Context: an optimization exercise on an open-source flow, tuned for small area and a short achievable clock period. The choices shown serve that exercise and are no tape-out recipe.
Where RTL was checked, it was by simulation tests only, not by an equivalence proof against the original.
Some runs may be left out. An edit can pass the tests and still lose a function that they never use.
No functional check of the RTL was part of runs 2 to 6.
Power and IR drop assume default switching activity.

## flow/run.sh

```bash
#!/bin/bash
# synth_recipe.tcl (not shown) runs the flow's synth.tcl, then flattens the netlist and writes it again
# the make line also repeats each setting of config.mk as NAME=value (left out here)
make -C /OpenROAD-flow-scripts/flow DESIGN_CONFIG=/design/flow/config.mk WORK_HOME=/design/flow/orfs CLKGATE_MAP_FILE= SYNTH_SCRIPT=/design/flow/synth_recipe.tcl finish
```

## flow/config.mk

```make
export PLATFORM = sky130hd
export DESIGN_NAME = ALU
export DESIGN_NICKNAME = ALU
export VERILOG_FILES = /design/flow/design.v
export SDC_FILE = /design/flow/constraint.sdc
export NUM_CORES = 4
export LEC_CHECK = 0
export CAP_MARGIN = 20
export CORE_MARGIN = 2
export CORE_UTILIZATION = 40
export SLEW_MARGIN = 20
```

## flow/constraint.sdc

```tcl
create_clock -name core_clock -period 11.5 [get_ports {Clk}]
set_input_delay 2.3000 -clock core_clock [delete_from_list [all_inputs] [get_ports {Clk}]]
set_output_delay 2.3000 -clock core_clock [all_outputs]
set_load 0.01 [all_outputs]
```

## flow/design.v

```verilog
module plusless
  (input [3:0] A, B,
    input Cin,
    output [3:0] Sum,
    output Cout);
    wire [3:0] p,g,c;
    wire a,b,d,e,f,h,i,j,k,l,m,o,q,r,s,t;
    xor R1(p[0],A[0],B[0]);
    xor R2(p[1],A[1],B[1]);
    xor R3(p[2],A[2],B[2]);
    xor R4(p[3],A[3],B[3]);  
    and Q1(g[0],A[0],B[0]);
    and Q2(g[1],A[1],B[1]);
    and Q3(g[2],A[2],B[2]);
    and Q4(g[3],A[3],B[3]);  
    assign c[0]=Cin;
    and T1(a,p[0],c[0]);
    or  T2(c[1],g[0],a);  
    and T3(b,p[1],a);
    and T4(d,p[1],g[0]);
    or  T5(e,b,d);
    or  T6(c[2],g[1],e);  
    and T7(f,p[2],b);
    and T8(h,p[2],d);
    and T9(i,p[2],g[1]);
    or  Y1(j,f,h);
    or  Y2(k,j,i);
    or  Y3(c[3],g[2],k);
    and Y4(l,p[3],f);
    and Y5(m,p[3],h);
    and Y6(o,p[3],i);
    and Y7(q,p[3],g[2]);
    or  Y8(r,l,m);
    or  Y9(s,r,o);
    or  U1(t,s,q);
    or  U2(Cout,g[3],t);
    xor U3(Sum[0],p[0],c[0]);
    xor U4(Sum[1],p[1],c[1]);
    xor U5(Sum[2],p[2],c[2]);
    xor U6(Sum[3],p[3],c[3]);
endmodule  
module Twos
  (input [31:0] A,
    output [31:0] B);
    assign B = ~A+1;
endmodule  
module suma
  (input [31:0] A,B,
    input cin,
    output [31:0] Sum,
    output  cout);
    wire [31:0] Sal;
    carry_look_ahead_32bit cla3(.a(A),.b(B), .cin(cin), .sum(Sal),.cout(cout));
    assign Sum=Sal;
endmodule  
module DespD
	(input [31:0] A,B,
	input AluFlagIn,
	output reg [31:0] Y,
	output Flags);
reg Ne;	  
reg C;
reg Ca;   
	always @(A or B or AluFlagIn) begin
		Y <= (A >> B)|((AluFlagIn *(2**B -1)) << (32-B));
		end
assign Flags=(B < 32) ? A[31-B] : 1'b0;
endmodule
module DespI
	(input [31:0] A,B,
	input AluFlagIn,
	output reg [31:0] Y,
	output  Flags);
reg Ne;	  
reg C;
reg Ca;   
	always @(A or B or AluFlagIn) begin
		Y <= (A << B)|(AluFlagIn *(2**B -1));
		end
assign Flags=(B < 32) ? A[31-B] : 1'b0;
endmodule
module carry_look_ahead_32bit(a,b, cin, sum,cout);
input [31:0] a,b;
input cin;
output [31:0] sum;
output cout;
wire c1,c2,c3,c4,c5,c6,c7;
plusless cla1 (.A(a[3:0]), .B(b[3:0]), .Cin(cin), .Sum(sum[3:0]), .Cout(c1));
plusless cla2 (.A(a[7:4]), .B(b[7:4]), .Cin(c1), .Sum(sum[7:4]), .Cout(c2));
plusless cla3 (.A(a[11:8]), .B(b[11:8]), .Cin(c2), .Sum(sum[11:8]), .Cout(c3));
plusless cla4 (.A(a[15:12]), .B(b[15:12]), .Cin(c3), .Sum(sum[15:12]), .Cout(c4));
plusless cla5 (.A(a[19:16]), .B(b[19:16]), .Cin(c4), .Sum(sum[19:16]), .Cout(c5));
plusless cla6 (.A(a[23:20]), .B(b[23:20]), .Cin(c5), .Sum(sum[23:20]), .Cout(c6));
plusless cla7 (.A(a[27:24]), .B(b[27:24]), .Cin(c6), .Sum(sum[27:24]), .Cout(c7));
plusless cla8 (.A(a[31:28]), .B(b[31:28]), .Cin(c7), .Sum(sum[31:28]), .Cout(cout));
endmodule
module ALU
  (input [31:0] ALUA,
    input [31:0] ALUB,
    input [3:0] ALUControl,  
    input ALUFlagIn,
    input Clk,
    output [31:0] ALUResult,
    output [3:0]ALUFlags);   
  wire [31:0] Add, Btwos, Menos1, Mas1, Sub, And, Or, Xor, NotA, NotB, DespD, DespI;
  wire c1, c2, c3, c4, c5, c6;
  reg [31:0]ALU1;
  reg [3:0]ALU2;
    Twos A(.A(ALUB),.B(Btwos));
    suma D(.A(ALUA),.B(ALUB), .cin(ALUFlagIn), .Sum(Add),.cout(c1));
    suma DU(.A(ALUA),.B(Btwos), .cin(ALUFlagIn), .Sum(Sub),.cout(c2));
    suma DUT(.A(ALUA),.B(32'd1), .cin(ALUFlagIn), .Sum(Mas1),.cout(c3));
    suma DUT1(.A(ALUA),.B(32'd4294967295), .cin(ALUFlagIn), .Sum(Menos1),.cout(c4));
    DespD DUT2(.A(ALUA),.B(ALUB), .AluFlagIn(ALUFlagIn), .Y(DespD), .Flags(c5));
    DespI DUT3(.A(ALUA),.B(ALUB), .AluFlagIn(ALUFlagIn), .Y(DespI), .Flags(c6));      
    assign And=ALUA&ALUB;
    assign Or =ALUA|ALUB;
    assign Xor=ALUA ^ ALUB;
    assign NotA=~ALUA;
    assign NotB=~ALUB;
  always @(posedge Clk) begin
    ALU1 = func(ALUControl,ALUFlagIn, Add,Sub,Mas1,Menos1,And,Or,Xor,NotA,NotB);
    ALU2 = flag(ALUA,ALUB,ALU1,ALUControl,c1,c2,c3,c4,c5,c6);
  end
  assign ALUResult = ALU1;
  assign ALUFlags = ALU2;
  function [31:0] func(input [3:0] ALUControl,input ALUFlagIn,input [31:0] Add, input [31:0]Sub, input [31:0] Mas1,input[31:0] Menos1,input [31:0] And, input [31:0] Or, input [31:0] Xor, input [31:0] NotA, input [31:0] notB );
    case (ALUControl)
      4'h0: func=Add;
      4'h1: func=Sub;
      4'h2: func=Mas1;
      4'h3: func=Menos1;
      4'h4: func=And;
      4'h5: func=Or;
      4'h6: begin
            case (ALUFlagIn)
              1'b0: func=NotA;
              default: func=NotB;
            endcase
            end
      4'h7: func=Xor;
      4'h8: func=DespD;
      4'h9: func=DespI;
      default: func=32'd0;
    endcase
  endfunction
function [3:0] flag(input [31:0]ALUA,ALUB, input [31:0] ALUResult, input [3:0] ALUControl, input c1,c2,c3,c4,c5,c6);
  case (ALUControl)
  4'h0: begin
        flag[3]=0;
        flag[2]=c1;
        flag[0]=0;
        if (ALUResult=='b0)
          flag[1]=1;
        else
          flag[1]=0;
        end
  4'h1: begin
        flag[3]=c2;
        flag[2]=0;
        if (ALUB>ALUA)
          flag[0]=1;
        else
          flag[0]=0;
        if (ALUResult=='b0)
          flag[1]=1;
        else
          flag[1]=0;
        end
  4'h2: begin
        flag[3]=0;
        flag[2]=c3;
        flag[0]=0;
        if (ALUResult=='b0)
          flag[1]=1;
        else
          flag[1]=0;
        end
  4'h3: begin
        flag[3]=c4;
        flag[2]=0;
        if (ALUA==0)
          flag[0]=1;
        else
          flag[0]=0;
        if (ALUResult=='b0)
          flag[1]=1;
        else
          flag[1]=0;
        end
  4'h4: begin
        flag[3]=0;
        flag[2]=0;
        if (ALUResult=='b0)
          flag[1]=1;
        else
          flag[1]=0;
        flag[0]=0;
        end
  4'h5: begin
        flag[3]=0;
        flag[2]=0;
        if (ALUResult=='b0)
          flag[1]=1;
        else
          flag[1]=0;
        flag[0]=0;
        end
  4'h6: begin
        flag[3]=0;
        flag[2]=0;
        if (ALUResult=='b0)
          flag[1]=1;
        else
          flag[1]=0;
        flag[0]=0;
        end
  4'h7: begin
        flag[3]=0;
        flag[2]=0;
        if (ALUResult=='b0)
          flag[1]=1;
        else
          flag[1]=0;
        flag[0]=0;
        end
  4'h8: begin
        flag[3]=0;
        flag[2]=c5;
        if (ALUResult=='b0)
          flag[1]=1;
        else
          flag[1]=0;
        flag[0]=0;
        end
  4'h9: begin
        flag[3]=0;
        flag[2]=c6;
        if (ALUResult=='b0)
          flag[1]=1;
        else
          flag[1]=0;
        flag[0]=0;
        end
  default: flag=4'b0000;
  endcase
endfunction
endmodule
```

run_1/power_grid.png
Scale bar: 50 microns. Pins as bars on the die edge.
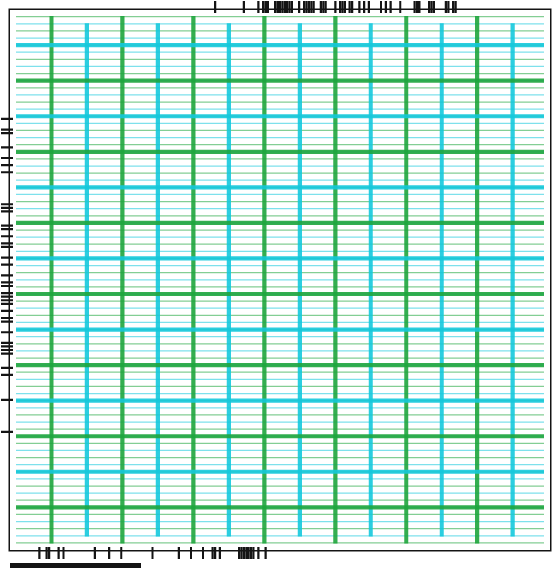
| net | color |
|---|---|
| VDD | cyan |
| VSS | green |
met4 straps: 14
rows: 74
met1 rails: 75
met5 straps: 14
signal pins: 106
area of the core: 40650 sq um
Die W: 206.6 microns
Worst VDD drop: 0.04648 mV
die height: 206.6 microns

run_1/placement_by_type.png
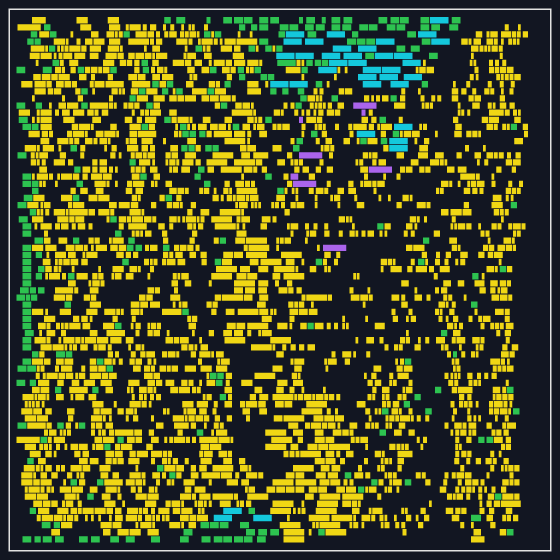
| class | color | cells |
|---|---|---|
| flops | cyan | 36 |
| other buffers and delay cells | green | 271 |
| combinational and other logic | yellow | 2018 |
| clock drivers and dummy loads | purple | 8 |

==> impl_metrics.ini, run 1 <==
[outcome]
status = timing/DRC/antenna clean

[worst_hold_path]
holdPathEnd = ALU1[1]
min_from = ALUB[1]

[grt]
met2_usage = 0.7063
grtUsageMet3 = 0.1168
grt-ovfl-total = 0

[pwr]
power.clock.fraction = 0.124
swShare = 0.5365

[clock_tree]
cts_resized = 1
cts_hold_buf = 0
cts_max_path_buffers = 2
clk_pin_slew_ns = 0.06

[synthesis]
yosys-mux-area-fraction = 0.1561
synth_compound_area_frac = 0.2802
ys_ff_latch = 36
syn-num-nets = 2536
ys.flop_type = dfxtp_1
synth-xor-area-share = 0.03896

[routing]
drt-pass1-iter-count = 5
wl_met1_mm = 37.34
wl_met2_mm = 43.30

[sta]
relSlewSlack = 0.1895
fmax_ghz = 0.09093

[finish]
clock_cell_area_share = 0.007631
multi_input_area_share = 0.7752
final_common_cell = ha_1
area_growth_pct = 14.89
area.sequential_sq_um = 720.7
final_cell_mix = 189 x ha_1, 186 x nand2_1, 170 x nor2_1
buffer_area_frac = 0.1211
nonClockBufferCount = 271
multiInputGateArea_sq_um = 14620
inv_count = 109
final_layout_size_suffix_gt1_frac = 0.1522
final_area_sq_um = 18860

[floorplan]
rows = 74
ios = 106

[worst_setup_path]
start_kind = input pin
crit_slowest_cell = clkdlybuf4s50_1
critPathCaptureType = register
run_1/clk_routes.png
Scale bar: 50 microns.
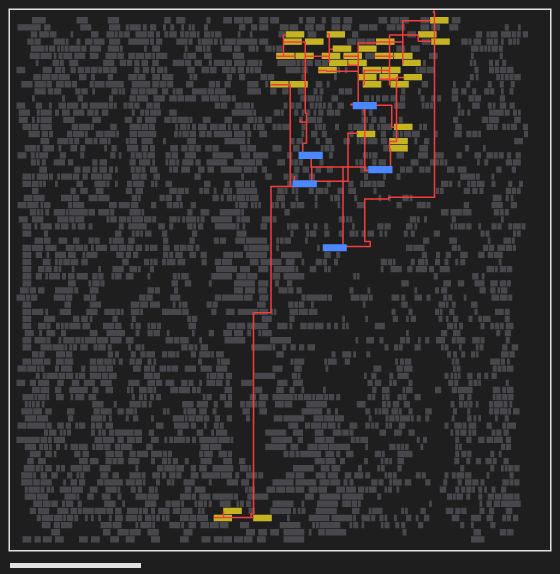
[flip-flops] yellow | count: 36
[clock drivers] blue | count: 5
[clock wires] red | length: 829 microns
routed clock nets: 6

run_1/wires.png
Scale bar: 50 microns.
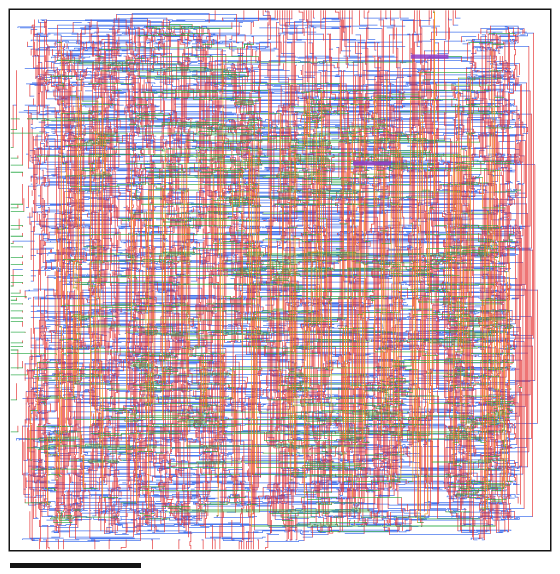
| layer | color | wire length |
|---|---|---|
| metal 3 | green | 10800 microns |
| metal 1 | blue | 37.3 mm |
| metal 5 | purple | 25.8 microns |
| metal 4 | orange | 8230 microns |
| metal 2 | red | 43.3 mm |
total wire length: 99.70 mm
routed len/inst: 34.73 microns
total number of vias: 20850

==> run 2, diff against run 1 <==
==> flow/design.v (replaced) <==
module ALU
  (input [31:0] ALUA,
    input [31:0] ALUB,
    input [3:0] ALUControl,
    input ALUFlagIn,
    input Clk,
    output reg [31:0] ALUResult,
    output reg [3:0] ALUFlags);
  wire [31:0] A = ALUA, B = ALUB;
  wire [3:0] op = ALUControl;
  wire f = ALUFlagIn;
  wire [31:0] T = ~B + 32'd1;
  reg [31:0] Y;
  always @* begin
    case (op[1:0])
      2'd0: Y = B;
      2'd1: Y = T;
      2'd2: Y = 32'd1;
      default: Y = 32'hFFFFFFFF;
    endcase
  end
  wire [32:0] S33 = {1'b0, A} + {1'b0, Y} + {32'd0, f};
  wire [31:0] sum = S33[31:0];
  wire cout = S33[32];
  function [31:0] rev(input [31:0] x);
    integer k;
    for (k = 0; k < 32; k = k + 1) rev[k] = x[31-k];
  endfunction
  wire big = |B[31:5];
  wire [4:0] n = B[4:0];
  wire [31:0] X = op[0] ? rev(A) : A;
  wire [63:0] xf = {{32{f}}, X} >> n;
  wire [31:0] shr = big ? ((op[0] | (B == 32'd32)) ? {32{f}} : 32'd0) : xf[31:0];
  wire [31:0] shres = op[0] ? rev(shr) : shr;
  wire S = ~big & A[~n];
  reg [31:0] R;
  always @* begin
    case (op)
      4'h0, 4'h1, 4'h2, 4'h3: R = sum;
      4'h4: R = A & B;
      4'h5: R = A | B;
      4'h6: R = f ? ~B : ~A;
      4'h7: R = A ^ B;
      4'h8, 4'h9: R = shres;
      default: R = 32'd0;
    endcase
  end
  wire Z = (R == 32'd0);
  wire bz = (B == 32'd0);
  reg [3:0] F;
  always @* begin
    F = 4'b0000;
    case (op)
      4'h0, 4'h2: F = {1'b0, cout, Z, 1'b0};
      4'h1: F = {cout, 1'b0, Z, ~bz & (~cout | (f & Z))};
      4'h3: F = {cout, 1'b0, Z, f ? Z : ~cout};
      4'h4, 4'h5, 4'h6, 4'h7: F = {2'b00, Z, 1'b0};
      4'h8, 4'h9: F = {1'b0, S, Z, 1'b0};
      default: F = 4'b0000;
    endcase
  end
  always @(posedge Clk) begin
    ALUResult <= R;
    ALUFlags <= F;
  end
endmodule
run_2/congestion.png
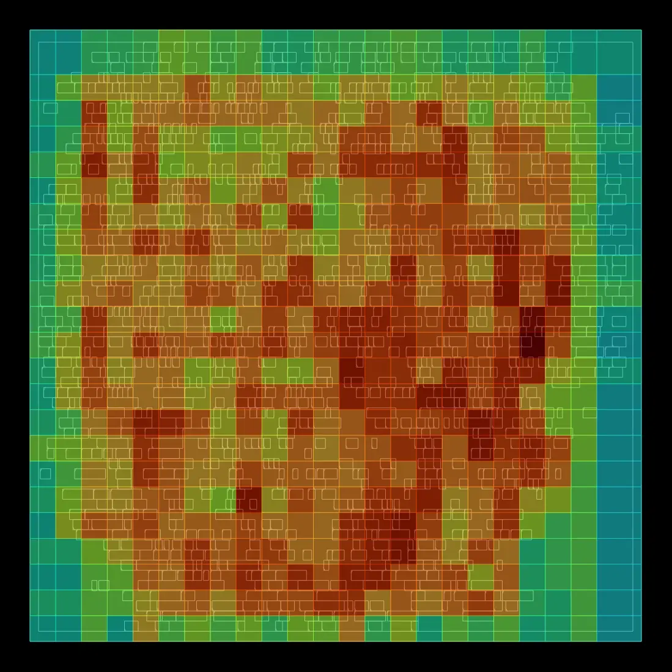
GR peak layer: met1
met1 GRT Util: 0.5051
Core Util, Final: 0.4538
grt met3 use: 0.09015
routed len/inst: 28.63 microns

run_2/power_grid.png
Scale bar: 50 microns. Pins as bars on the die edge.
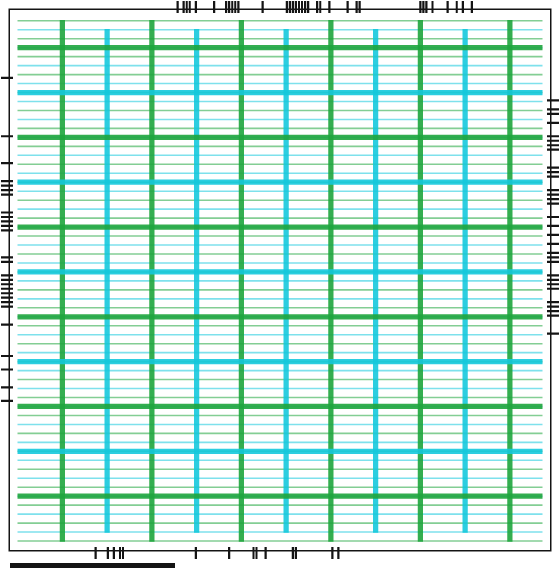
| net | color |
|---|---|
| VSS | green |
| VDD | cyan |
met5 straps: 11
rows: 58
met1 rails: 59
signal pins: 106
Die W: 163.7 microns
die height: 163.7 microns
area of the core: 25110 sq um
Worst VDD drop: 0.08596 mV

run_2/layout.png
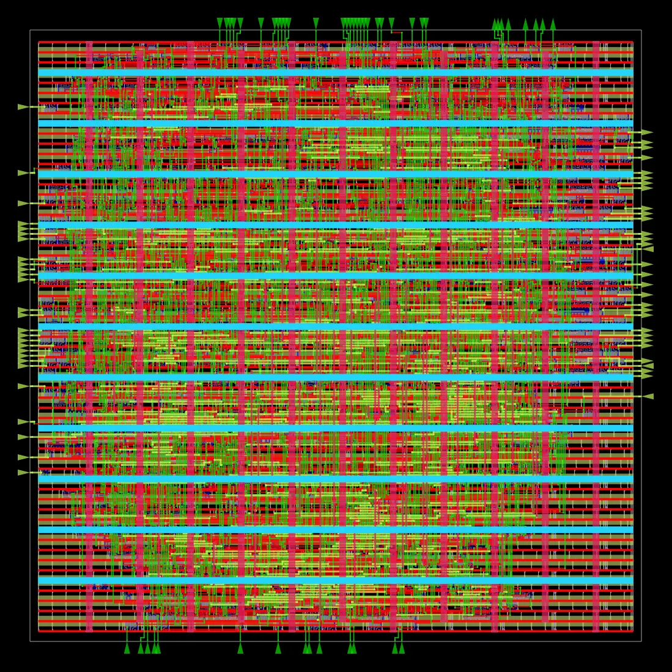
I/O pins: 106
Cell Rows: 58

run_2/wires.png
Scale bar: 50 microns.
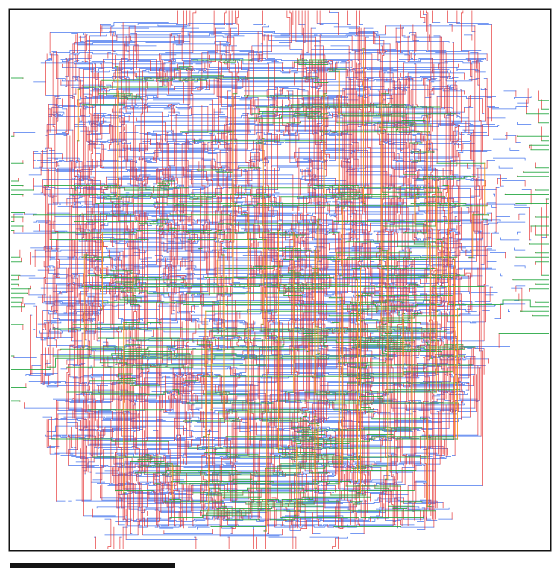
| layer | color | wire length |
|---|---|---|
| metal 4 | orange | 1750 microns |
| metal 1 | blue | 20.3 mm |
| metal 2 | red | 19700 microns |
| metal 3 | green | 5880 microns |

==> run 2 against run 1 <==
  * Still clean
  * Synthesized area down 38%
  * Non-clock buffer count down 139
  * Largest cell class unchanged
  * Fmax up 29%
  * Worst hold slack worse by 0.084 ns
==> impl_metrics.ini, run 2 <==
[worst_setup_path]
critical-path-top-delay-family = simple AND/OR/NAND/NOR gates
critPathMostFrequentCell = nor2_1
start_kind = input pin
crit_buf_inv = 2
path_max_fanout = 18
crit_slowest_cell = clkdlybuf4s50_1
critPathCaptureType = register

[synthesis]
yosys.area_share.simple = 0.1727
synth-xor-area-share = 0.03089
syn-num-nets = 1482
synth_compound_area_frac = 0.2843
synthArstFlopShare = 0
ys.flop_type = dfxtp_1
yosys-mux-area-fraction = 0.2220
ys_ff_latch = 36
yosysTopAreaCell = ha_1

[outcome]
status = timing/DRC/antenna clean

[clock_tree]
cts_max_path_buffers = 2
clk_pin_slew_ns = 0.05
cts_hold_buf = 0
cts_resized = 0

[routing]
wl_met1_mm = 20.31
wl_met2_mm = 19.66
drt-pass1-iter-count = 7
wl_mm = 47.61
vias = 11350

[sta]
fmax_ghz = 0.1175
finalCritPeriodShare = 0.7401
relSlewSlack = 0.2667
finalSetupViolCount = 0
finalMaxSlewViolations = 0

[pwr]
power.group.top = combinational logic
combPwrFrac = 0.671
swShare = 0.4637
power.clock.fraction = 0.154

[finish]
buffer_area_frac = 0.1080
final_layout_size_suffix_gt1_frac = 0.1134
multiInputGateArea_sq_um = 8597
final_nets = 1506
nonClockBufferCount = 132
area_growth_pct = 11.63
final_common_cell = nand2_1
inv_count = 75
final_cell_mix = 116 x nand2_1, 103 x ha_1, 100 x o21ai_0, 100 x clkdlybuf4s50_1, 91 x nor2_1
clock_cell_area_share = 0.01307
multi_input_area_share = 0.7545
area.sequential_sq_um = 720.7
final_area_sq_um = 11390

[grt]
met2_usage = 0.5004
grt-ovfl-total = 0
grt_pass1_vias = 10190
track_usage = 0.3492

[worst_hold_path]
min_from = ALUFlagIn
holdPathEnd = ALUResult[2]

[placement]
placed_cell_area_sq_um = 11240
==> run 3, diff against run 2 <==
==> flow/design.v (replaced) <==
module ALU
  (input [31:0] ALUA,
    input [31:0] ALUB,
    input [3:0] ALUControl,
    input ALUFlagIn,
    input Clk,
    output reg [31:0] ALUResult,
    output reg [3:0] ALUFlags);
  wire [31:0] A = ALUA, B = ALUB;
  wire [3:0] op = ALUControl;
  wire f = ALUFlagIn;
  wire arith = (op[3:2] == 2'b00);
  wire o_sub = (op == 4'h1);
  wire o_inc = (op == 4'h2);
  wire o_dec = (op == 4'h3);
  wire o_and = (op == 4'h4);
  wire o_or  = (op == 4'h5);
  wire o_not = (op == 4'h6);
  wire o_xor = (op == 4'h7);
  wire o_shr = (op == 4'h8);
  wire o_shl = (op == 4'h9);
  wire [31:0] Y;
  assign Y[0] = o_dec | o_inc | (B[0] ^ o_sub);
  assign Y[31:1] = {31{o_dec}} | ({31{~o_inc & ~o_dec}} & (B[31:1] ^ {31{o_sub}}));
  wire [31:0] S, C;
  assign S[0] = A[0] ^ Y[0] ^ o_sub;
  assign C[0] = (A[0] & Y[0]) | (o_sub & (A[0] ^ Y[0]));
  assign S[31:1] = A[31:1] ^ Y[31:1];
  assign C[31:1] = A[31:1] & Y[31:1];
  wire [31:0] p, g;
  assign p = S ^ {C[30:0], 1'b0};
  assign g = {S[31:1] & C[30:0], S[0] & f};
  wire [31:0] gl [0:5];
  wire [31:0] pl [0:5];
  assign gl[0] = g;
  assign pl[0] = p;
  genvar l, i;
  generate
    for (l = 0; l < 5; l = l + 1) begin : lev
      for (i = 0; i < 32; i = i + 1) begin : bt
        if ((i >> l) & 1) begin : comb
          localparam integer j = ((i >> l) << l) - 1;
          assign gl[l+1][i] = gl[l][i] | (pl[l][i] & gl[l][j]);
          assign pl[l+1][i] = pl[l][i] & pl[l][j];
        end else begin : pass
          assign gl[l+1][i] = gl[l][i];
          assign pl[l+1][i] = pl[l][i];
        end
      end
    end
  endgenerate
  wire [32:0] c = {gl[5], f};
  wire [31:0] sum = p ^ c[31:0];
  wire v32 = c[32] ^ C[31];        
  function [31:0] rev(input [31:0] x);
    integer k;
    for (k = 0; k < 32; k = k + 1) rev[k] = x[31-k];
  endfunction
  wire big = |B[31:5];
  wire [4:0] n = B[4:0];
  wire [31:0] X = op[0] ? rev(A) : A;
  wire [31:0] s0 = n[0] ? {f, X[31:1]} : X;
  wire [31:0] s1 = n[1] ? {{2{f}}, s0[31:2]} : s0;
  wire [31:0] s2 = n[2] ? {{4{f}}, s1[31:4]} : s1;
  wire [31:0] s3 = n[3] ? {{8{f}}, s2[31:8]} : s2;
  wire [31:0] s4 = n[4] ? {{16{f}}, s3[31:16]} : s3;
  wire fb = f & (op[0] | ((n == 5'd0) & (B[31:6] == 26'd0)));
  wire [31:0] sh = big ? {32{fb}} : s4;
  wire sflag = ~big & A[~n];
  wire [31:0] R = ({32{arith}} & sum)
                | ({32{o_and}} & (A & B))
                | ({32{o_or}}  & (A | B))
                | ({32{o_not}} & (f ? ~B : ~A))
                | ({32{o_xor}} & (A ^ B))
                | ({32{o_shr}} & sh)
                | ({32{o_shl}} & rev(sh));
  wire Z = ~|R;
  wire bz = ~|B;
  wire az = ~|A;
  wire [3:0] F;
  assign F[3] = (o_sub & (v32 ^ bz)) | (o_dec & v32);
  assign F[2] = ((op == 4'h0) | o_inc) & v32 | ((o_shr | o_shl) & sflag);
  assign F[1] = Z & ~(op[3] & (op[2] | op[1]));
  assign F[0] = (o_sub & ~bz & (~v32 | (f & Z))) | (o_dec & az);
  always @(posedge Clk) begin
    ALUResult <= R;
    ALUFlags <= F;
  end
endmodule
run_3/clk_routes.png
Scale bar: 50 microns.
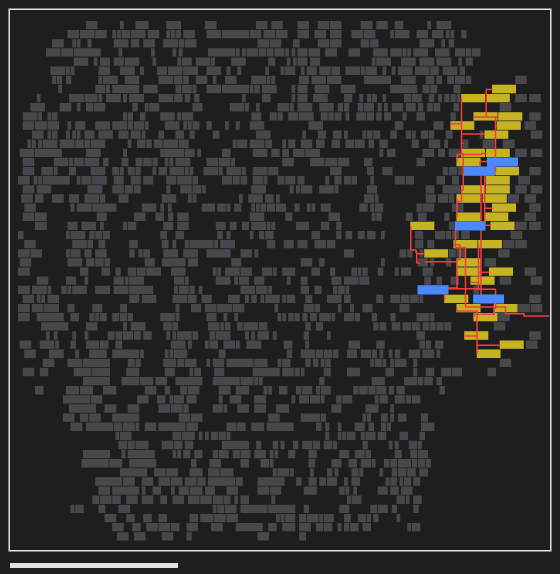
[clock wires] red | length: 375 microns
[flip-flops] yellow | count: 36
[clock drivers] blue | count: 5
routed clock nets: 6
Clk pwr share: 0.144
Clk power: 0.127 mW

run_3/congestion.png
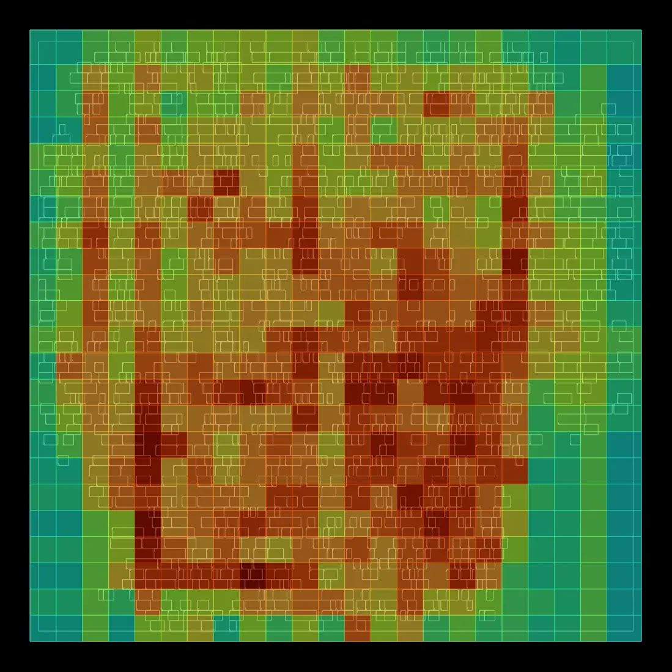
GRT Total Usage: 0.3204
Core Util, Final: 0.4632
grt met3 use: 0.08316
GR peak layer: met2
met1 GRT Util: 0.4449

run_3/placement_by_type.png
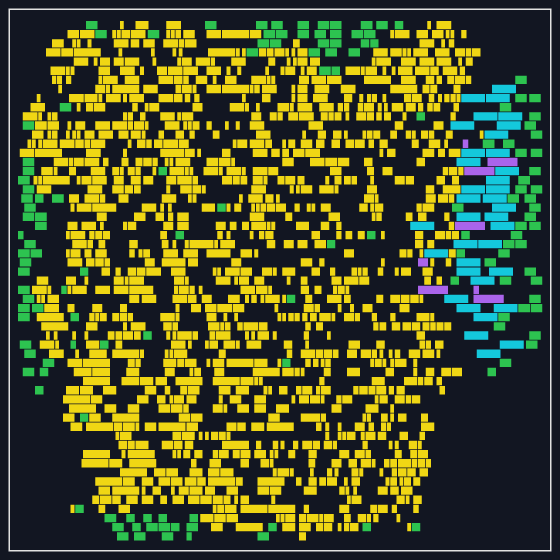
| class | color | cells |
|---|---|---|
| other buffers and delay cells | green | 138 |
| flops | cyan | 36 |
| combinational and other logic | yellow | 1117 |
| clock drivers and dummy loads | purple | 8 |
Seq/total area: 0.06416
area of the core: 24250 sq um
Finished Cell Area: 11230 sq um
Cell Rows: 57

run_3/power_grid.png
Scale bar: 50 microns. Pins as bars on the die edge.
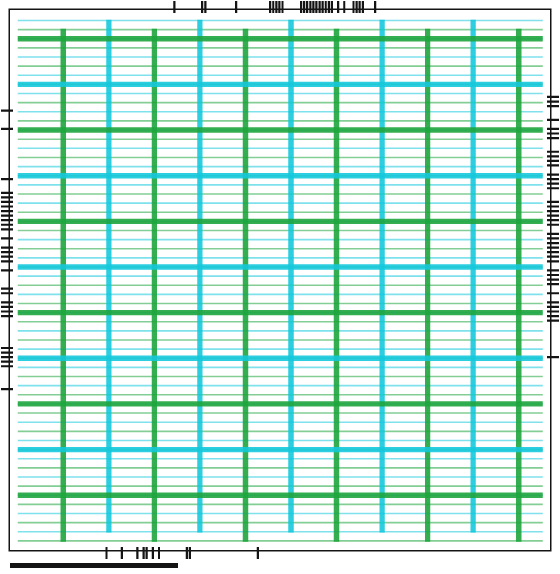
| net | color |
|---|---|
| VDD | cyan |
| VSS | green |
met1 rails: 58
met4 straps: 11
met5 straps: 11

==> run 3 against run 2 <==
  * Clock-buffer cell count shrank 1
  * Utilization grew 0.94 points
  * Still clean
  * Largest power group unchanged
  * Highest routed layer is now met5
  * Die area shrank 3.5%
  * Critical endpoint unchanged
  * Critical path depth is the same
  * Combinational power grew 5.2%
  * Non-clock buffer count grew 6
  * Design area shrank 1.4%
  * Worst hold slack gained 0.040 ns
==> impl_metrics.ini, run 3 <==
[outcome]
status = timing/DRC/antenna clean

[finish]
final_layout_size_suffix_gt1_frac = 0.09854
multiInputGateArea_sq_um = 8342
inv_count = 91
multi_input_area_share = 0.7427
area_growth_pct = 14.08
final_cell_mix = 129 x nand2_1, 126 x ha_1, 100 x clkdlybuf4s50_1
area.sequential_sq_um = 720.7
clock_cell_area_share = 0.01281
nonClockBufferCount = 138

[pwr]
swShare = 0.4612
combPwrFrac = 0.684
irDropWorstVdd_mv = 0.1116

[clock_tree]
cts_resized = 0
cts_max_path_buffers = 2
cts_hold_buf = 0

[sta]
fmax_ghz = 0.1150
finalCritPeriodShare = 0.7559
finalSetupViolCount = 0
finalMaxSlewViolations = 0

[synthesis]
syn-num-nets = 1458
synth-xor-area-share = 0.04092
synth_compound_area_frac = 0.2354
yosys-mux-area-fraction = 0.2190
synthArstFlopShare = 0
yosysTopAreaCell = ha_1

[grt]
grt_pass1_vias = 9682
met2_usage = 0.4746

[worst_hold_path]
holdPathEnd = ALUFlags[3]
min_from = ALUControl[1]

[routing]
wl_met1_mm = 18.16
wl_met2_mm = 17.67
wl_mm = 42.54
wire_per_inst_microns = 26.19

[worst_setup_path]
crit_buf_inv = 3
critPathMostFrequentCell = fa_1
path_max_fanout = 23
crit_slowest_cell = or2_2
critical-path-top-delay-family = simple AND/OR/NAND/NOR gates

[floorplan]
die_x_microns = 160.9
die_h_microns = 160.9
ios = 106
==> run 4, diff against run 3 <==
--- a/flow/config.mk
+++ b/flow/config.mk
@@ -9,3 +9,4 @@
 export CORE_MARGIN = 2
 export CORE_UTILIZATION = 40
+export SETUP_SLACK_MARGIN = 5
 export SLEW_MARGIN = 20
run_4/wires.png
Scale bar: 50 microns.
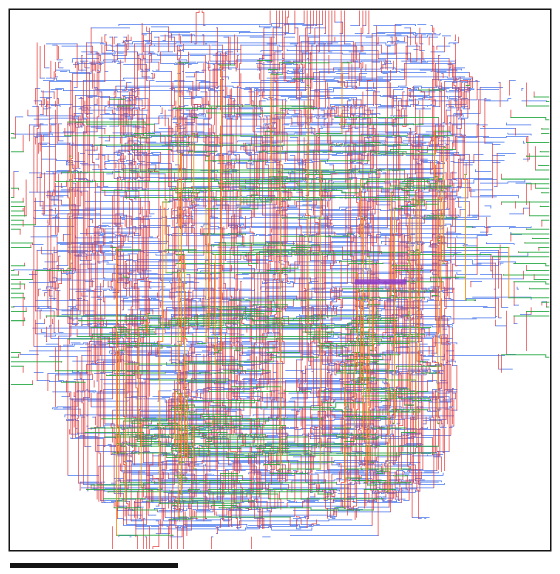
| layer | color | wire length |
|---|---|---|
| metal 4 | orange | 2100 microns |
| metal 3 | green | 5260 microns |
| metal 2 | red | 17900 microns |
| metal 5 | purple | 13.8 microns |
| metal 1 | blue | 18100 microns |

run_4/placement_by_type.png
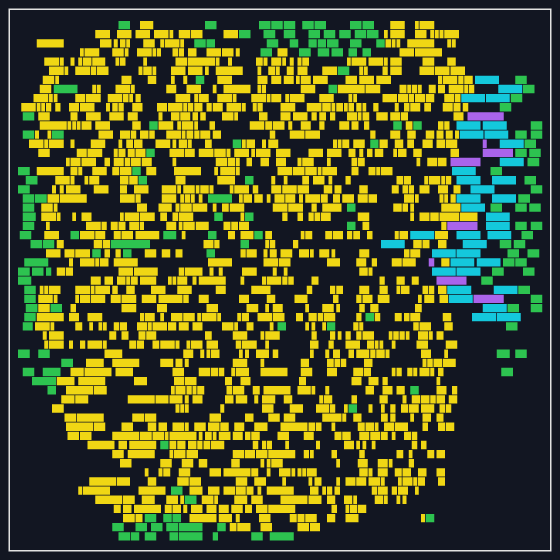
| class | color | cells |
|---|---|---|
| clock drivers and dummy loads | purple | 8 |
| other buffers and delay cells | green | 155 |
| combinational and other logic | yellow | 1118 |
| flops | cyan | 36 |
Seq/total area: 0.06196
Finished Cell Area: 11630 sq um
Core Util, Final: 0.4797

run_4/clk_routes.png
Scale bar: 50 microns.
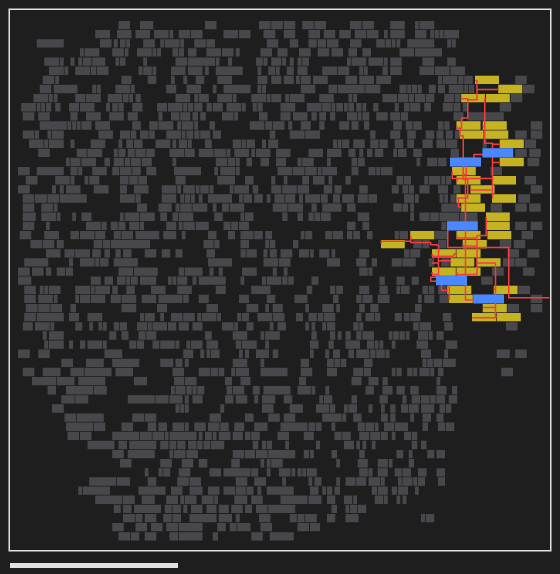
[clock drivers] blue | count: 5
[clock wires] red | length: 387 microns
[flip-flops] yellow | count: 36
routed clock nets: 6

run_4/power_grid.png
Scale bar: 50 microns. Pins as bars on the die edge.
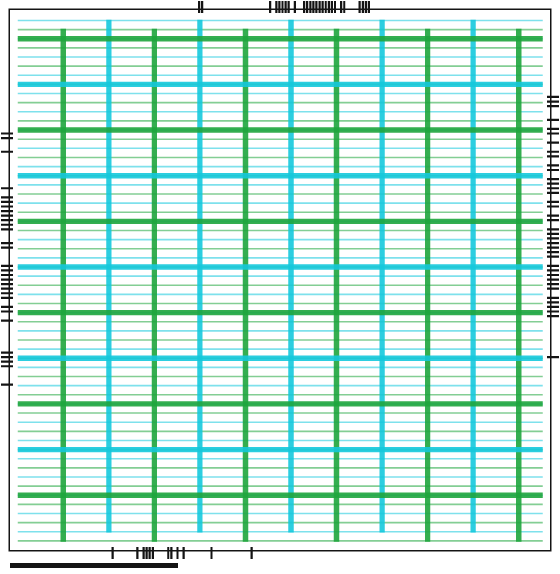
| net | color |
|---|---|
| VSS | green |
| VDD | cyan |
met4 straps: 11
rows: 57
met1 rails: 58
Die W: 160.9 microns
die height: 160.9 microns

==> run 4 against run 3 <==
  * Still clean
  * Flip-flop and latch count unchanged
  * Clock-buffer cell count increased by 1
  * Via count up 1.8%
  * Worst hold slack got worse by 0.29 ns
  * Synthesized cell count unchanged
  * First-iteration DRC count rose by 2.5%
  * Power rose by 5.5%
  * Fmax rose by 17%
  * Synthesized area stayed put
  * Design area rose by 3.6%
  * Utilization up 1.7 points
  * Critical path type unchanged
  * Largest cell class unchanged
  * Largest power group unchanged
==> impl_metrics.ini, run 4 <==
[outcome]
status = timing/DRC/antenna clean

[grt]
grtUsageMet3 = 0.09323
met2_usage = 0.4848
track_usage = 0.3276
grt_pass1_vias = 9979
met1_usage = 0.4476
antenna_found_initial = 3

[routing]
wl_met1_mm = 18.05
wire_per_inst_microns = 26.37
wl_mm = 43.33
wl_met2_mm = 17.90

[pwr]
swShare = 0.4471
power.clock.fraction = 0.160
power_switching_mw = 0.4149
powerDensity_nw_per_um2 = 79.77
combPwrFrac = 0.677
irDropWorstVdd_mv = 0.07615
powerClk_mw = 0.148

[sta]
rsz0062_at_grt = true
tns_ns = 0
finalMaxSlewViolations = 0
finalSetupViolCount = 0
finalCritPeriodShare = 0.6454
fmax_ghz = 0.1347

[worst_hold_path]
holdPathEnd = ALUResult[6]
min_from = ALUControl[3]

[floorplan]
start_util = 0.4060
rows = 57
ios = 106
core-area_sq_um = 24250

[synthesis]
yosysTopAreaCell = ha_1
yosys-mux-area-fraction = 0.2190
syn-num-nets = 1458
synth_compound_area_frac = 0.2354
ys_warn_count = 1
synthArstFlopShare = 0

[clock_tree]
cts_resized = 48
cts_hold_buf = 0
cts_setup_buffers = 10

[finish]
final_layout_size_suffix_gt1_frac = 0.1268
clock_cell_area_share = 0.01409
multi_input_area_share = 0.7268
inv_count = 91
area_growth_pct = 18.15
multiInputGateArea_sq_um = 8454
largest_reg_flops = 32
area.sequential_sq_um = 720.7

[worst_setup_path]
critPathKind = in -> reg
crit_buf_inv = 5
critical-path-top-delay-family = simple AND/OR/NAND/NOR gates
arrival_ns = 7.61
path_max_fanout = 4
==> run 5, diff against run 4 <==
==> flow/flow/run.sh (new file) <==
#!/bin/bash
# The standard layout, with Yosys's full/half adder extraction turned off
# (ADDER_MAP_FILE empty) so that ABC maps the whole datapath itself.
set -euo pipefail
bash standard.sh ADDER_MAP_FILE= finish > flow_make.log 2>&1
==> flow/standard.sh (new file) <==
#!/bin/bash
# synth_recipe.tcl (not shown) runs the flow's synth.tcl, then flattens the netlist and writes it again
# the make line also repeats each setting of config.mk as NAME=value (left out here)
make -C /OpenROAD-flow-scripts/flow DESIGN_CONFIG=/design/flow/config.mk WORK_HOME=/design/flow/orfs CLKGATE_MAP_FILE= SYNTH_SCRIPT=/design/flow/synth_recipe.tcl "${@:-finish}"
--- a/flow/config.mk
+++ b/flow/config.mk
@@ -6,4 +6,5 @@
 export NUM_CORES = 4
 export LEC_CHECK = 0
+export ABC_AREA = 1
 export CAP_MARGIN = 20
 export CORE_MARGIN = 2
removed: flow/run.sh
run_5/placement_by_type.png
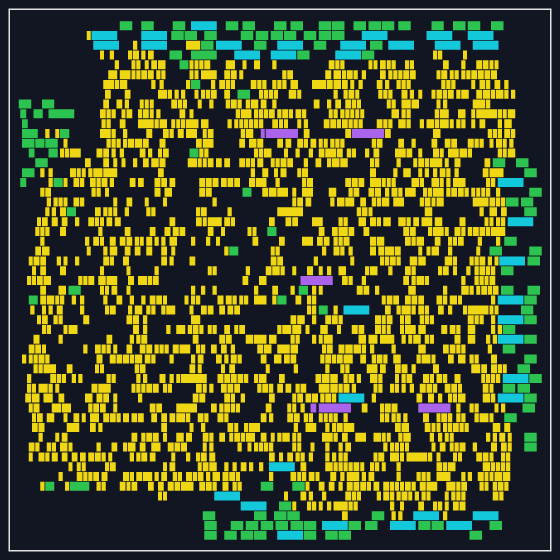
| class | color | cells |
|---|---|---|
| combinational and other logic | yellow | 1589 |
| clock drivers and dummy loads | purple | 7 |
| flops | cyan | 36 |
| other buffers and delay cells | green | 125 |

run_5/power_grid.png
Scale bar: 50 microns. Pins as bars on the die edge.
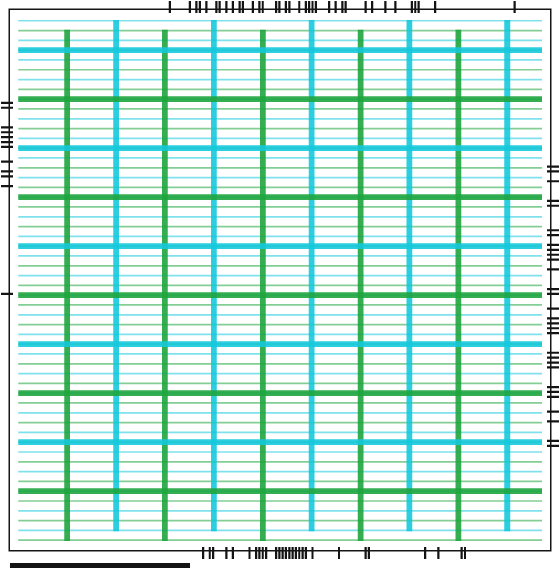
| net | color |
|---|---|
| VDD | cyan |
| VSS | green |
signal pins: 106
met4 straps: 10
rows: 53
met1 rails: 54
met5 straps: 10
die height: 149.9 microns
Worst VDD drop: 0.04815 mV

run_5/clk_routes.png
Scale bar: 50 microns.
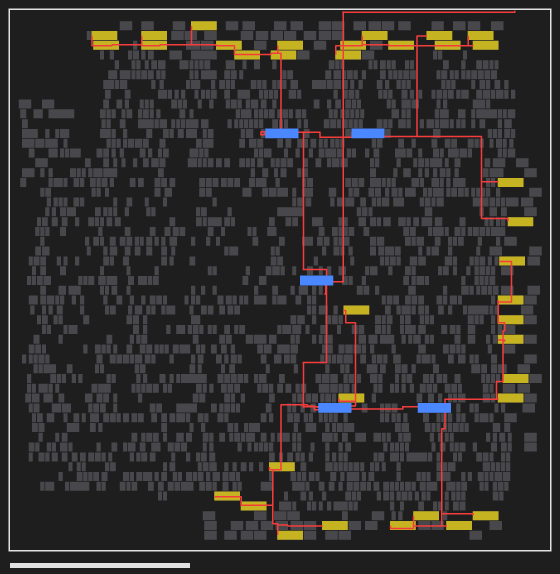
[clock wires] red | length: 793 microns
[flip-flops] yellow | count: 36
[clock drivers] blue | count: 5
flops lie: all over the die
routed clock nets: 6
Clk power: 0.139 mW
Clk pwr share: 0.183

run_5/congestion.png
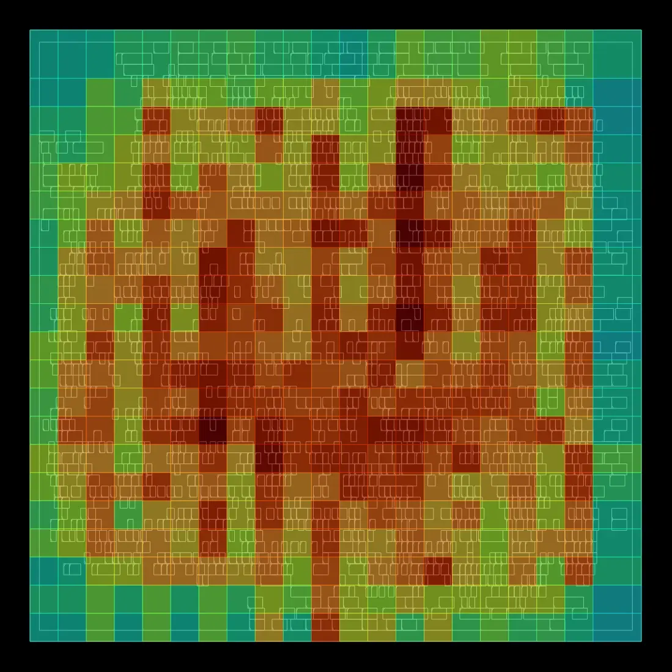
met2 Use GR: 0.5292
GRT Total Usage: 0.3469
grt met3 use: 0.06921

==> run 5 against run 4 <==
  * Via count increased by 11%
  * Combinational power decreased by 25%
  * First-iteration DRC count increased by 3.1%
  * Clock power decreased by 6%
  * Utilization decreased by 1.0 points
  * Non-clock buffer count decreased by 30
  * Still clean
  * Worst hold slack improved by 0.21 ns
  * Critical path depth increased by 3
  * Clock-buffer cell count unchanged
  * Synthesized area decreased by 14%
  * Wire length decreased by 8.7%
  * Largest cell class unchanged
  * Critical path type unchanged
  * Flip-flop and latch count unchanged
==> impl_metrics.ini, run 5 <==
[outcome]
status = timing/DRC/antenna clean

[routing]
wl_met1_mm = 16.51
wire_per_inst_microns = 19.46
wl_mm = 39.54

[pwr]
swShare = 0.4917
p_total_mw = 0.7566
powerDensity_nw_per_um2 = 76.91
combPwrFrac = 0.624
power_switching_mw = 0.3720
p_leak_nw = 4.768

[clock_tree]
cts_setup_buffers = 0
cts_resized = 8
cts_max_path_buffers = 2
cts_hold_buf = 0

[sta]
finalCritPeriodShare = 0.5396
rsz0062_at_grt = false
fmax_ghz = 0.1612
finalMaxSlewViolations = 0
tns_ns = 0
fin_hold_ws_ns = 2.715

[synthesis]
ys_warn_count = 1
yosys-mux-area-fraction = 0.004704
synth.avg_cell_area_sq_um = 4.965
synthArstFlopShare = 0
yosysTopAreaCell = nand2_1
synth_top_family_by_area = simple AND/OR/NAND/NOR gates
ys.flop_type = dfxtp_1
syn-num-nets = 1784
synth_compound_area_frac = 0.2296

[grt]
antenna_found_initial = 0
met1_usage = 0.4623
grt_pass1_vias = 10560

[worst_setup_path]
critPathKind = in -> reg
critical-path-top-delay-family = simple AND/OR/NAND/NOR gates
path_max_fanout = 32
arrival_ns = 6.45
crit_buf_inv = 3
cp-endpoint = ALUFlags[0]

[floorplan]
ios = 106
die_x_microns = 149.9
start_util = 0.4061
rows = 53
core-area_sq_um = 20960

[finish]
multi_input_area_share = 0.6969
inv_count = 145
sh_seq_area = 0.07325
largest_reg_flops = 32
clock_cell_area_share = 0.01361
final_util = 0.4695
final_layout_size_suffix_gt1_frac = 0.06716
final_area_sq_um = 9838
area.sequential_sq_um = 720.7
area_growth_pct = 15.60
instances_no_fill = 2032
multiInputGateArea_sq_um = 6857

[placement]
place_congestion = 1.036

[worst_hold_path]
min_from = ALUControl[3]
holdPathEnd = ALUFlags[1]
==> run 6, diff against run 5 <==
--- a/flow/config.mk
+++ b/flow/config.mk
@@ -10,4 +10,3 @@
 export CORE_MARGIN = 2
 export CORE_UTILIZATION = 40
-export SETUP_SLACK_MARGIN = 5
 export SLEW_MARGIN = 20
run_6/placement_by_type.png
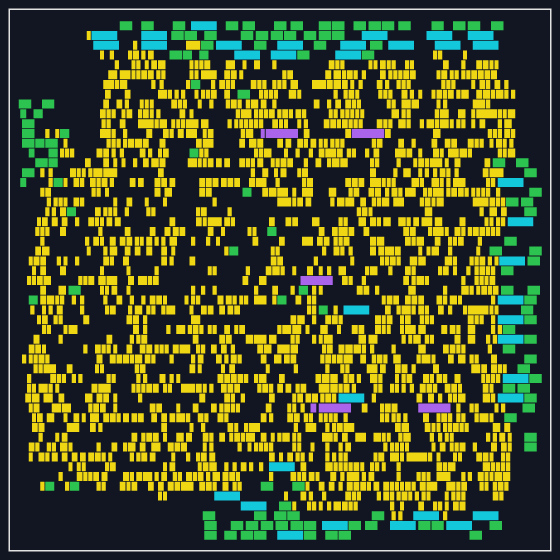
| class | color | cells |
|---|---|---|
| flops | cyan | 36 |
| clock drivers and dummy loads | purple | 7 |
| other buffers and delay cells | green | 125 |
| combinational and other logic | yellow | 1588 |
Core Util, Final: 0.4651
area of the core: 20960 sq um
Seq/total area: 0.07394
Finished Cell Area: 9747 sq um

run_6/wires.png
Scale bar: 50 microns.
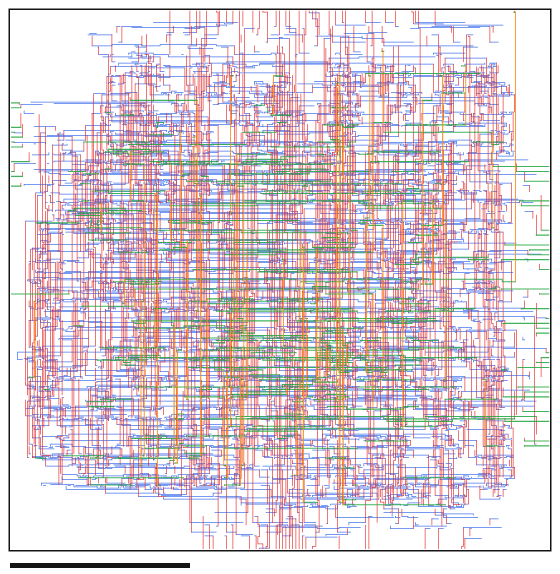
| layer | color | wire length |
|---|---|---|
| metal 2 | red | 17000 microns |
| metal 4 | orange | 2120 microns |
| metal 3 | green | 3720 microns |
| metal 1 | blue | 16300 microns |
total wire length: 39.14 mm
GRT Total Usage: 0.3474
total number of vias: 11970

run_6/clk_routes.png
Scale bar: 50 microns.
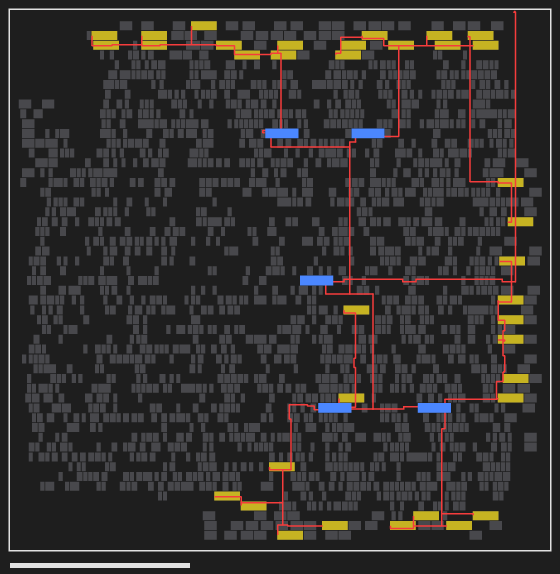
[flip-flops] yellow | count: 36
[clock wires] red | length: 796 microns
[clock drivers] blue | count: 5
routed clock nets: 6
flops lie: all over the die

run_6/layout.png
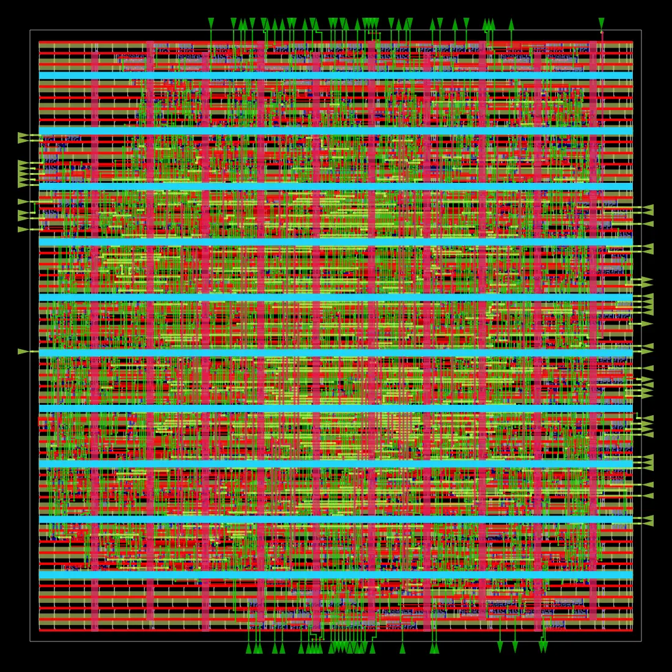
Die W: 149.9 microns
Cell Rows: 53
fin cells: 2031
Die Area: 22460 sq um

==> run 6 against run 5 <==
  * Critical endpoint unchanged
  * Combinational power down 1%
  * Worst hold slack better by 0.0078 ns
  * Largest power group unchanged
  * Largest cell class unchanged
  * Critical path type unchanged
  * Design area down 0.93%
  * Via count up 0.10%
  * Synthesized cell count unchanged
==> impl_metrics.ini, run 6 <==
[outcome]
status = timing/DRC/antenna clean

[sta]
finalCritPeriodShare = 0.6128
finalMaxSlewViolations = 0
rsz0062_at_grt = false
tns_ns = 0
fmax_ghz = 0.1419

[synthesis]
synth_top_family_by_area = simple AND/OR/NAND/NOR gates
yosys-mux-area-fraction = 0.004704
ys_warn_count = 1
synth.avg_cell_area_sq_um = 4.965
synth_compound_area_frac = 0.2296
ys.flop_type = dfxtp_1

[finish]
multiInputGateArea_sq_um = 6815
clock_cell_area_share = 0.01374
inv_count = 145
final_layout_size_suffix_gt1_frac = 0.06492

[pwr]
power_switching_mw = 0.3673
swShare = 0.4898
irDropWorstVdd_mv = 0.04764
powerDensity_nw_per_um2 = 76.93

[grt]
antenna_found_initial = 0
met2_usage = 0.5338
met1_usage = 0.4655
grtUsageMet3 = 0.06372

[routing]
wl_met1_mm = 16.33
wire_per_inst_microns = 19.27

[clock_tree]
cts_hold_buf = 0
cts_max_path_buffers = 2

[worst_setup_path]
arrival_ns = 7.29
critical-path-top-delay-family = simple AND/OR/NAND/NOR gates
critPathKind = in -> reg
path_max_fanout = 26
crit_buf_inv = 2

[floorplan]
start_util = 0.4061
ios = 106

[worst_hold_path]
holdPathEnd = ALUFlags[1]
==> run 7: a larger rewrite; changed files in full <==
==> flow/design.v <==
module ALU
  (input [31:0] ALUA,
    input [31:0] ALUB,
    input [3:0] ALUControl,
    input ALUFlagIn,
    input Clk,
    output reg [31:0] ALUResult,
    output reg [3:0] ALUFlags);
  wire [31:0] A = ALUA, B = ALUB;
  wire [3:0] op = ALUControl;
  wire f = ALUFlagIn;
  wire arith = (op[3:2] == 2'b00);
  wire o_add = (op == 4'h0);
  wire o_sub = (op == 4'h1);
  wire o_inc = (op == 4'h2);
  wire o_dec = (op == 4'h3);
  wire o_and = (op == 4'h4);
  wire o_or  = (op == 4'h5);
  wire o_not = (op == 4'h6);
  wire o_xor = (op == 4'h7);
  wire o_shr = (op == 4'h8);
  wire o_shl = (op == 4'h9);
  wire nt_f = o_not & f, nt_nf = o_not & ~f;
  wire u00 = o_sub | o_dec | o_not;
  wire u01 = o_add | o_dec | o_or | o_xor | nt_nf;
  wire u10 = o_add | o_inc | o_or | o_xor | nt_f;
  wire u11 = o_sub | o_inc | o_and | o_or;
  wire v00 = o_inc | o_dec | o_not;
  wire v01 = o_add | o_sub | o_inc | o_dec | o_or | o_xor | nt_nf;
  wire v10 = o_add | o_sub | o_or | o_xor | nt_f;
  wire v11 = o_and | o_or;
  wire wb1 = o_add | o_dec;
  wire wb0 = o_sub | o_dec;
  wire [31:0] U, W;
  assign U[0] = A[0] ? (B[0] ? v11 : v10) : (B[0] ? v01 : v00);
  assign W[0] = (A[0] & (o_add ? B[0] : (o_sub | o_inc | o_dec))) | (o_sub & ~B[0]);
  genvar q;
  generate
    for (q = 1; q < 32; q = q + 1) begin : lut
      assign U[q] = A[q] ? (B[q] ? u11 : u10) : (B[q] ? u01 : u00);
      assign W[q] = A[q] & (B[q] ? wb1 : wb0);
    end
  endgenerate
  wire cin = f & arith;
  wire [31:0] p = U ^ {W[30:0], 1'b0};
  wire [31:0] t = U | {W[30:0], 1'b0};
  wire [31:0] g = {U[31:1] & W[30:0], U[0] & cin};
  wire g_0_1 = g[1] | (p[1] & g[0]);
  wire p_0_1 = p[1] & p[0];
  wire g_0_3 = g[3] | (p[3] & g[2]);
  wire p_0_3 = p[3] & p[2];
  wire g_0_5 = g[5] | (p[5] & g[4]);
  wire p_0_5 = p[5] & p[4];
  wire g_0_7 = g[7] | (p[7] & g[6]);
  wire p_0_7 = p[7] & p[6];
  wire g_0_9 = g[9] | (p[9] & g[8]);
  wire p_0_9 = p[9] & p[8];
  wire g_0_11 = g[11] | (p[11] & g[10]);
  wire p_0_11 = p[11] & p[10];
  wire g_0_13 = g[13] | (p[13] & g[12]);
  wire p_0_13 = p[13] & p[12];
  wire g_0_15 = g[15] | (p[15] & g[14]);
  wire p_0_15 = p[15] & p[14];
  wire g_0_17 = g[17] | (p[17] & g[16]);
  wire p_0_17 = p[17] & p[16];
  wire g_0_19 = g[19] | (p[19] & g[18]);
  wire p_0_19 = p[19] & p[18];
  wire g_0_21 = g[21] | (p[21] & g[20]);
  wire p_0_21 = p[21] & p[20];
  wire g_0_23 = g[23] | (p[23] & g[22]);
  wire p_0_23 = p[23] & p[22];
  wire g_0_25 = g[25] | (p[25] & g[24]);
  wire p_0_25 = p[25] & p[24];
  wire g_0_27 = g[27] | (p[27] & g[26]);
  wire p_0_27 = p[27] & p[26];
  wire g_0_29 = g[29] | (p[29] & g[28]);
  wire p_0_29 = p[29] & p[28];
  wire g_0_31 = g[31] | (p[31] & g[30]);
  wire p_0_31 = p[31] & p[30];
  wire g_1_3 = g_0_3 | (p_0_3 & g_0_1);
  wire p_1_3 = p_0_3 & p_0_1;
  wire g_1_7 = g_0_7 | (p_0_7 & g_0_5);
  wire p_1_7 = p_0_7 & p_0_5;
  wire g_1_11 = g_0_11 | (p_0_11 & g_0_9);
  wire p_1_11 = p_0_11 & p_0_9;
  wire g_1_15 = g_0_15 | (p_0_15 & g_0_13);
  wire p_1_15 = p_0_15 & p_0_13;
  wire g_1_19 = g_0_19 | (p_0_19 & g_0_17);
  wire p_1_19 = p_0_19 & p_0_17;
  wire g_1_23 = g_0_23 | (p_0_23 & g_0_21);
  wire p_1_23 = p_0_23 & p_0_21;
  wire g_1_27 = g_0_27 | (p_0_27 & g_0_25);
  wire p_1_27 = p_0_27 & p_0_25;
  wire g_1_31 = g_0_31 | (p_0_31 & g_0_29);
  wire p_1_31 = p_0_31 & p_0_29;
  wire g_2_7 = g_1_7 | (p_1_7 & g_1_3);
  wire p_2_7 = p_1_7 & p_1_3;
  wire g_2_15 = g_1_15 | (p_1_15 & g_1_11);
  wire p_2_15 = p_1_15 & p_1_11;
  wire g_2_23 = g_1_23 | (p_1_23 & g_1_19);
  wire p_2_23 = p_1_23 & p_1_19;
  wire g_2_31 = g_1_31 | (p_1_31 & g_1_27);
  wire p_2_31 = p_1_31 & p_1_27;
  wire g_3_15 = g_2_15 | (p_2_15 & g_2_7);
  wire p_3_15 = p_2_15 & p_2_7;
  wire g_3_31 = g_2_31 | (p_2_31 & g_2_23);
  wire p_3_31 = p_2_31 & p_2_23;
  wire g_4_31 = g_3_31 | (p_3_31 & g_3_15);
  wire p_4_31 = p_3_31 & p_3_15;
  wire g_6_23 = g_2_23 | (p_2_23 & g_3_15);
  wire p_6_23 = p_2_23 & p_3_15;
  wire g_7_11 = g_1_11 | (p_1_11 & g_2_7);
  wire p_7_11 = p_1_11 & p_2_7;
  wire g_7_19 = g_1_19 | (p_1_19 & g_3_15);
  wire p_7_19 = p_1_19 & p_3_15;
  wire g_7_27 = g_1_27 | (p_1_27 & g_6_23);
  wire p_7_27 = p_1_27 & p_6_23;
  wire g_8_5 = g_0_5 | (p_0_5 & g_1_3);
  wire p_8_5 = p_0_5 & p_1_3;
  wire g_8_9 = g_0_9 | (p_0_9 & g_2_7);
  wire p_8_9 = p_0_9 & p_2_7;
  wire g_8_13 = g_0_13 | (p_0_13 & g_7_11);
  wire p_8_13 = p_0_13 & p_7_11;
  wire g_8_17 = g_0_17 | (p_0_17 & g_3_15);
  wire p_8_17 = p_0_17 & p_3_15;
  wire g_8_21 = g_0_21 | (p_0_21 & g_7_19);
  wire p_8_21 = p_0_21 & p_7_19;
  wire g_8_25 = g_0_25 | (p_0_25 & g_6_23);
  wire p_8_25 = p_0_25 & p_6_23;
  wire g_8_29 = g_0_29 | (p_0_29 & g_7_27);
  wire p_8_29 = p_0_29 & p_7_27;
  wire g_9_2 = g[2] | (p[2] & g_0_1);
  wire p_9_2 = p[2] & p_0_1;
  wire g_9_4 = g[4] | (p[4] & g_1_3);
  wire p_9_4 = p[4] & p_1_3;
  wire g_9_6 = g[6] | (p[6] & g_8_5);
  wire p_9_6 = p[6] & p_8_5;
  wire g_9_8 = g[8] | (p[8] & g_2_7);
  wire p_9_8 = p[8] & p_2_7;
  wire g_9_10 = g[10] | (p[10] & g_8_9);
  wire p_9_10 = p[10] & p_8_9;
  wire g_9_12 = g[12] | (p[12] & g_7_11);
  wire p_9_12 = p[12] & p_7_11;
  wire g_9_14 = g[14] | (p[14] & g_8_13);
  wire p_9_14 = p[14] & p_8_13;
  wire g_9_16 = g[16] | (p[16] & g_3_15);
  wire p_9_16 = p[16] & p_3_15;
  wire g_9_18 = g[18] | (p[18] & g_8_17);
  wire p_9_18 = p[18] & p_8_17;
  wire g_9_20 = g[20] | (p[20] & g_7_19);
  wire p_9_20 = p[20] & p_7_19;
  wire g_9_22 = g[22] | (p[22] & g_8_21);
  wire p_9_22 = p[22] & p_8_21;
  wire g_9_24 = g[24] | (p[24] & g_6_23);
  wire p_9_24 = p[24] & p_6_23;
  wire g_9_26 = g[26] | (p[26] & g_8_25);
  wire p_9_26 = p[26] & p_8_25;
  wire g_9_28 = g[28] | (p[28] & g_7_27);
  wire p_9_28 = p[28] & p_7_27;
  wire g_9_30 = g[30] | (p[30] & g_8_29);
  wire p_9_30 = p[30] & p_8_29;
  wire [32:0] c;
  assign c[0] = cin;
  assign c[1] = g[0];
  assign c[2] = g_0_1;
  assign c[3] = g_9_2;
  assign c[4] = g_1_3;
  assign c[5] = g_9_4;
  assign c[6] = g_8_5;
  assign c[7] = g_9_6;
  assign c[8] = g_2_7;
  assign c[9] = g_9_8;
  assign c[10] = g_8_9;
  assign c[11] = g_9_10;
  assign c[12] = g_7_11;
  assign c[13] = g_9_12;
  assign c[14] = g_8_13;
  assign c[15] = g_9_14;
  assign c[16] = g_3_15;
  assign c[17] = g_9_16;
  assign c[18] = g_8_17;
  assign c[19] = g_9_18;
  assign c[20] = g_7_19;
  assign c[21] = g_9_20;
  assign c[22] = g_8_21;
  assign c[23] = g_9_22;
  assign c[24] = g_6_23;
  assign c[25] = g_9_24;
  assign c[26] = g_8_25;
  assign c[27] = g_9_26;
  assign c[28] = g_7_27;
  assign c[29] = g_9_28;
  assign c[30] = g_8_29;
  assign c[31] = g_9_30;
  assign c[32] = g_4_31;
  wire [31:0] sum = p ^ c[31:0];
  wire v32 = c[32] ^ W[31];      
  wire zsum = ~(p[0] ^ cin) & (&(~(p[31:1] ^ t[30:0])));
  function [31:0] rev(input [31:0] x);
    integer k;
    for (k = 0; k < 32; k = k + 1) rev[k] = x[31-k];
  endfunction
  wire big = |B[31:5];
  wire [4:0] n = B[4:0];
  wire [31:0] X = op[0] ? rev(A) : A;
  wire [31:0] s0 = n[0] ? {f, X[31:1]} : X;
  wire [31:0] s1 = n[1] ? {{2{f}}, s0[31:2]} : s0;
  wire [31:0] s2 = n[2] ? {{4{f}}, s1[31:4]} : s1;
  wire [31:0] s3 = n[3] ? {{8{f}}, s2[31:8]} : s2;
  wire [31:0] s4 = n[4] ? {{16{f}}, s3[31:16]} : s3;
  wire fb = f & (op[0] | ((n == 5'd0) & (B[31:6] == 26'd0)));
  wire sflag = ~big & A[~n];
  wire shop = o_shr | o_shl;
  wire esr = o_shr & ~big;
  wire esl = o_shl & ~big;
  wire ef = shop & big & fb;
  wire [31:0] R = sum | ({32{esr}} & s4) | ({32{esl}} & rev(s4)) | {32{ef}};
  wire zsh = big ? ~fb : ~|s4;
  wire bz = ~|B;
  wire az = ~|A;
  wire [3:0] F;
  assign F[3] = (o_sub & (v32 ^ bz)) | (o_dec & v32);
  assign F[2] = ((o_add | o_inc) & v32) | (shop & sflag);
  assign F[1] = shop ? zsh : (zsum & ~op[3]);
  assign F[0] = (o_sub & ~bz & (~v32 | (f & zsum))) | (o_dec & az);
  always @(posedge Clk) begin
    ALUResult <= R;
    ALUFlags <= F;
  end
endmodule
==> flow/flow/run.sh <==
#!/bin/bash
# The standard layout with two changes: Yosys's full/half adder extraction is off
# (ADDER_MAP_FILE empty) so that ABC maps the whole datapath, and the port buffers
# are buf_1 cells instead of the resizer's default pick.
set -euo pipefail
bash standard.sh ADDER_MAP_FILE= "BUFFER_PORTS_ARGS=-buffer_cell sky130_fd_sc_hd__buf_1" ${EXTRA_MAKE_ARGS:-} finish > flow_make.log 2>&1
==> flow/config.mk <==
export PLATFORM = sky130hd
export DESIGN_NAME = ALU
export DESIGN_NICKNAME = ALU
export VERILOG_FILES = /design/flow/design.v
export SDC_FILE = /design/flow/constraint.sdc
export NUM_CORES = 4
export LEC_CHECK = 0
export ABC_AREA = 1
export CAP_MARGIN = 20
export CORE_MARGIN = 2
export CORE_UTILIZATION = 65
export SETUP_SLACK_MARGIN = 5
export SLEW_MARGIN = 20
run_7/congestion.png
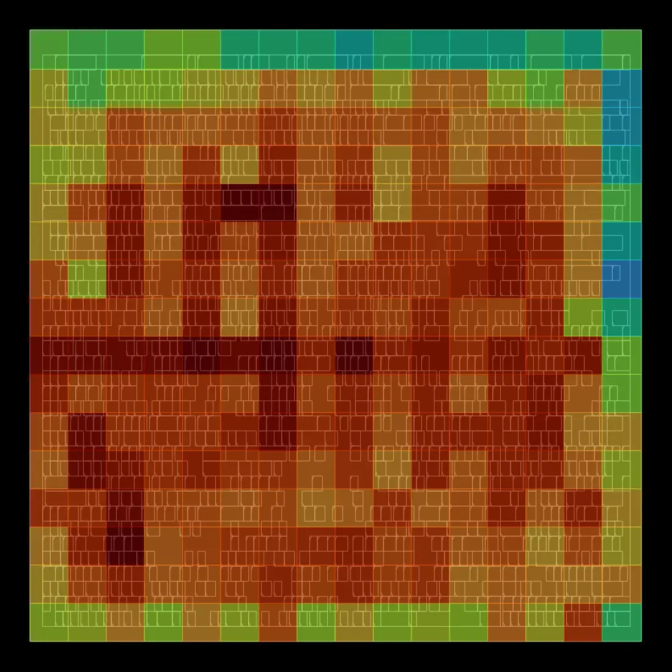
met2 Use GR: 0.7391
met1 GRT Util: 0.6282
Core Util, Final: 0.7158
GRT Total Usage: 0.4913

run_7/placement_by_type.png
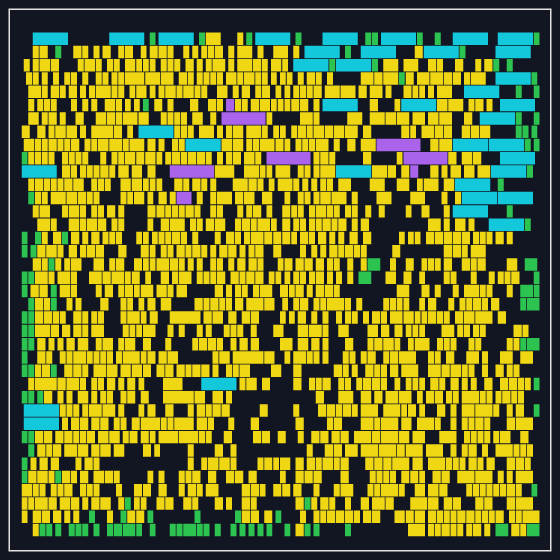
| class | color | cells |
|---|---|---|
| flops | cyan | 36 |
| other buffers and delay cells | green | 115 |
| combinational and other logic | yellow | 1296 |
| clock drivers and dummy loads | purple | 8 |

run_7/wires.png
Scale bar: 20 microns.
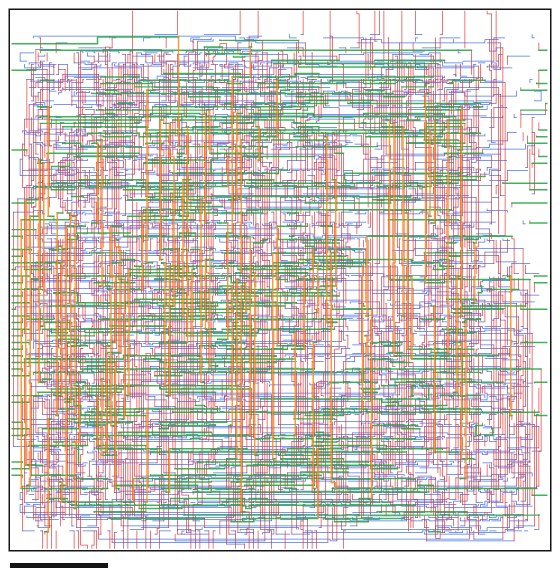
| layer | color | wire length |
|---|---|---|
| metal 1 | blue | 11000 microns |
| metal 2 | red | 12700 microns |
| metal 4 | orange | 2370 microns |
| metal 3 | green | 4850 microns |

run_7/power_grid.png
Scale bar: 20 microns. Pins as bars on the die edge.
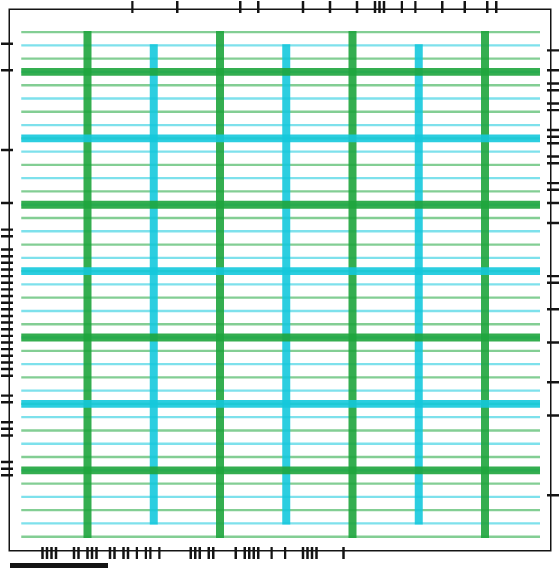
| net | color |
|---|---|
| VDD | cyan |
| VSS | green |
signal pins: 106
met1 rails: 39
rows: 38
die height: 110.6 microns
Worst VDD drop: 0.09888 mV

==> run 7 against run 6 <==
  * Still clean
  * Via count fell by 12%
  * Clock-buffer cell count shrank 1
  * Non-clock buffer count down 10
  * Wire length is 21% lower
  * Flip-flop and latch count unchanged
  * Synthesized cell count decreased by 19%
  * Critical path type unchanged
  * Largest cell class unchanged
==> impl_metrics.ini, run 7 <==
[outcome]
status = timing/DRC/antenna clean

[worst_setup_path]
path_max_fanout = 70
critical-path-top-delay-family = simple AND/OR/NAND/NOR gates
critPathKind = in -> reg
crit_slowest_cell = o22ai_1
crit_buf_inv = 4

[routing]
vias = 10500
wl_met1_mm = 11.04
wl_mm = 30.98
drt-pass1-iter-count = 9
wire_per_inst_microns = 19.42

[clock_tree]
cts_max_path_buffers = 2
cts_hold_buf = 0
clkSinkCount = 36
cts_setup_buffers = 0
cts-root-buf = clkbuf_16
numCtsBuffers = 5

[synthesis]
synth.avg_cell_area_sq_um = 5.299
ys.flop_type = dfxtp_1
yosys-mux-area-fraction = 0.03794
synth_top_area_frac = 0.2068
ys_warn_count = 1
synth_top_family_by_area = simple AND/OR/NAND/NOR gates
synthTopCellsByCount = 407 x nand2_1, 164 x o21ai_0, 146 x inv_1, 96 x nand3_1, 96 x nor2_1
synth_compound_area_frac = 0.2876
synth-xor-area-share = 0.01660
synthArstFlopShare = 0

[placement]
post-place-ws_ns = 5.681
numPortBuffers = 105

[sta]
rsz0062_at_grt = false
finalSetupViolCount = 0
fmax_ghz = 0.1700
finalCritPeriodShare = 0.5115
finalMaxSlewViolations = 0
tns_ns = 0

[pwr]
pg_seq_mw = 0.153
p_leak_nw = 3.862
swShare = 0.5087
power_switching_mw = 0.3566
powerDensity_nw_per_um2 = 89.16

[floorplan]
die_x_microns = 110.6
ios = 106
die_area_sq_um = 12230
start_util = 0.6726
rows = 38

[worst_hold_path]
holdPathEnd = ALUFlags[0]
worstHoldPathType = in -> reg
min_from = ALUControl[1]

[finish]
inv_count = 163
buffer_area_frac = 0.05984
diodes = 0
clock_cell_area_share = 0.01830
final_nets = 1524
final_layout_size_suffix_gt1_frac = 0.06529
final_area_sq_um = 7861
sh_seq_area = 0.09168
instances_no_fill = 1595
multiInputGateArea_sq_um = 5737

[grt]
grtUsageMet3 = 0.1432
antenna_found_initial = 0
==> run 8, diff against run 7 <==
--- a/flow/config.mk
+++ b/flow/config.mk
@@ -9,5 +9,5 @@
 export CAP_MARGIN = 20
 export CORE_MARGIN = 2
-export CORE_UTILIZATION = 65
+export CORE_UTILIZATION = 40
 export SETUP_SLACK_MARGIN = 5
 export SLEW_MARGIN = 20
run_8/layout.png
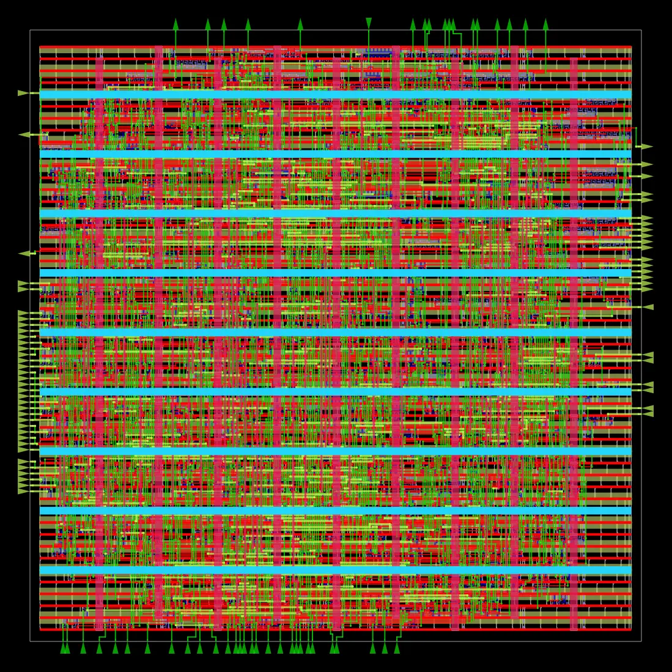
Die Area: 19570 sq um
Cell Rows: 49
Die W: 139.9 microns
Finished Cell Area: 7980 sq um
total wire length: 34.42 mm

run_8/wires.png
Scale bar: 50 microns.
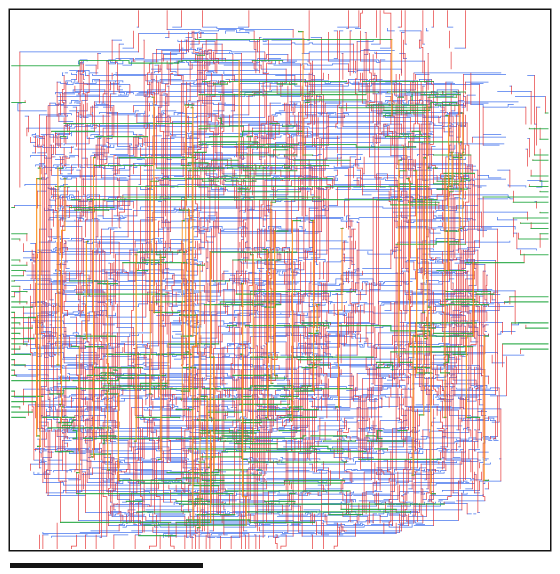
| layer | color | wire length |
|---|---|---|
| metal 3 | green | 3260 microns |
| metal 4 | orange | 2210 microns |
| metal 2 | red | 14700 microns |
| metal 1 | blue | 14200 microns |
routed len/inst: 20.44 microns
total number of vias: 10030

run_8/congestion.png
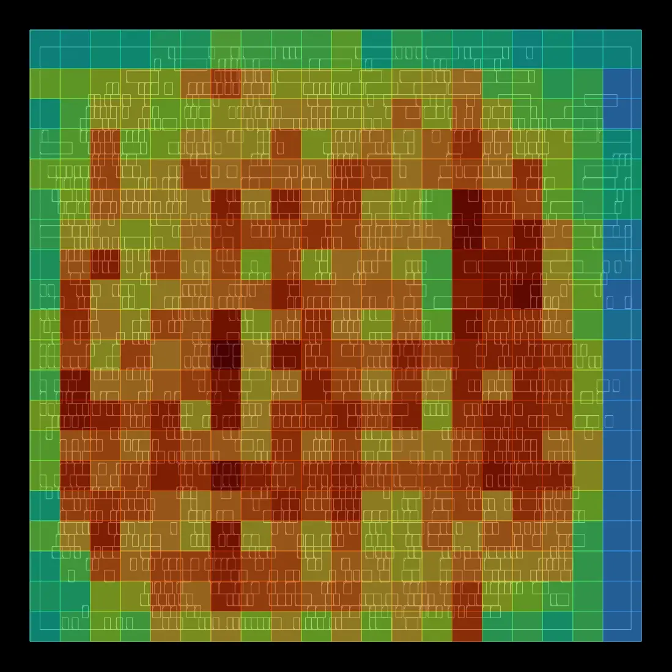
grt met3 use: 0.06393
met1 GRT Util: 0.4489

run_8/power_grid.png
Scale bar: 50 microns. Pins as bars on the die edge.
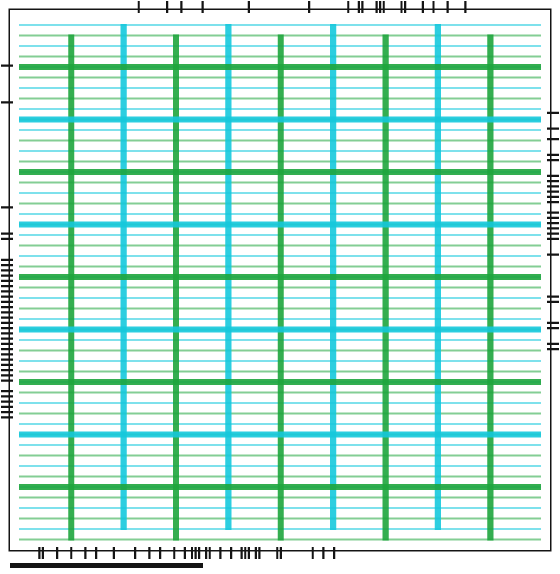
| net | color |
|---|---|
| VDD | cyan |
| VSS | green |
signal pins: 106
met5 straps: 9
met4 straps: 9
die height: 139.9 microns
Worst VDD drop: 0.05882 mV
area of the core: 18020 sq um

==> run 8 against run 7 <==
  * Still clean
  * Clock power about the same
  * Flip-flop and latch count unchanged
  * Synthesized area unchanged
  * Critical path type unchanged
  * Largest power group unchanged
  * Highest routed layer unchanged
==> impl_metrics.ini, run 8 <==
[worst_hold_path]
holdPathEnd = ALUFlags[3]
worstHoldPathType = in -> reg

[placement]
post-place-ws_ns = 5.404
numPortBuffers = 105

[finish]
final_util = 0.4427
clock_cell_area_share = 0.01881
final_nets = 1524
sh_seq_area = 0.09031
instances_no_fill = 1684

[grt]
track_usage = 0.3446
met2_usage = 0.5456
antenna_found_initial = 0

[pwr]
pg_seq_mw = 0.153
swShare = 0.5049
powerDensity_nw_per_um2 = 88.77
p_leak_nw = 3.861
power_switching_mw = 0.3576

[routing]
drt-pass1-iter-count = 6
wl_met1_mm = 14.24

[sta]
finalSetupViolCount = 0
finalCritPeriodShare = 0.5157
rsz0062_at_grt = false
fmax_ghz = 0.1686
finalMaxSlewViolations = 0

[clock_tree]
cts_hold_buf = 0
numCtsBuffers = 5
cts-root-buf = clkbuf_16
cts_max_path_buffers = 2

[synthesis]
synth_top_family_by_area = simple AND/OR/NAND/NOR gates
synthTopCellsByCount = 407 x nand2_1, 164 x o21ai_0, 146 x inv_1, 96 x nand3_1, 96 x nor2_1
ys_warn_count = 1
synth-xor-area-share = 0.01660
synth_compound_area_frac = 0.2876
synthArstFlopShare = 0
synth_top_area_frac = 0.2068
ys.flop_type = dfxtp_1

[worst_setup_path]
critPathKind = in -> reg
path_max_fanout = 70
crit_buf_inv = 2
critical-path-top-delay-family = simple AND/OR/NAND/NOR gates
crit_slowest_cell = buf_4

[outcome]
status = timing/DRC/antenna clean

[floorplan]
ios = 106
==> run 9, diff against run 8 <==
==> flow/run.sh (new file) <==
#!/bin/bash
# synth_recipe.tcl (not shown) runs the flow's synth.tcl, then flattens the netlist and writes it again
# the make line also repeats each setting of config.mk as NAME=value (left out here)
make -C /OpenROAD-flow-scripts/flow DESIGN_CONFIG=/design/flow/config.mk WORK_HOME=/design/flow/orfs CLKGATE_MAP_FILE= SYNTH_SCRIPT=/design/flow/synth_recipe.tcl finish
--- a/flow/config.mk
+++ b/flow/config.mk
@@ -9,5 +9,5 @@
 export CAP_MARGIN = 20
 export CORE_MARGIN = 2
-export CORE_UTILIZATION = 40
+export CORE_UTILIZATION = 65
 export SETUP_SLACK_MARGIN = 5
 export SLEW_MARGIN = 20
removed: flow/flow/run.sh
removed: flow/standard.sh
run_9/power_grid.png
Scale bar: 20 microns. Pins as bars on the die edge.
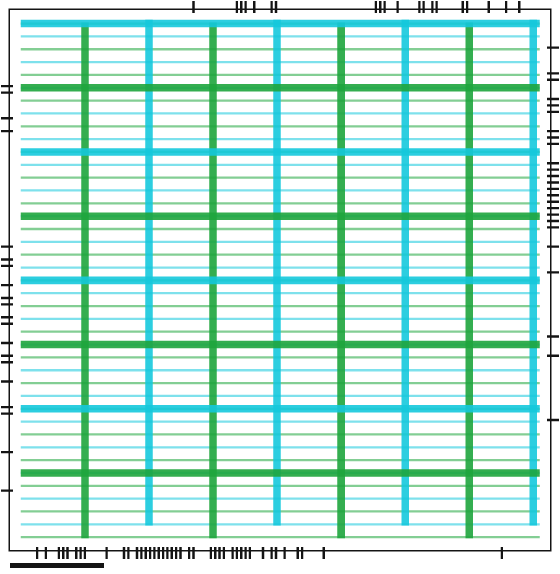
| net | color |
|---|---|
| VDD | cyan |
| VSS | green |
signal pins: 106
rows: 40
met5 straps: 8
met1 rails: 41

run_9/clk_routes.png
Scale bar: 20 microns.
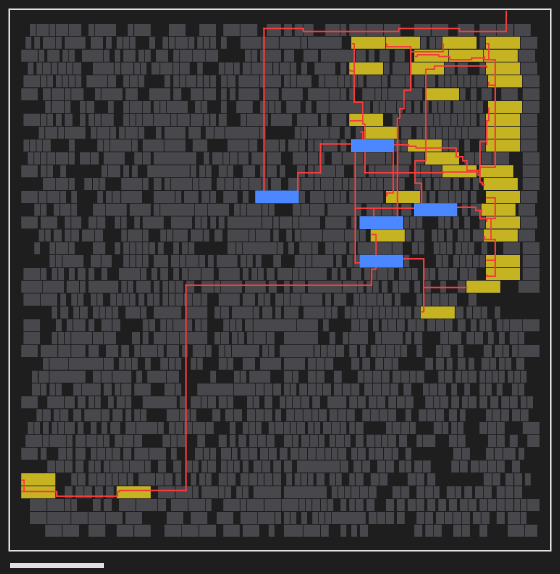
[clock wires] red | length: 654 microns
[clock drivers] blue | count: 5
[flip-flops] yellow | count: 36
routed clock nets: 6
Clk pwr share: 0.173
Clk power: 0.143 mW

run_9/placement_by_type.png
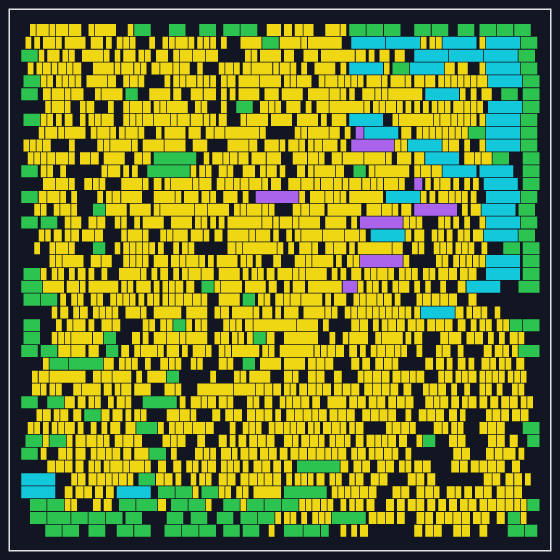
| class | color | cells |
|---|---|---|
| clock drivers and dummy loads | purple | 8 |
| combinational and other logic | yellow | 1321 |
| other buffers and delay cells | green | 133 |
| flops | cyan | 36 |

run_9/congestion.png
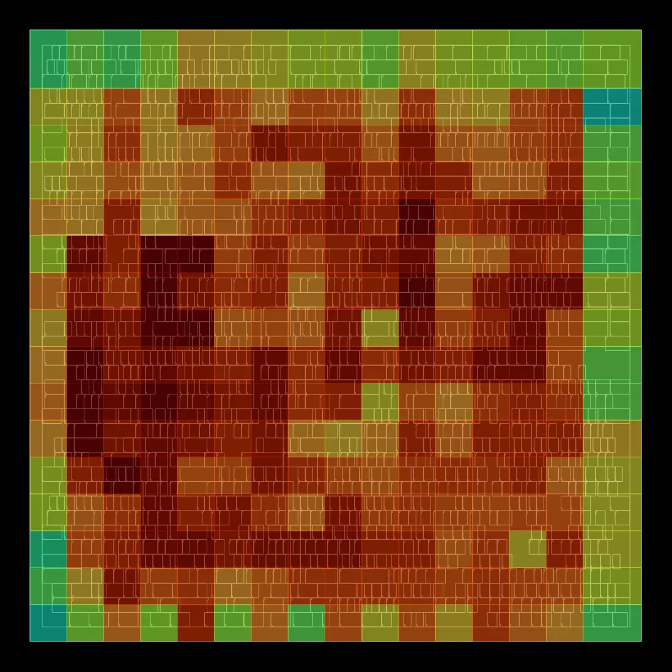
Core Util, Final: 0.7939
met2 Use GR: 0.7574

==> run 9 against run 8 <==
  * Clock-buffer cell count shrank 2
  * Sequential share of layout area is 1.4 points lower
  * Via count rose by 8.9%
  * Clock power hardly changed
  * Sequential power up 5%
  * Synthesized area grew 7.2%
  * Die area down 33%
  * Design area up 19%
  * Still clean
  * Fmax is 6.8% lower
  * Non-clock buffer count up 18
  * Combinational power up 26%
  * Worst setup slack lost 0.43 ns
==> impl_metrics.ini, run 9 <==
[synthesis]
synthArstFlopShare = 0
synth_top_family_by_area = simple AND/OR/NAND/NOR gates
synth-xor-area-share = 0.02543
ys.flop_type = dfxtp_1
synth_compound_area_frac = 0.1494
synthTopCellsByCount = 314 x nand2_1, 241 x nand3_1, 191 x inv_1, 170 x nor2_1, 62 x ha_1
ys_warn_count = 1

[pwr]
swShare = 0.4718
irDropWorstVdd_mv = 0.06244
power_switching_mw = 0.3887
pg_seq_mw = 0.161

[worst_hold_path]
holdPathEnd = ALUFlags[3]
worstHoldPathType = in -> reg
hold_depth = 4
min_from = ALUControl[1]

[sta]
finalMaxSlewViolations = 0
finalSetupViolCount = 0
rsz0062_at_grt = false
fmax_ghz = 0.1572
max_slew.worst_pin.slew_ns = 0.8811
finalCritPeriodShare = 0.5532

[worst_setup_path]
critPathKind = in -> reg
cp-endpoint = ALUResult[31]
crit_slowest_cell = dlymetal6s2s_1
startpoint = ALUB[3]
path_max_fanout = 16
crit_buf_inv = 7
critical-path-top-delay-family = buffers and inverters

[routing]
drt-pass1-iter-count = 8
wl_met1_mm = 12.00
drc_errors = 0
wl_mm = 33.95

[finish]
sh_seq_area = 0.07589
final_area_sq_um = 9497
instances_no_fill = 1645
final_nets = 1645
clock_cell_area_share = 0.01515
final_common_cell = nand2_1

[grt]
track_usage = 0.5010
met1_usage = 0.6300
grtUsageMet3 = 0.1551
antenna_found_initial = 0

[clock_tree]
numCtsBuffers = 5
cts_hold_buf = 0
cts-root-buf = clkbuf_16
cts_max_path_buffers = 2

[floorplan]
die_h_microns = 114.4
die_area_sq_um = 13090
ios = 106
core-area_sq_um = 11960
rows = 40

[placement]
post-place-ws_ns = 3.325
numPortBuffers = 105

[outcome]
status = timing/DRC/antenna clean
==> run 10, diff against run 9 <==
==> flow/flow/run.sh (new file) <==
#!/bin/bash
# The standard layout (standard.sh) with these make settings on top of config.mk:
#  - ADDER_MAP_FILE empty: no Yosys full/half adder extraction, so ABC maps the whole datapath;
#  - port buffers are buf_1 cells instead of the resizer's default pick;
set -euo pipefail
bash standard.sh ADDER_MAP_FILE= "BUFFER_PORTS_ARGS=-buffer_cell sky130_fd_sc_hd__buf_1" SETUP_SLACK_MARGIN=6 finish > flow_make.log 2>&1
==> flow/standard.sh (new file) <==
#!/bin/bash
# synth_recipe.tcl (not shown) runs the flow's synth.tcl, then flattens the netlist and writes it again
# the make line also repeats each setting of config.mk as NAME=value (left out here)
make -C /OpenROAD-flow-scripts/flow DESIGN_CONFIG=/design/flow/config.mk WORK_HOME=/design/flow/orfs CLKGATE_MAP_FILE= SYNTH_SCRIPT=/design/flow/synth_recipe.tcl "${@:-finish}"
removed: flow/run.sh
run_10/wires.png
Scale bar: 20 microns.
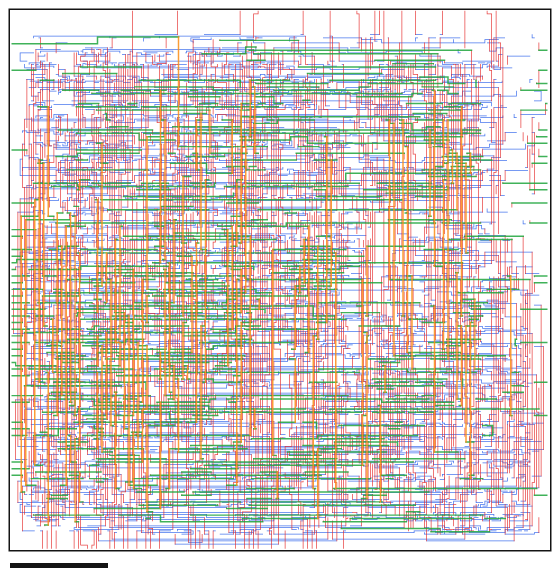
| layer | color | wire length |
|---|---|---|
| metal 4 | orange | 2720 microns |
| metal 1 | blue | 11200 microns |
| metal 2 | red | 12600 microns |
| metal 3 | green | 4960 microns |
routed len/inst: 19.71 microns
GRT Total Usage: 0.4924
total number of vias: 10630
total wire length: 31.52 mm

run_10/layout.png
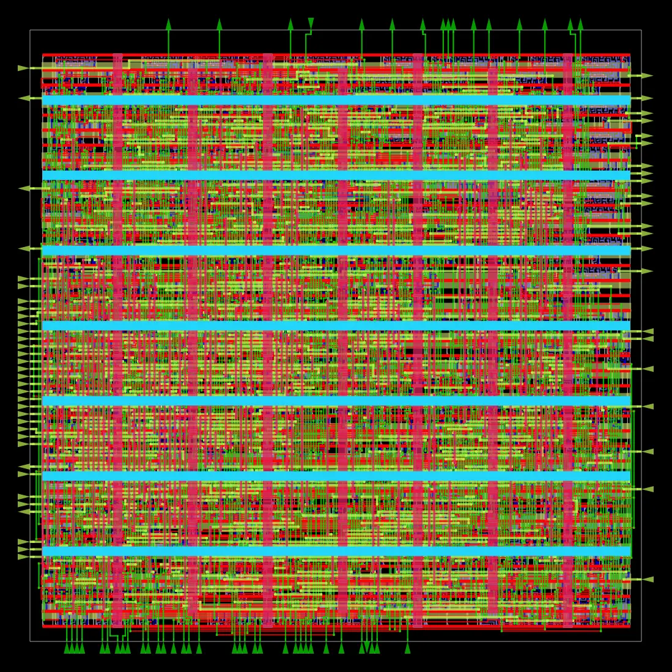
Core Util, Final: 0.7242
Die Area: 12230 sq um

run_10/clk_routes.png
Scale bar: 20 microns.
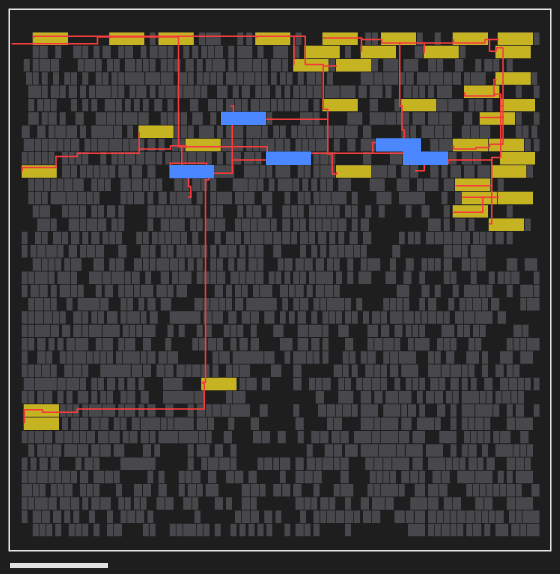
[flip-flops] yellow | count: 36
[clock drivers] blue | count: 5
[clock wires] red | length: 614 microns
routed clock nets: 6
Clk pwr share: 0.200
Clk power: 0.141 mW

run_10/placement_by_type.png
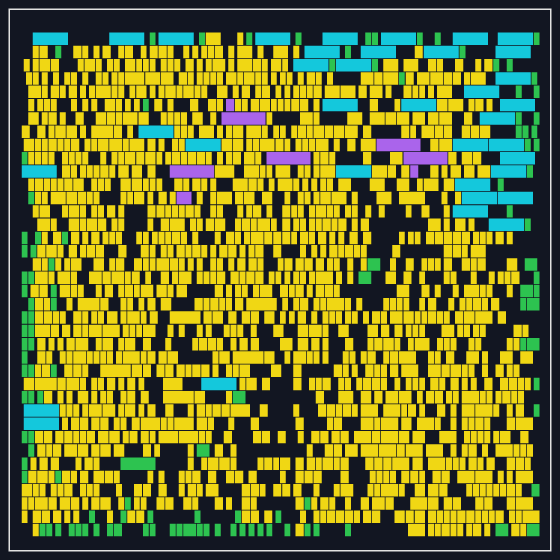
| class | color | cells |
|---|---|---|
| other buffers and delay cells | green | 117 |
| clock drivers and dummy loads | purple | 8 |
| combinational and other logic | yellow | 1298 |
| flops | cyan | 36 |

==> run 10 against run 9 <==
  * Still clean
  * Power shrank 14%
  * Fmax is 19% higher
  * Clock-buffer cell count stayed put
  * Via count down 2.7%
  * Sequential share of layout area rose by 1.5 points
  * Critical path type unchanged
  * Largest cell class unchanged
  * Highest routed layer unchanged
==> impl_metrics.ini, run 10 <==
[sta]
max_slew.worst_pin.slew_ns = 1.037
finalSetupViolCount = 0
finalCritPeriodShare = 0.4656
fmax_ghz = 0.1868
rsz0062_at_grt = true

[grt]
antenna_found_initial = 0
grtUsageMet3 = 0.1400
met1_usage = 0.6309
met2_usage = 0.7456

[clock_tree]
cts_hold_buf = 0
numCtsBuffers = 5
cts_max_path_buffers = 2

[worst_setup_path]
crit_buf_inv = 3
cp-endpoint = ALUResult[25]
path_max_fanout = 70
crit_slowest_cell = xor2_1
critical-path-top-delay-family = simple AND/OR/NAND/NOR gates
startpoint = ALUControl[0]
critPathKind = in -> reg

[worst_hold_path]
min_from = ALUControl[1]
worstHoldPathType = in -> reg
holdPathEnd = ALUFlags[0]

[finish]
final_common_cell = nand2_1
final_nets = 1528
final_area_sq_um = 7954
sh_seq_area = 0.09061
clock_cell_area_share = 0.01809
instances_no_fill = 1599

[pwr]
power_switching_mw = 0.3594
pg_seq_mw = 0.153

[synthesis]
synth_compound_area_frac = 0.2876
synthTopCellsByCount = 407 x nand2_1, 164 x o21ai_0, 146 x inv_1, 96 x nand3_1, 96 x nor2_1
synthArstFlopShare = 0
synth_top_family_by_area = simple AND/OR/NAND/NOR gates

[floorplan]
core-area_sq_um = 10980
rows = 38
ios = 106

[routing]
wl_met1_mm = 11.20
drt-pass1-iter-count = 9

[placement]
post-place-ws_ns = 5.681

[outcome]
status = timing/DRC/antenna clean
==> run 11, diff against run 10 <==
--- a/flow/config.mk
+++ b/flow/config.mk
@@ -10,4 +10,5 @@
 export CORE_MARGIN = 2
 export CORE_UTILIZATION = 65
+export CTS_BUF_LIST = sky130_fd_sc_hd__clkbuf_8
 export SETUP_SLACK_MARGIN = 5
 export SLEW_MARGIN = 20
run_11/placement_by_type.png
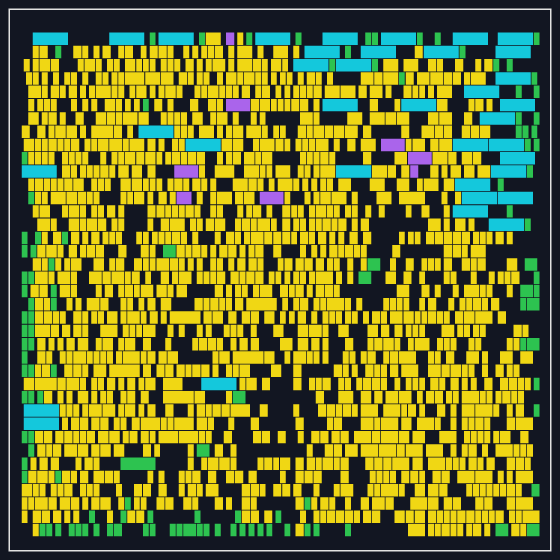
| class | color | cells |
|---|---|---|
| combinational and other logic | yellow | 1298 |
| clock drivers and dummy loads | purple | 8 |
| flops | cyan | 36 |
| other buffers and delay cells | green | 118 |

run_11/wires.png
Scale bar: 20 microns.
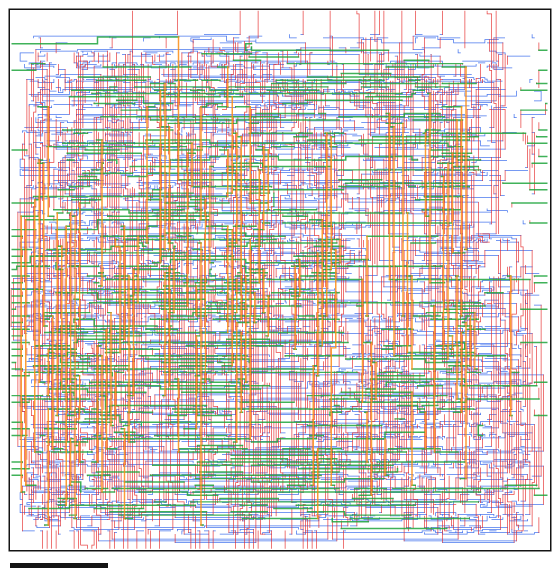
| layer | color | wire length |
|---|---|---|
| metal 4 | orange | 2590 microns |
| metal 3 | green | 4840 microns |
| metal 1 | blue | 11300 microns |
| metal 2 | red | 12600 microns |
total number of vias: 10540
GRT Total Usage: 0.4922
routed len/inst: 19.57 microns
total wire length: 31.31 mm

run_11/congestion.png
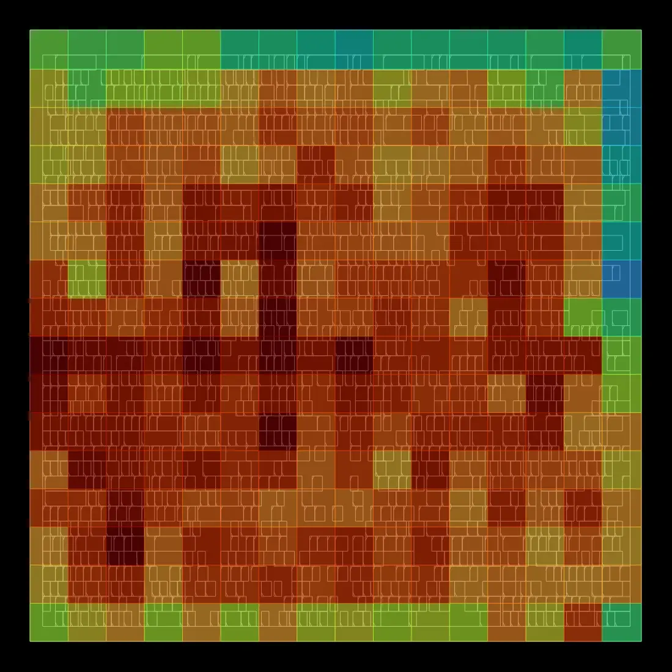
met1 GRT Util: 0.6272
Core Util, Final: 0.7192
grt met3 use: 0.1471

run_11/clk_routes.png
Scale bar: 20 microns.
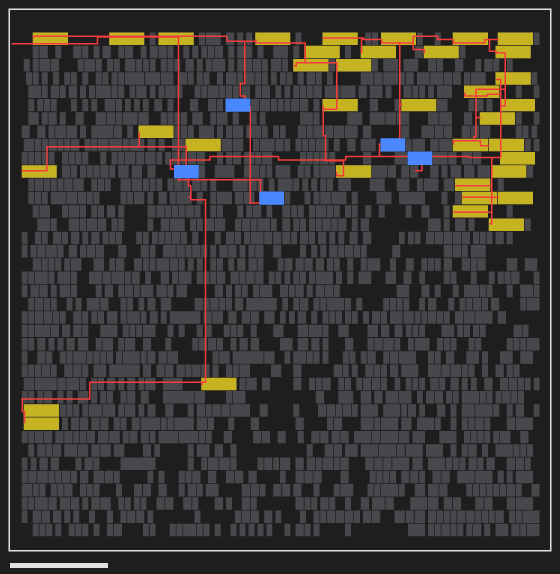
[clock wires] red | length: 638 microns
[flip-flops] yellow | count: 36
[clock drivers] blue | count: 5
routed clock nets: 6
Clk power: 0.0998 mW
Clk pwr share: 0.150

==> run 11 against run 10 <==
  * Worst hold slack got worse by 0.034 ns
  * Worst setup slack got worse by 0.055 ns
  * Die area unchanged
  * Sequential power barely moved
  * Global-route usage barely moved
  * Synthesized area is the same
  * Via count is 0.81% lower
  * Sequential share of layout area grew 0.063 points
  * Highest routed layer unchanged
==> impl_metrics.ini, run 11 <==
[floorplan]
core-area_sq_um = 10980
start_util = 0.6726
die_area_sq_um = 12230
rows = 38
ios = 106

[worst_setup_path]
startpoint = ALUB[10]
cp-endpoint = ALUResult[21]
critPathCaptureType = register
path_max_fanout = 27
critical-path-top-delay-family = simple AND/OR/NAND/NOR gates
start_kind = input pin
crit_buf_inv = 4
critPathKind = in -> reg

[finish]
final_area_sq_um = 7899
clock_cell_area_share = 0.01109
nonClockBufferCount = 118
final_common_cell = nand2_1
final_layout_size_suffix_gt1_frac = 0.07123
sh_seq_area = 0.09124
instances_no_fill = 1600
final_nets = 1529

[pwr]
power_switching_mw = 0.3553
pg_seq_mw = 0.153
p_total_mw = 0.6638

[grt]
met2_usage = 0.7354
antenna_found_initial = 2
grt_max_degree = 71

[clock_tree]
cts_max_path_buffers = 2
cts_hold_buf = 0
numCtsBuffers = 5

[placement]
post-place-ws_ns = 5.681
dp.final_hpwl_mm = 24.35

[synthesis]
synth_compound_area_frac = 0.2876
yosysTopAreaCell = nand2_1
ys_top_cells_by_area = nand2_1 21%, o21ai_0 11%, dfxtp_1 9.8%
syn-cell-area_sq_um = 7387
synthArstFlopShare = 0
ys_warn_count = 1
synthDistinctLibCells = 55
synth_top_family_by_area = simple AND/OR/NAND/NOR gates
ys_seq_area_frac = 0.09756
synthTopCellsByCount = 407 x nand2_1, 164 x o21ai_0, 146 x inv_1, 96 x nand3_1, 96 x nor2_1

[sta]
finalSetupViolCount = 0
rsz0062_at_grt = false
fmax_ghz = 0.1849
max_slew.worst_pin.slew_ns = 1.075
finalCritPeriodShare = 0.4704

[worst_hold_path]
worstHoldPathType = in -> reg
min_from = ALUControl[1]

[outcome]
status = timing/DRC/antenna clean

[routing]
drt-pass1-iter-count = 10
wl_met1_mm = 11.27

[run]
max_cap_violations = 0
==> run 12, diff against run 11 <==
==> flow/flow/run.sh (replaced) <==
#!/bin/bash
# The standard layout (standard.sh) with these make settings on top of config.mk:
#  - ADDER_MAP_FILE empty: no Yosys full/half adder extraction, so ABC maps the whole datapath;
#  - port buffers are buf_1 cells instead of the resizer's default pick;
set -euo pipefail
bash standard.sh ADDER_MAP_FILE= "BUFFER_PORTS_ARGS=-buffer_cell sky130_fd_sc_hd__buf_1" SETUP_SLACK_MARGIN=6.2 finish > flow_make.log 2>&1
--- a/flow/config.mk
+++ b/flow/config.mk
@@ -10,5 +10,4 @@
 export CORE_MARGIN = 2
 export CORE_UTILIZATION = 65
-export CTS_BUF_LIST = sky130_fd_sc_hd__clkbuf_8
 export SETUP_SLACK_MARGIN = 5
 export SLEW_MARGIN = 20
run_12/clk_routes.png
Scale bar: 20 microns.
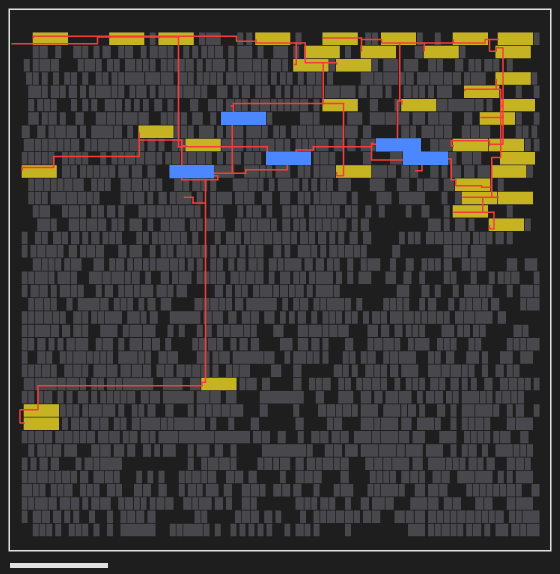
[clock drivers] blue | count: 5
[flip-flops] yellow | count: 36
[clock wires] red | length: 636 microns
routed clock nets: 6

run_12/wires.png
Scale bar: 20 microns.
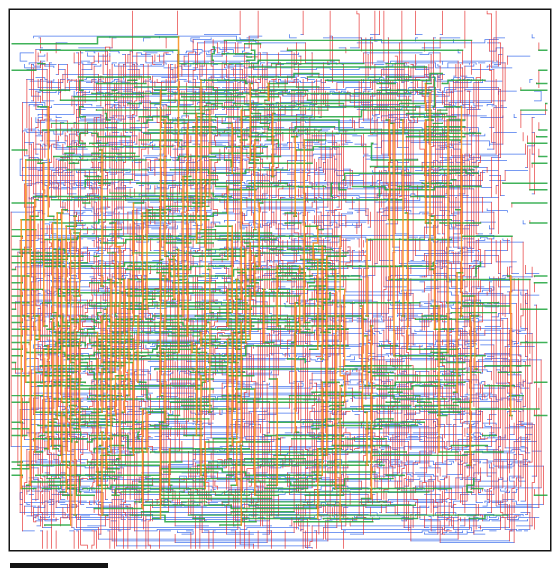
| layer | color | wire length |
|---|---|---|
| metal 4 | orange | 2810 microns |
| metal 3 | green | 5300 microns |
| metal 2 | red | 12900 microns |
| metal 1 | blue | 11400 microns |
total number of vias: 10770
routed len/inst: 20.07 microns
total wire length: 32.36 mm
GRT Total Usage: 0.4953

run_12/layout.png
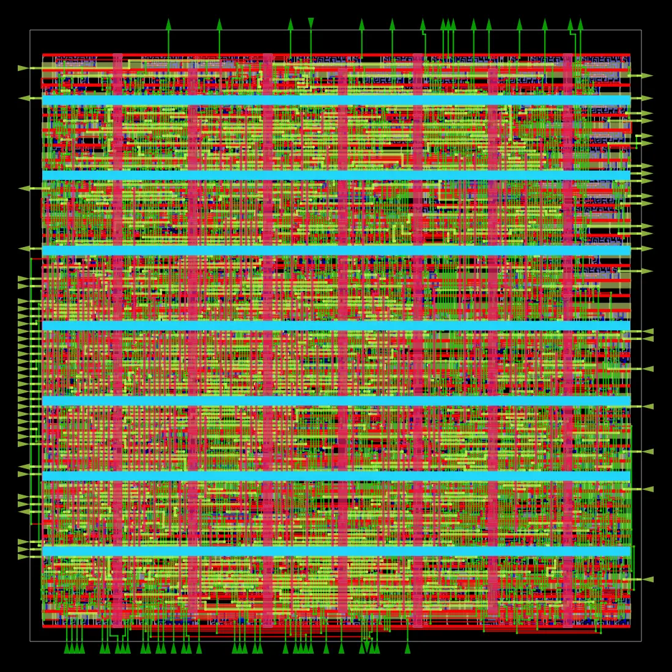
Die W: 110.6 microns
Cell Rows: 38

run_12/placement_by_type.png
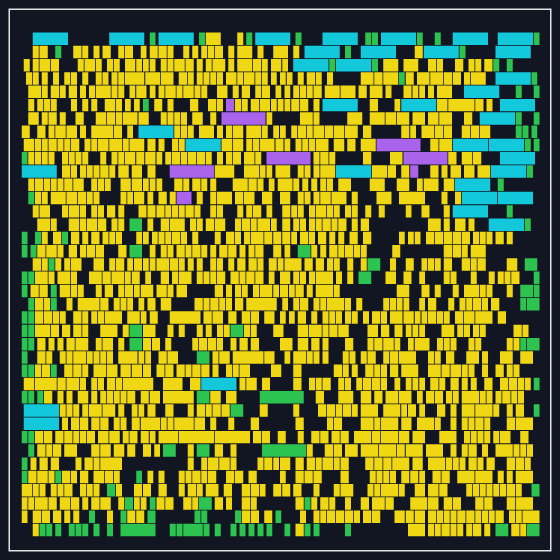
| class | color | cells |
|---|---|---|
| combinational and other logic | yellow | 1299 |
| flops | cyan | 36 |
| clock drivers and dummy loads | purple | 8 |
| other buffers and delay cells | green | 129 |
Finished Cell Area: 8152 sq um
area of the core: 10980 sq um
Core Util, Final: 0.7422
Seq/total area: 0.08841

==> run 12 against run 11 <==
  * Synthesized area is the same
  * Via count up 2.2%
  * Synthesized cell count did not move
  * Sequential power barely moved
  * Worst hold slack got worse by 0.013 ns
  * Flip-flop and latch count unchanged
  * Die area unchanged
  * Worst setup slack improved by 0.11 ns
==> impl_metrics.ini, run 12 <==
[pwr]
power_switching_mw = 0.3664
pg_seq_mw = 0.153
power.clock.fraction = 0.199
powerClk_mw = 0.143
p_total_mw = 0.7181

[worst_setup_path]
critical-path-top-delay-family = simple AND/OR/NAND/NOR gates
critPathKind = in -> reg
path_max_fanout = 27
crit_buf_inv = 4
cp-endpoint = ALUResult[21]
startpoint = ALUB[10]
start_kind = input pin
critPathCaptureType = register

[floorplan]
die_area_sq_um = 12230
start_util = 0.6726
ios = 106

[synthesis]
ys_top_cells_by_area = nand2_1 21%, o21ai_0 11%, dfxtp_1 9.8%
synthArstFlopShare = 0
synthTopCellsByCount = 407 x nand2_1, 164 x o21ai_0, 146 x inv_1, 96 x nand3_1, 96 x nor2_1
yosysTopAreaCell = nand2_1
syn-cell-area_sq_um = 7387
ys_warn_count = 1
synth_compound_area_frac = 0.2876
synthDistinctLibCells = 55
ys_seq_area_frac = 0.09756
synth_top_family_by_area = simple AND/OR/NAND/NOR gates

[routing]
final_antenna_net_count = 0
drt-pass1-iter-count = 8
wl_met1_mm = 11.35
avgViaCountPerCell = 6.683

[finish]
clock_cell_area_share = 0.01765
nonClockBufferCount = 129
final_common_cell = nand2_1
instances_no_fill = 1612
final_nets = 1541
multi_input_area_share = 0.7190
nClkBuffers = 5
final_layout_size_suffix_gt1_frac = 0.08764

[clock_tree]
cts_max_path_buffers = 2
numCtsBuffers = 5
cts_hold_buf = 0

[placement]
post-place-ws_ns = 5.681
dp.final_hpwl_mm = 24.35

[run]
max_cap_violations = 0

[outcome]
status = timing/DRC/antenna clean

[worst_hold_path]
worstHoldPathType = in -> reg
hold_depth = 3

[sta]
finalCritPeriodShare = 0.4607
finalSetupViolCount = 0
fmax_ghz = 0.1887
rsz0062_at_grt = false
max_slew.worst_pin.slew_ns = 1.137

[grt]
grtUsageMet3 = 0.1526
grt_max_degree = 71
met1_usage = 0.6302
antenna_found_initial = 0
met2_usage = 0.7452
==> run 13, diff against run 12 <==
==> flow/flow/run.sh (replaced) <==
#!/bin/bash
# The standard layout (standard.sh) with these make settings on top of config.mk:
#  - ADDER_MAP_FILE empty: no Yosys full/half adder extraction, so ABC maps the whole datapath;
#  - port buffers are buf_1 cells instead of the resizer's default pick;
#  - SKIP_GATE_CLONING=1: repair timing does not clone gates.
set -euo pipefail
bash standard.sh ADDER_MAP_FILE= "BUFFER_PORTS_ARGS=-buffer_cell sky130_fd_sc_hd__buf_1" SETUP_SLACK_MARGIN=6.2 SKIP_GATE_CLONING=1 finish > flow_make.log 2>&1
run_13/congestion.png
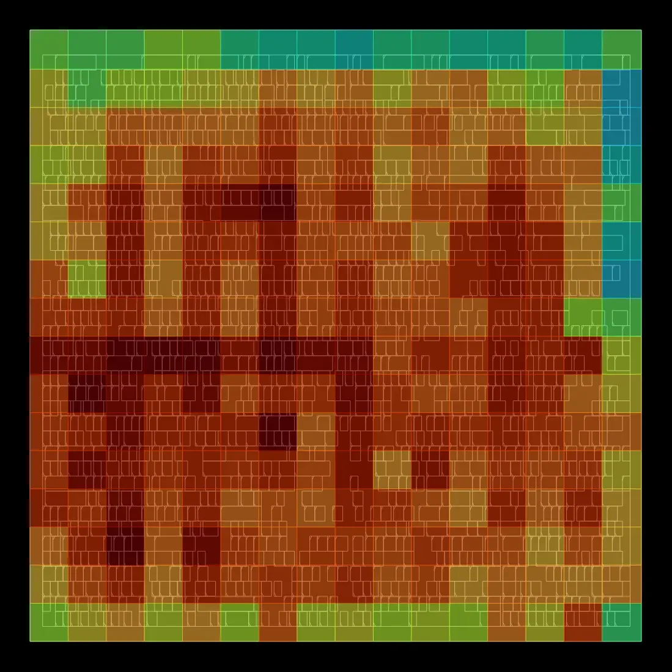
met1 GRT Util: 0.6302
GRT Total Usage: 0.4950

run_13/layout.png
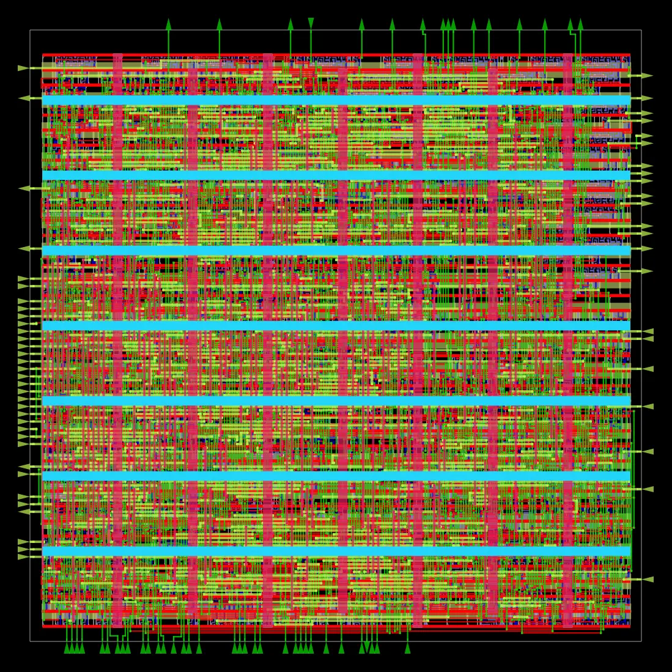
Core Util, Final: 0.7346
Finished Cell Area: 8068 sq um
total wire length: 31.67 mm
fin cells: 1609

run_13/wires.png
Scale bar: 20 microns.
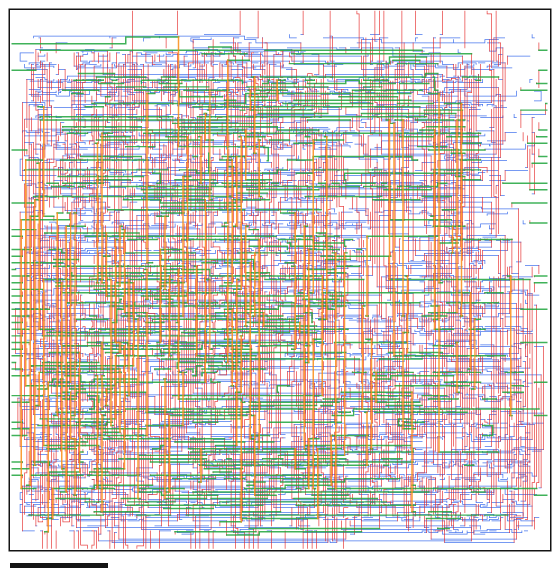
| layer | color | wire length |
|---|---|---|
| metal 1 | blue | 11200 microns |
| metal 3 | green | 4980 microns |
| metal 4 | orange | 2600 microns |
| metal 2 | red | 12800 microns |

run_13/placement_by_type.png
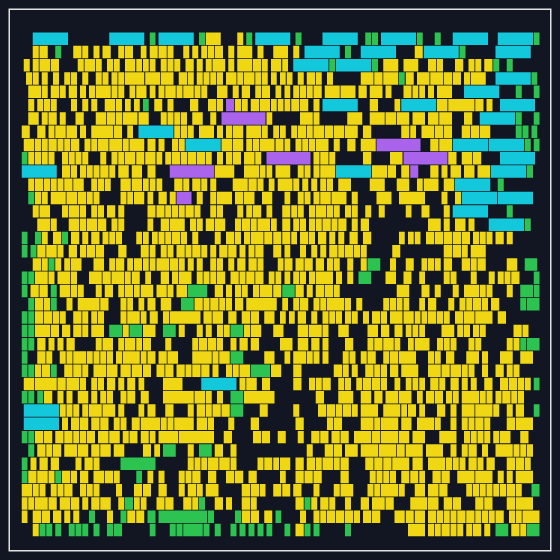
| class | color | cells |
|---|---|---|
| other buffers and delay cells | green | 129 |
| flops | cyan | 36 |
| combinational and other logic | yellow | 1296 |
| clock drivers and dummy loads | purple | 8 |
Seq/total area: 0.08933

==> run 13 against run 12 <==
  * Power is 0.99% lower
  * Cell count is 0.19% lower
  * Non-clock buffer count stayed put
  * First-iteration DRC count is 3.4% lower
  * Clock power hardly changed
  * Combinational power is 1% lower
  * Wire length is 2.1% lower
  * Critical path type unchanged
  * Largest cell class unchanged
==> impl_metrics.ini, run 13 <==
[outcome]
status = timing/DRC/antenna clean

[placement]
dp.final_hpwl_mm = 24.35

[synthesis]
ys_warn_count = 1
yosysTopAreaCell = nand2_1
synth_compound_area_frac = 0.2876
synthTopCellsByCount = 407 x nand2_1, 164 x o21ai_0, 146 x inv_1, 96 x nand3_1, 96 x nor2_1
syn-cell-area_sq_um = 7387
ys_top_cells_by_area = nand2_1 21%, o21ai_0 11%, dfxtp_1 9.8%
ys.flop_type = dfxtp_1
synthDistinctLibCells = 55
ys_seq_area_frac = 0.09756
synth_top_family_by_area = simple AND/OR/NAND/NOR gates

[pwr]
p_total_mw = 0.7109
power_switching_mw = 0.3608
power.clock.fraction = 0.198
pg_seq_mw = 0.153
powerClk_mw = 0.141

[routing]
drc_errors = 0
vias = 10680
wire_per_inst_microns = 19.68
final_antenna_net_count = 0

[worst_setup_path]
path_max_fanout = 27
start_kind = input pin
critical-path-top-delay-family = simple AND/OR/NAND/NOR gates
crit_buf_inv = 4
startpoint = ALUB[10]
critPathKind = in -> reg
critPathCaptureType = register

[finish]
nClkBuffers = 5
final_layout_size_suffix_gt1_frac = 0.07965
clock_cell_area_share = 0.01783
multi_input_area_share = 0.7167
final_nets = 1538
final_common_cell = nand2_1

[run]
max_cap_violations = 0

[sta]
finalCritPeriodShare = 0.4598
fmax_ghz = 0.1891
max_slew.worst_pin.slew_ns = 1.155
finalSetupViolCount = 0

[floorplan]
die_x_microns = 110.6
start_util = 0.6726
die_area_sq_um = 12230

[worst_hold_path]
worstHoldPathType = in -> reg

[clock_tree]
cts_max_path_buffers = 2
numCtsBuffers = 5

[grt]
met2_usage = 0.7538
antenna_found_initial = 0
grtUsageMet3 = 0.1460
grt_max_degree = 71
==> run 14, diff against run 13 <==
--- a/flow/design.v
+++ b/flow/design.v
@@ -217,11 +217,10 @@
   wire [31:0] R = sum | ({32{esr}} & s4) | ({32{esl}} & rev(s4)) | {32{ef}};
   wire zsh = big ? ~fb : ~|s4;
-  wire bz = ~|B;
-  wire az = ~|A;
+  wire bz = ~big & (n == 5'd0);
   wire [3:0] F;
   assign F[3] = (o_sub & (v32 ^ bz)) | (o_dec & v32);
   assign F[2] = ((o_add | o_inc) & v32) | (shop & sflag);
   assign F[1] = shop ? zsh : (zsum & ~op[3]);
-  assign F[0] = (o_sub & ~bz & (~v32 | (f & zsum))) | (o_dec & az);
+  assign F[0] = (o_sub & ~bz & (~v32 | (f & zsum))) | (o_dec & (f ? zsum : ~v32));    
   always @(posedge Clk) begin
     ALUResult <= R;
==> flow/flow/run.sh (replaced) <==
#!/bin/bash
# The standard layout (standard.sh) with these make settings on top of config.mk:
#  - ADDER_MAP_FILE empty: no Yosys full/half adder extraction, so ABC maps the whole datapath;
#  - port buffers are buf_1 cells instead of the resizer's default pick;
set -euo pipefail
bash standard.sh ADDER_MAP_FILE= "BUFFER_PORTS_ARGS=-buffer_cell sky130_fd_sc_hd__buf_1" SETUP_SLACK_MARGIN=6 finish > flow_make.log 2>&1
run_14/congestion.png
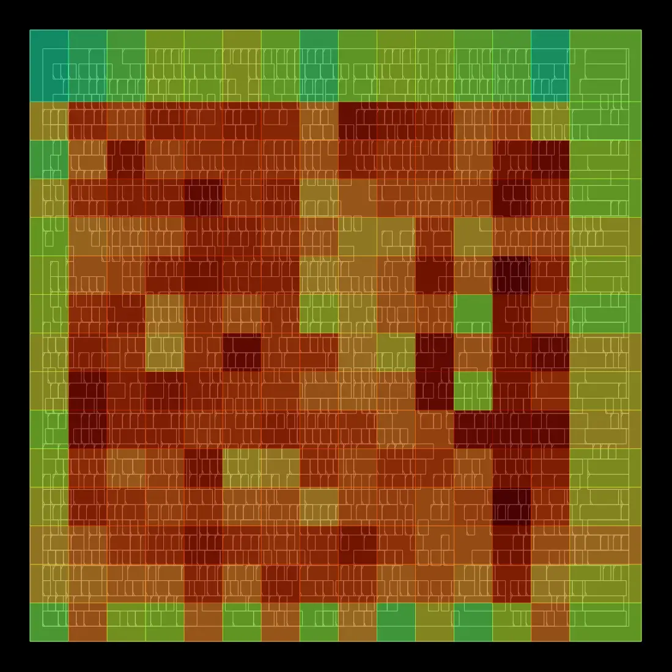
met1 GRT Util: 0.6560
Core Util, Final: 0.7251
routed len/inst: 19.48 microns
grt met3 use: 0.1624
GRT Total Usage: 0.4974

run_14/placement_by_type.png
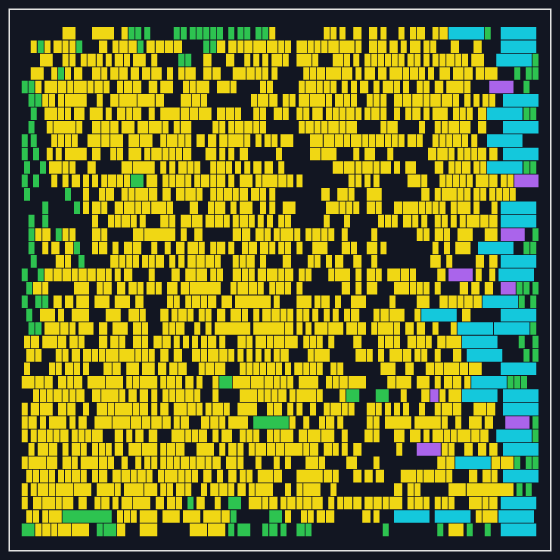
| class | color | cells |
|---|---|---|
| other buffers and delay cells | green | 115 |
| combinational and other logic | yellow | 1273 |
| flops | cyan | 36 |
| clock drivers and dummy loads | purple | 8 |

run_14/power_grid.png
Scale bar: 20 microns. Pins as bars on the die edge.
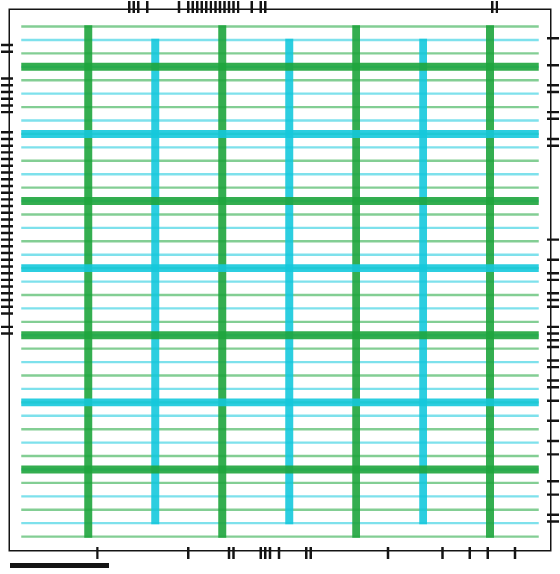
| net | color |
|---|---|
| VSS | green |
| VDD | cyan |
rows: 38
signal pins: 106
met1 rails: 39
met4 straps: 7

run_14/wires.png
Scale bar: 20 microns.
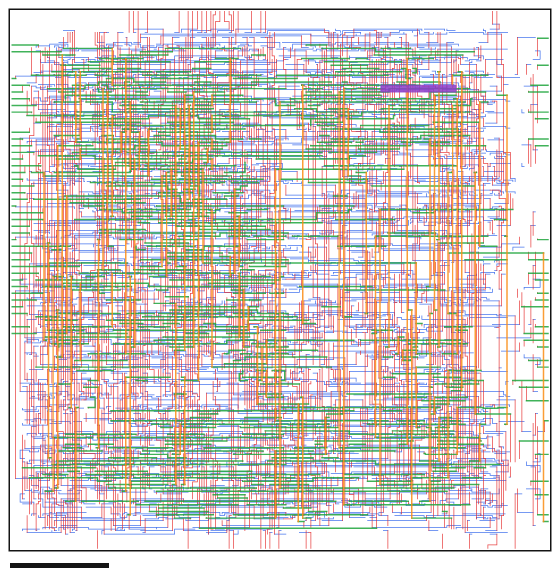
| layer | color | wire length |
|---|---|---|
| metal 5 | purple | 13.8 microns |
| metal 2 | red | 11500 microns |
| metal 1 | blue | 11200 microns |
| metal 3 | green | 5330 microns |
| metal 4 | orange | 2580 microns |
total wire length: 30.62 mm
total number of vias: 10370

==> run 14 against run 13 <==
  * Via count shrank 2.9%
  * Wire length shrank 3.3%
  * Critical endpoint is now ALUFlags[2]
  * Global-route usage grew 0.24 points
  * Still clean on timing, DRC and antenna
  * Clock-buffer cell count grew 1
==> impl_metrics.ini, run 14 <==
[worst_setup_path]
critPathCaptureType = register
startpoint = ALUControl[0]
crit_buf_inv = 4
cpPeakStageDelay_ns = 0.29
critical-path-top-delay-family = simple AND/OR/NAND/NOR gates
start_kind = input pin
path_max_fanout = 67
critPathKind = in -> reg

[synthesis]
ys_warn_count = 1
syn-cell-area_sq_um = 7226
synthTopCellsByCount = 430 x nand2_1, 161 x o21ai_0, 135 x inv_1, 88 x a21oi_1, 85 x nand3_1
yosysTopAreaCell = nand2_1
synth_top_family_by_area = simple AND/OR/NAND/NOR gates
synth-edff-count = 0
ys_seq_area_frac = 0.09974
synthDistinctLibCells = 51
ys.flop_type = dfxtp_1
ys_top_cells_by_area = nand2_1 22%, o21ai_0 11%, dfxtp_1 10%
synth_compound_area_frac = 0.3136

[floorplan]
die_area_sq_um = 11980
nWellTaps = 140
start_util = 0.6666
die_x_microns = 109.4

[pwr]
power_switching_mw = 0.3413
power.clock.fraction = 0.144
p_total_mw = 0.6550
pg_seq_mw = 0.152
powerClk_mw = 0.0944

[finish]
final_common_cell = nand2_1
instances_no_fill = 1572
multiInputGateArea_sq_um = 5779
inv_count = 152
final_layout_size_suffix_gt1_frac = 0.06634
sh_seq_area = 0.09169
final_nets = 1501
final_area_sq_um = 7860
nClkBuffers = 6
multi_input_area_share = 0.7353
clock_cell_area_share = 0.01226
largest_reg_flops = 32

[sta]
max_slew.worst_pin.slew_ns = 0.8298
finalSetupViolCount = 0
finalCritPeriodShare = 0.4682
fmax_ghz = 0.1857

[placement]
dp.final_hpwl_mm = 23.74

[run]
max_cap_violations = 0

[routing]
wl_met1_mm = 11.18
drtIter0Drc = 2057
drc_errors = 0
final_antenna_net_count = 0

[clock_tree]
numCtsBuffers = 5
cts_max_path_buffers = 2
cts-root-buf = clkbuf_8

[grt]
grt_max_degree = 68
antenna_found_initial = 1
met2_usage = 0.6803

[worst_hold_path]
worstHoldPathType = in -> reg

[outcome]
status = timing/DRC/antenna clean

-- port drivers added, routing unchanged --
Ports are ideal in the flow. The routed layouts listed here were re-timed in OpenROAD.
Step 1, drivers: a clkbuf_16 drives Clk and a buf_2 each remaining input, both assumed.
Step 2 also shifts input and output timing later by t, the mid clock arrival at the registers, as if the neighbouring blocks saw the same clock.
a / b / c = no drivers / after step 1 / after step 2; a / b = the first two.
run | t (ns) | setup slack, ns | pins driven straight from the clock port
run 1 | 0.349 | 0.503 / 0.527 / 0.178 | 1
run 2 | 0.309 | 2.988 / 2.995 / 2.686 | 1
run 3 | 0.302 | 2.808 / 2.801 / 2.499 | 1
run 4 | 0.301 | 4.078 / 4.044 / 3.743 | 1
run 5 | 0.340 | 5.295 / 5.314 / 4.974 | 1
run 6 | 0.341 | 4.453 / 4.476 / 4.136 | 1
run 7 | 0.320 | 5.618 / 5.632 / 5.312 | 1
run 8 | 0.326 | 5.569 / 5.579 / 5.253 | 1
run 9 | 0.326 | 5.138 / 5.155 / 4.829 | 1
run 10 | 0.321 | 6.146 / 6.161 / 5.841 | 1
run 11 | 0.340 | 6.091 / 6.101 / 5.761 | 1
run 12 | 0.323 | 6.202 / 6.215 / 5.892 | 1
run 13 | 0.322 | 6.212 / 6.227 / 5.905 | 1
run 14 | 0.325 | 6.116 / 6.066 / 5.742 | 1
After both steps every run listed still meets setup and hold. The setup slack of run 14, which loses most, moves by -0.050 ns with the drivers and by -0.374 ns with both steps.
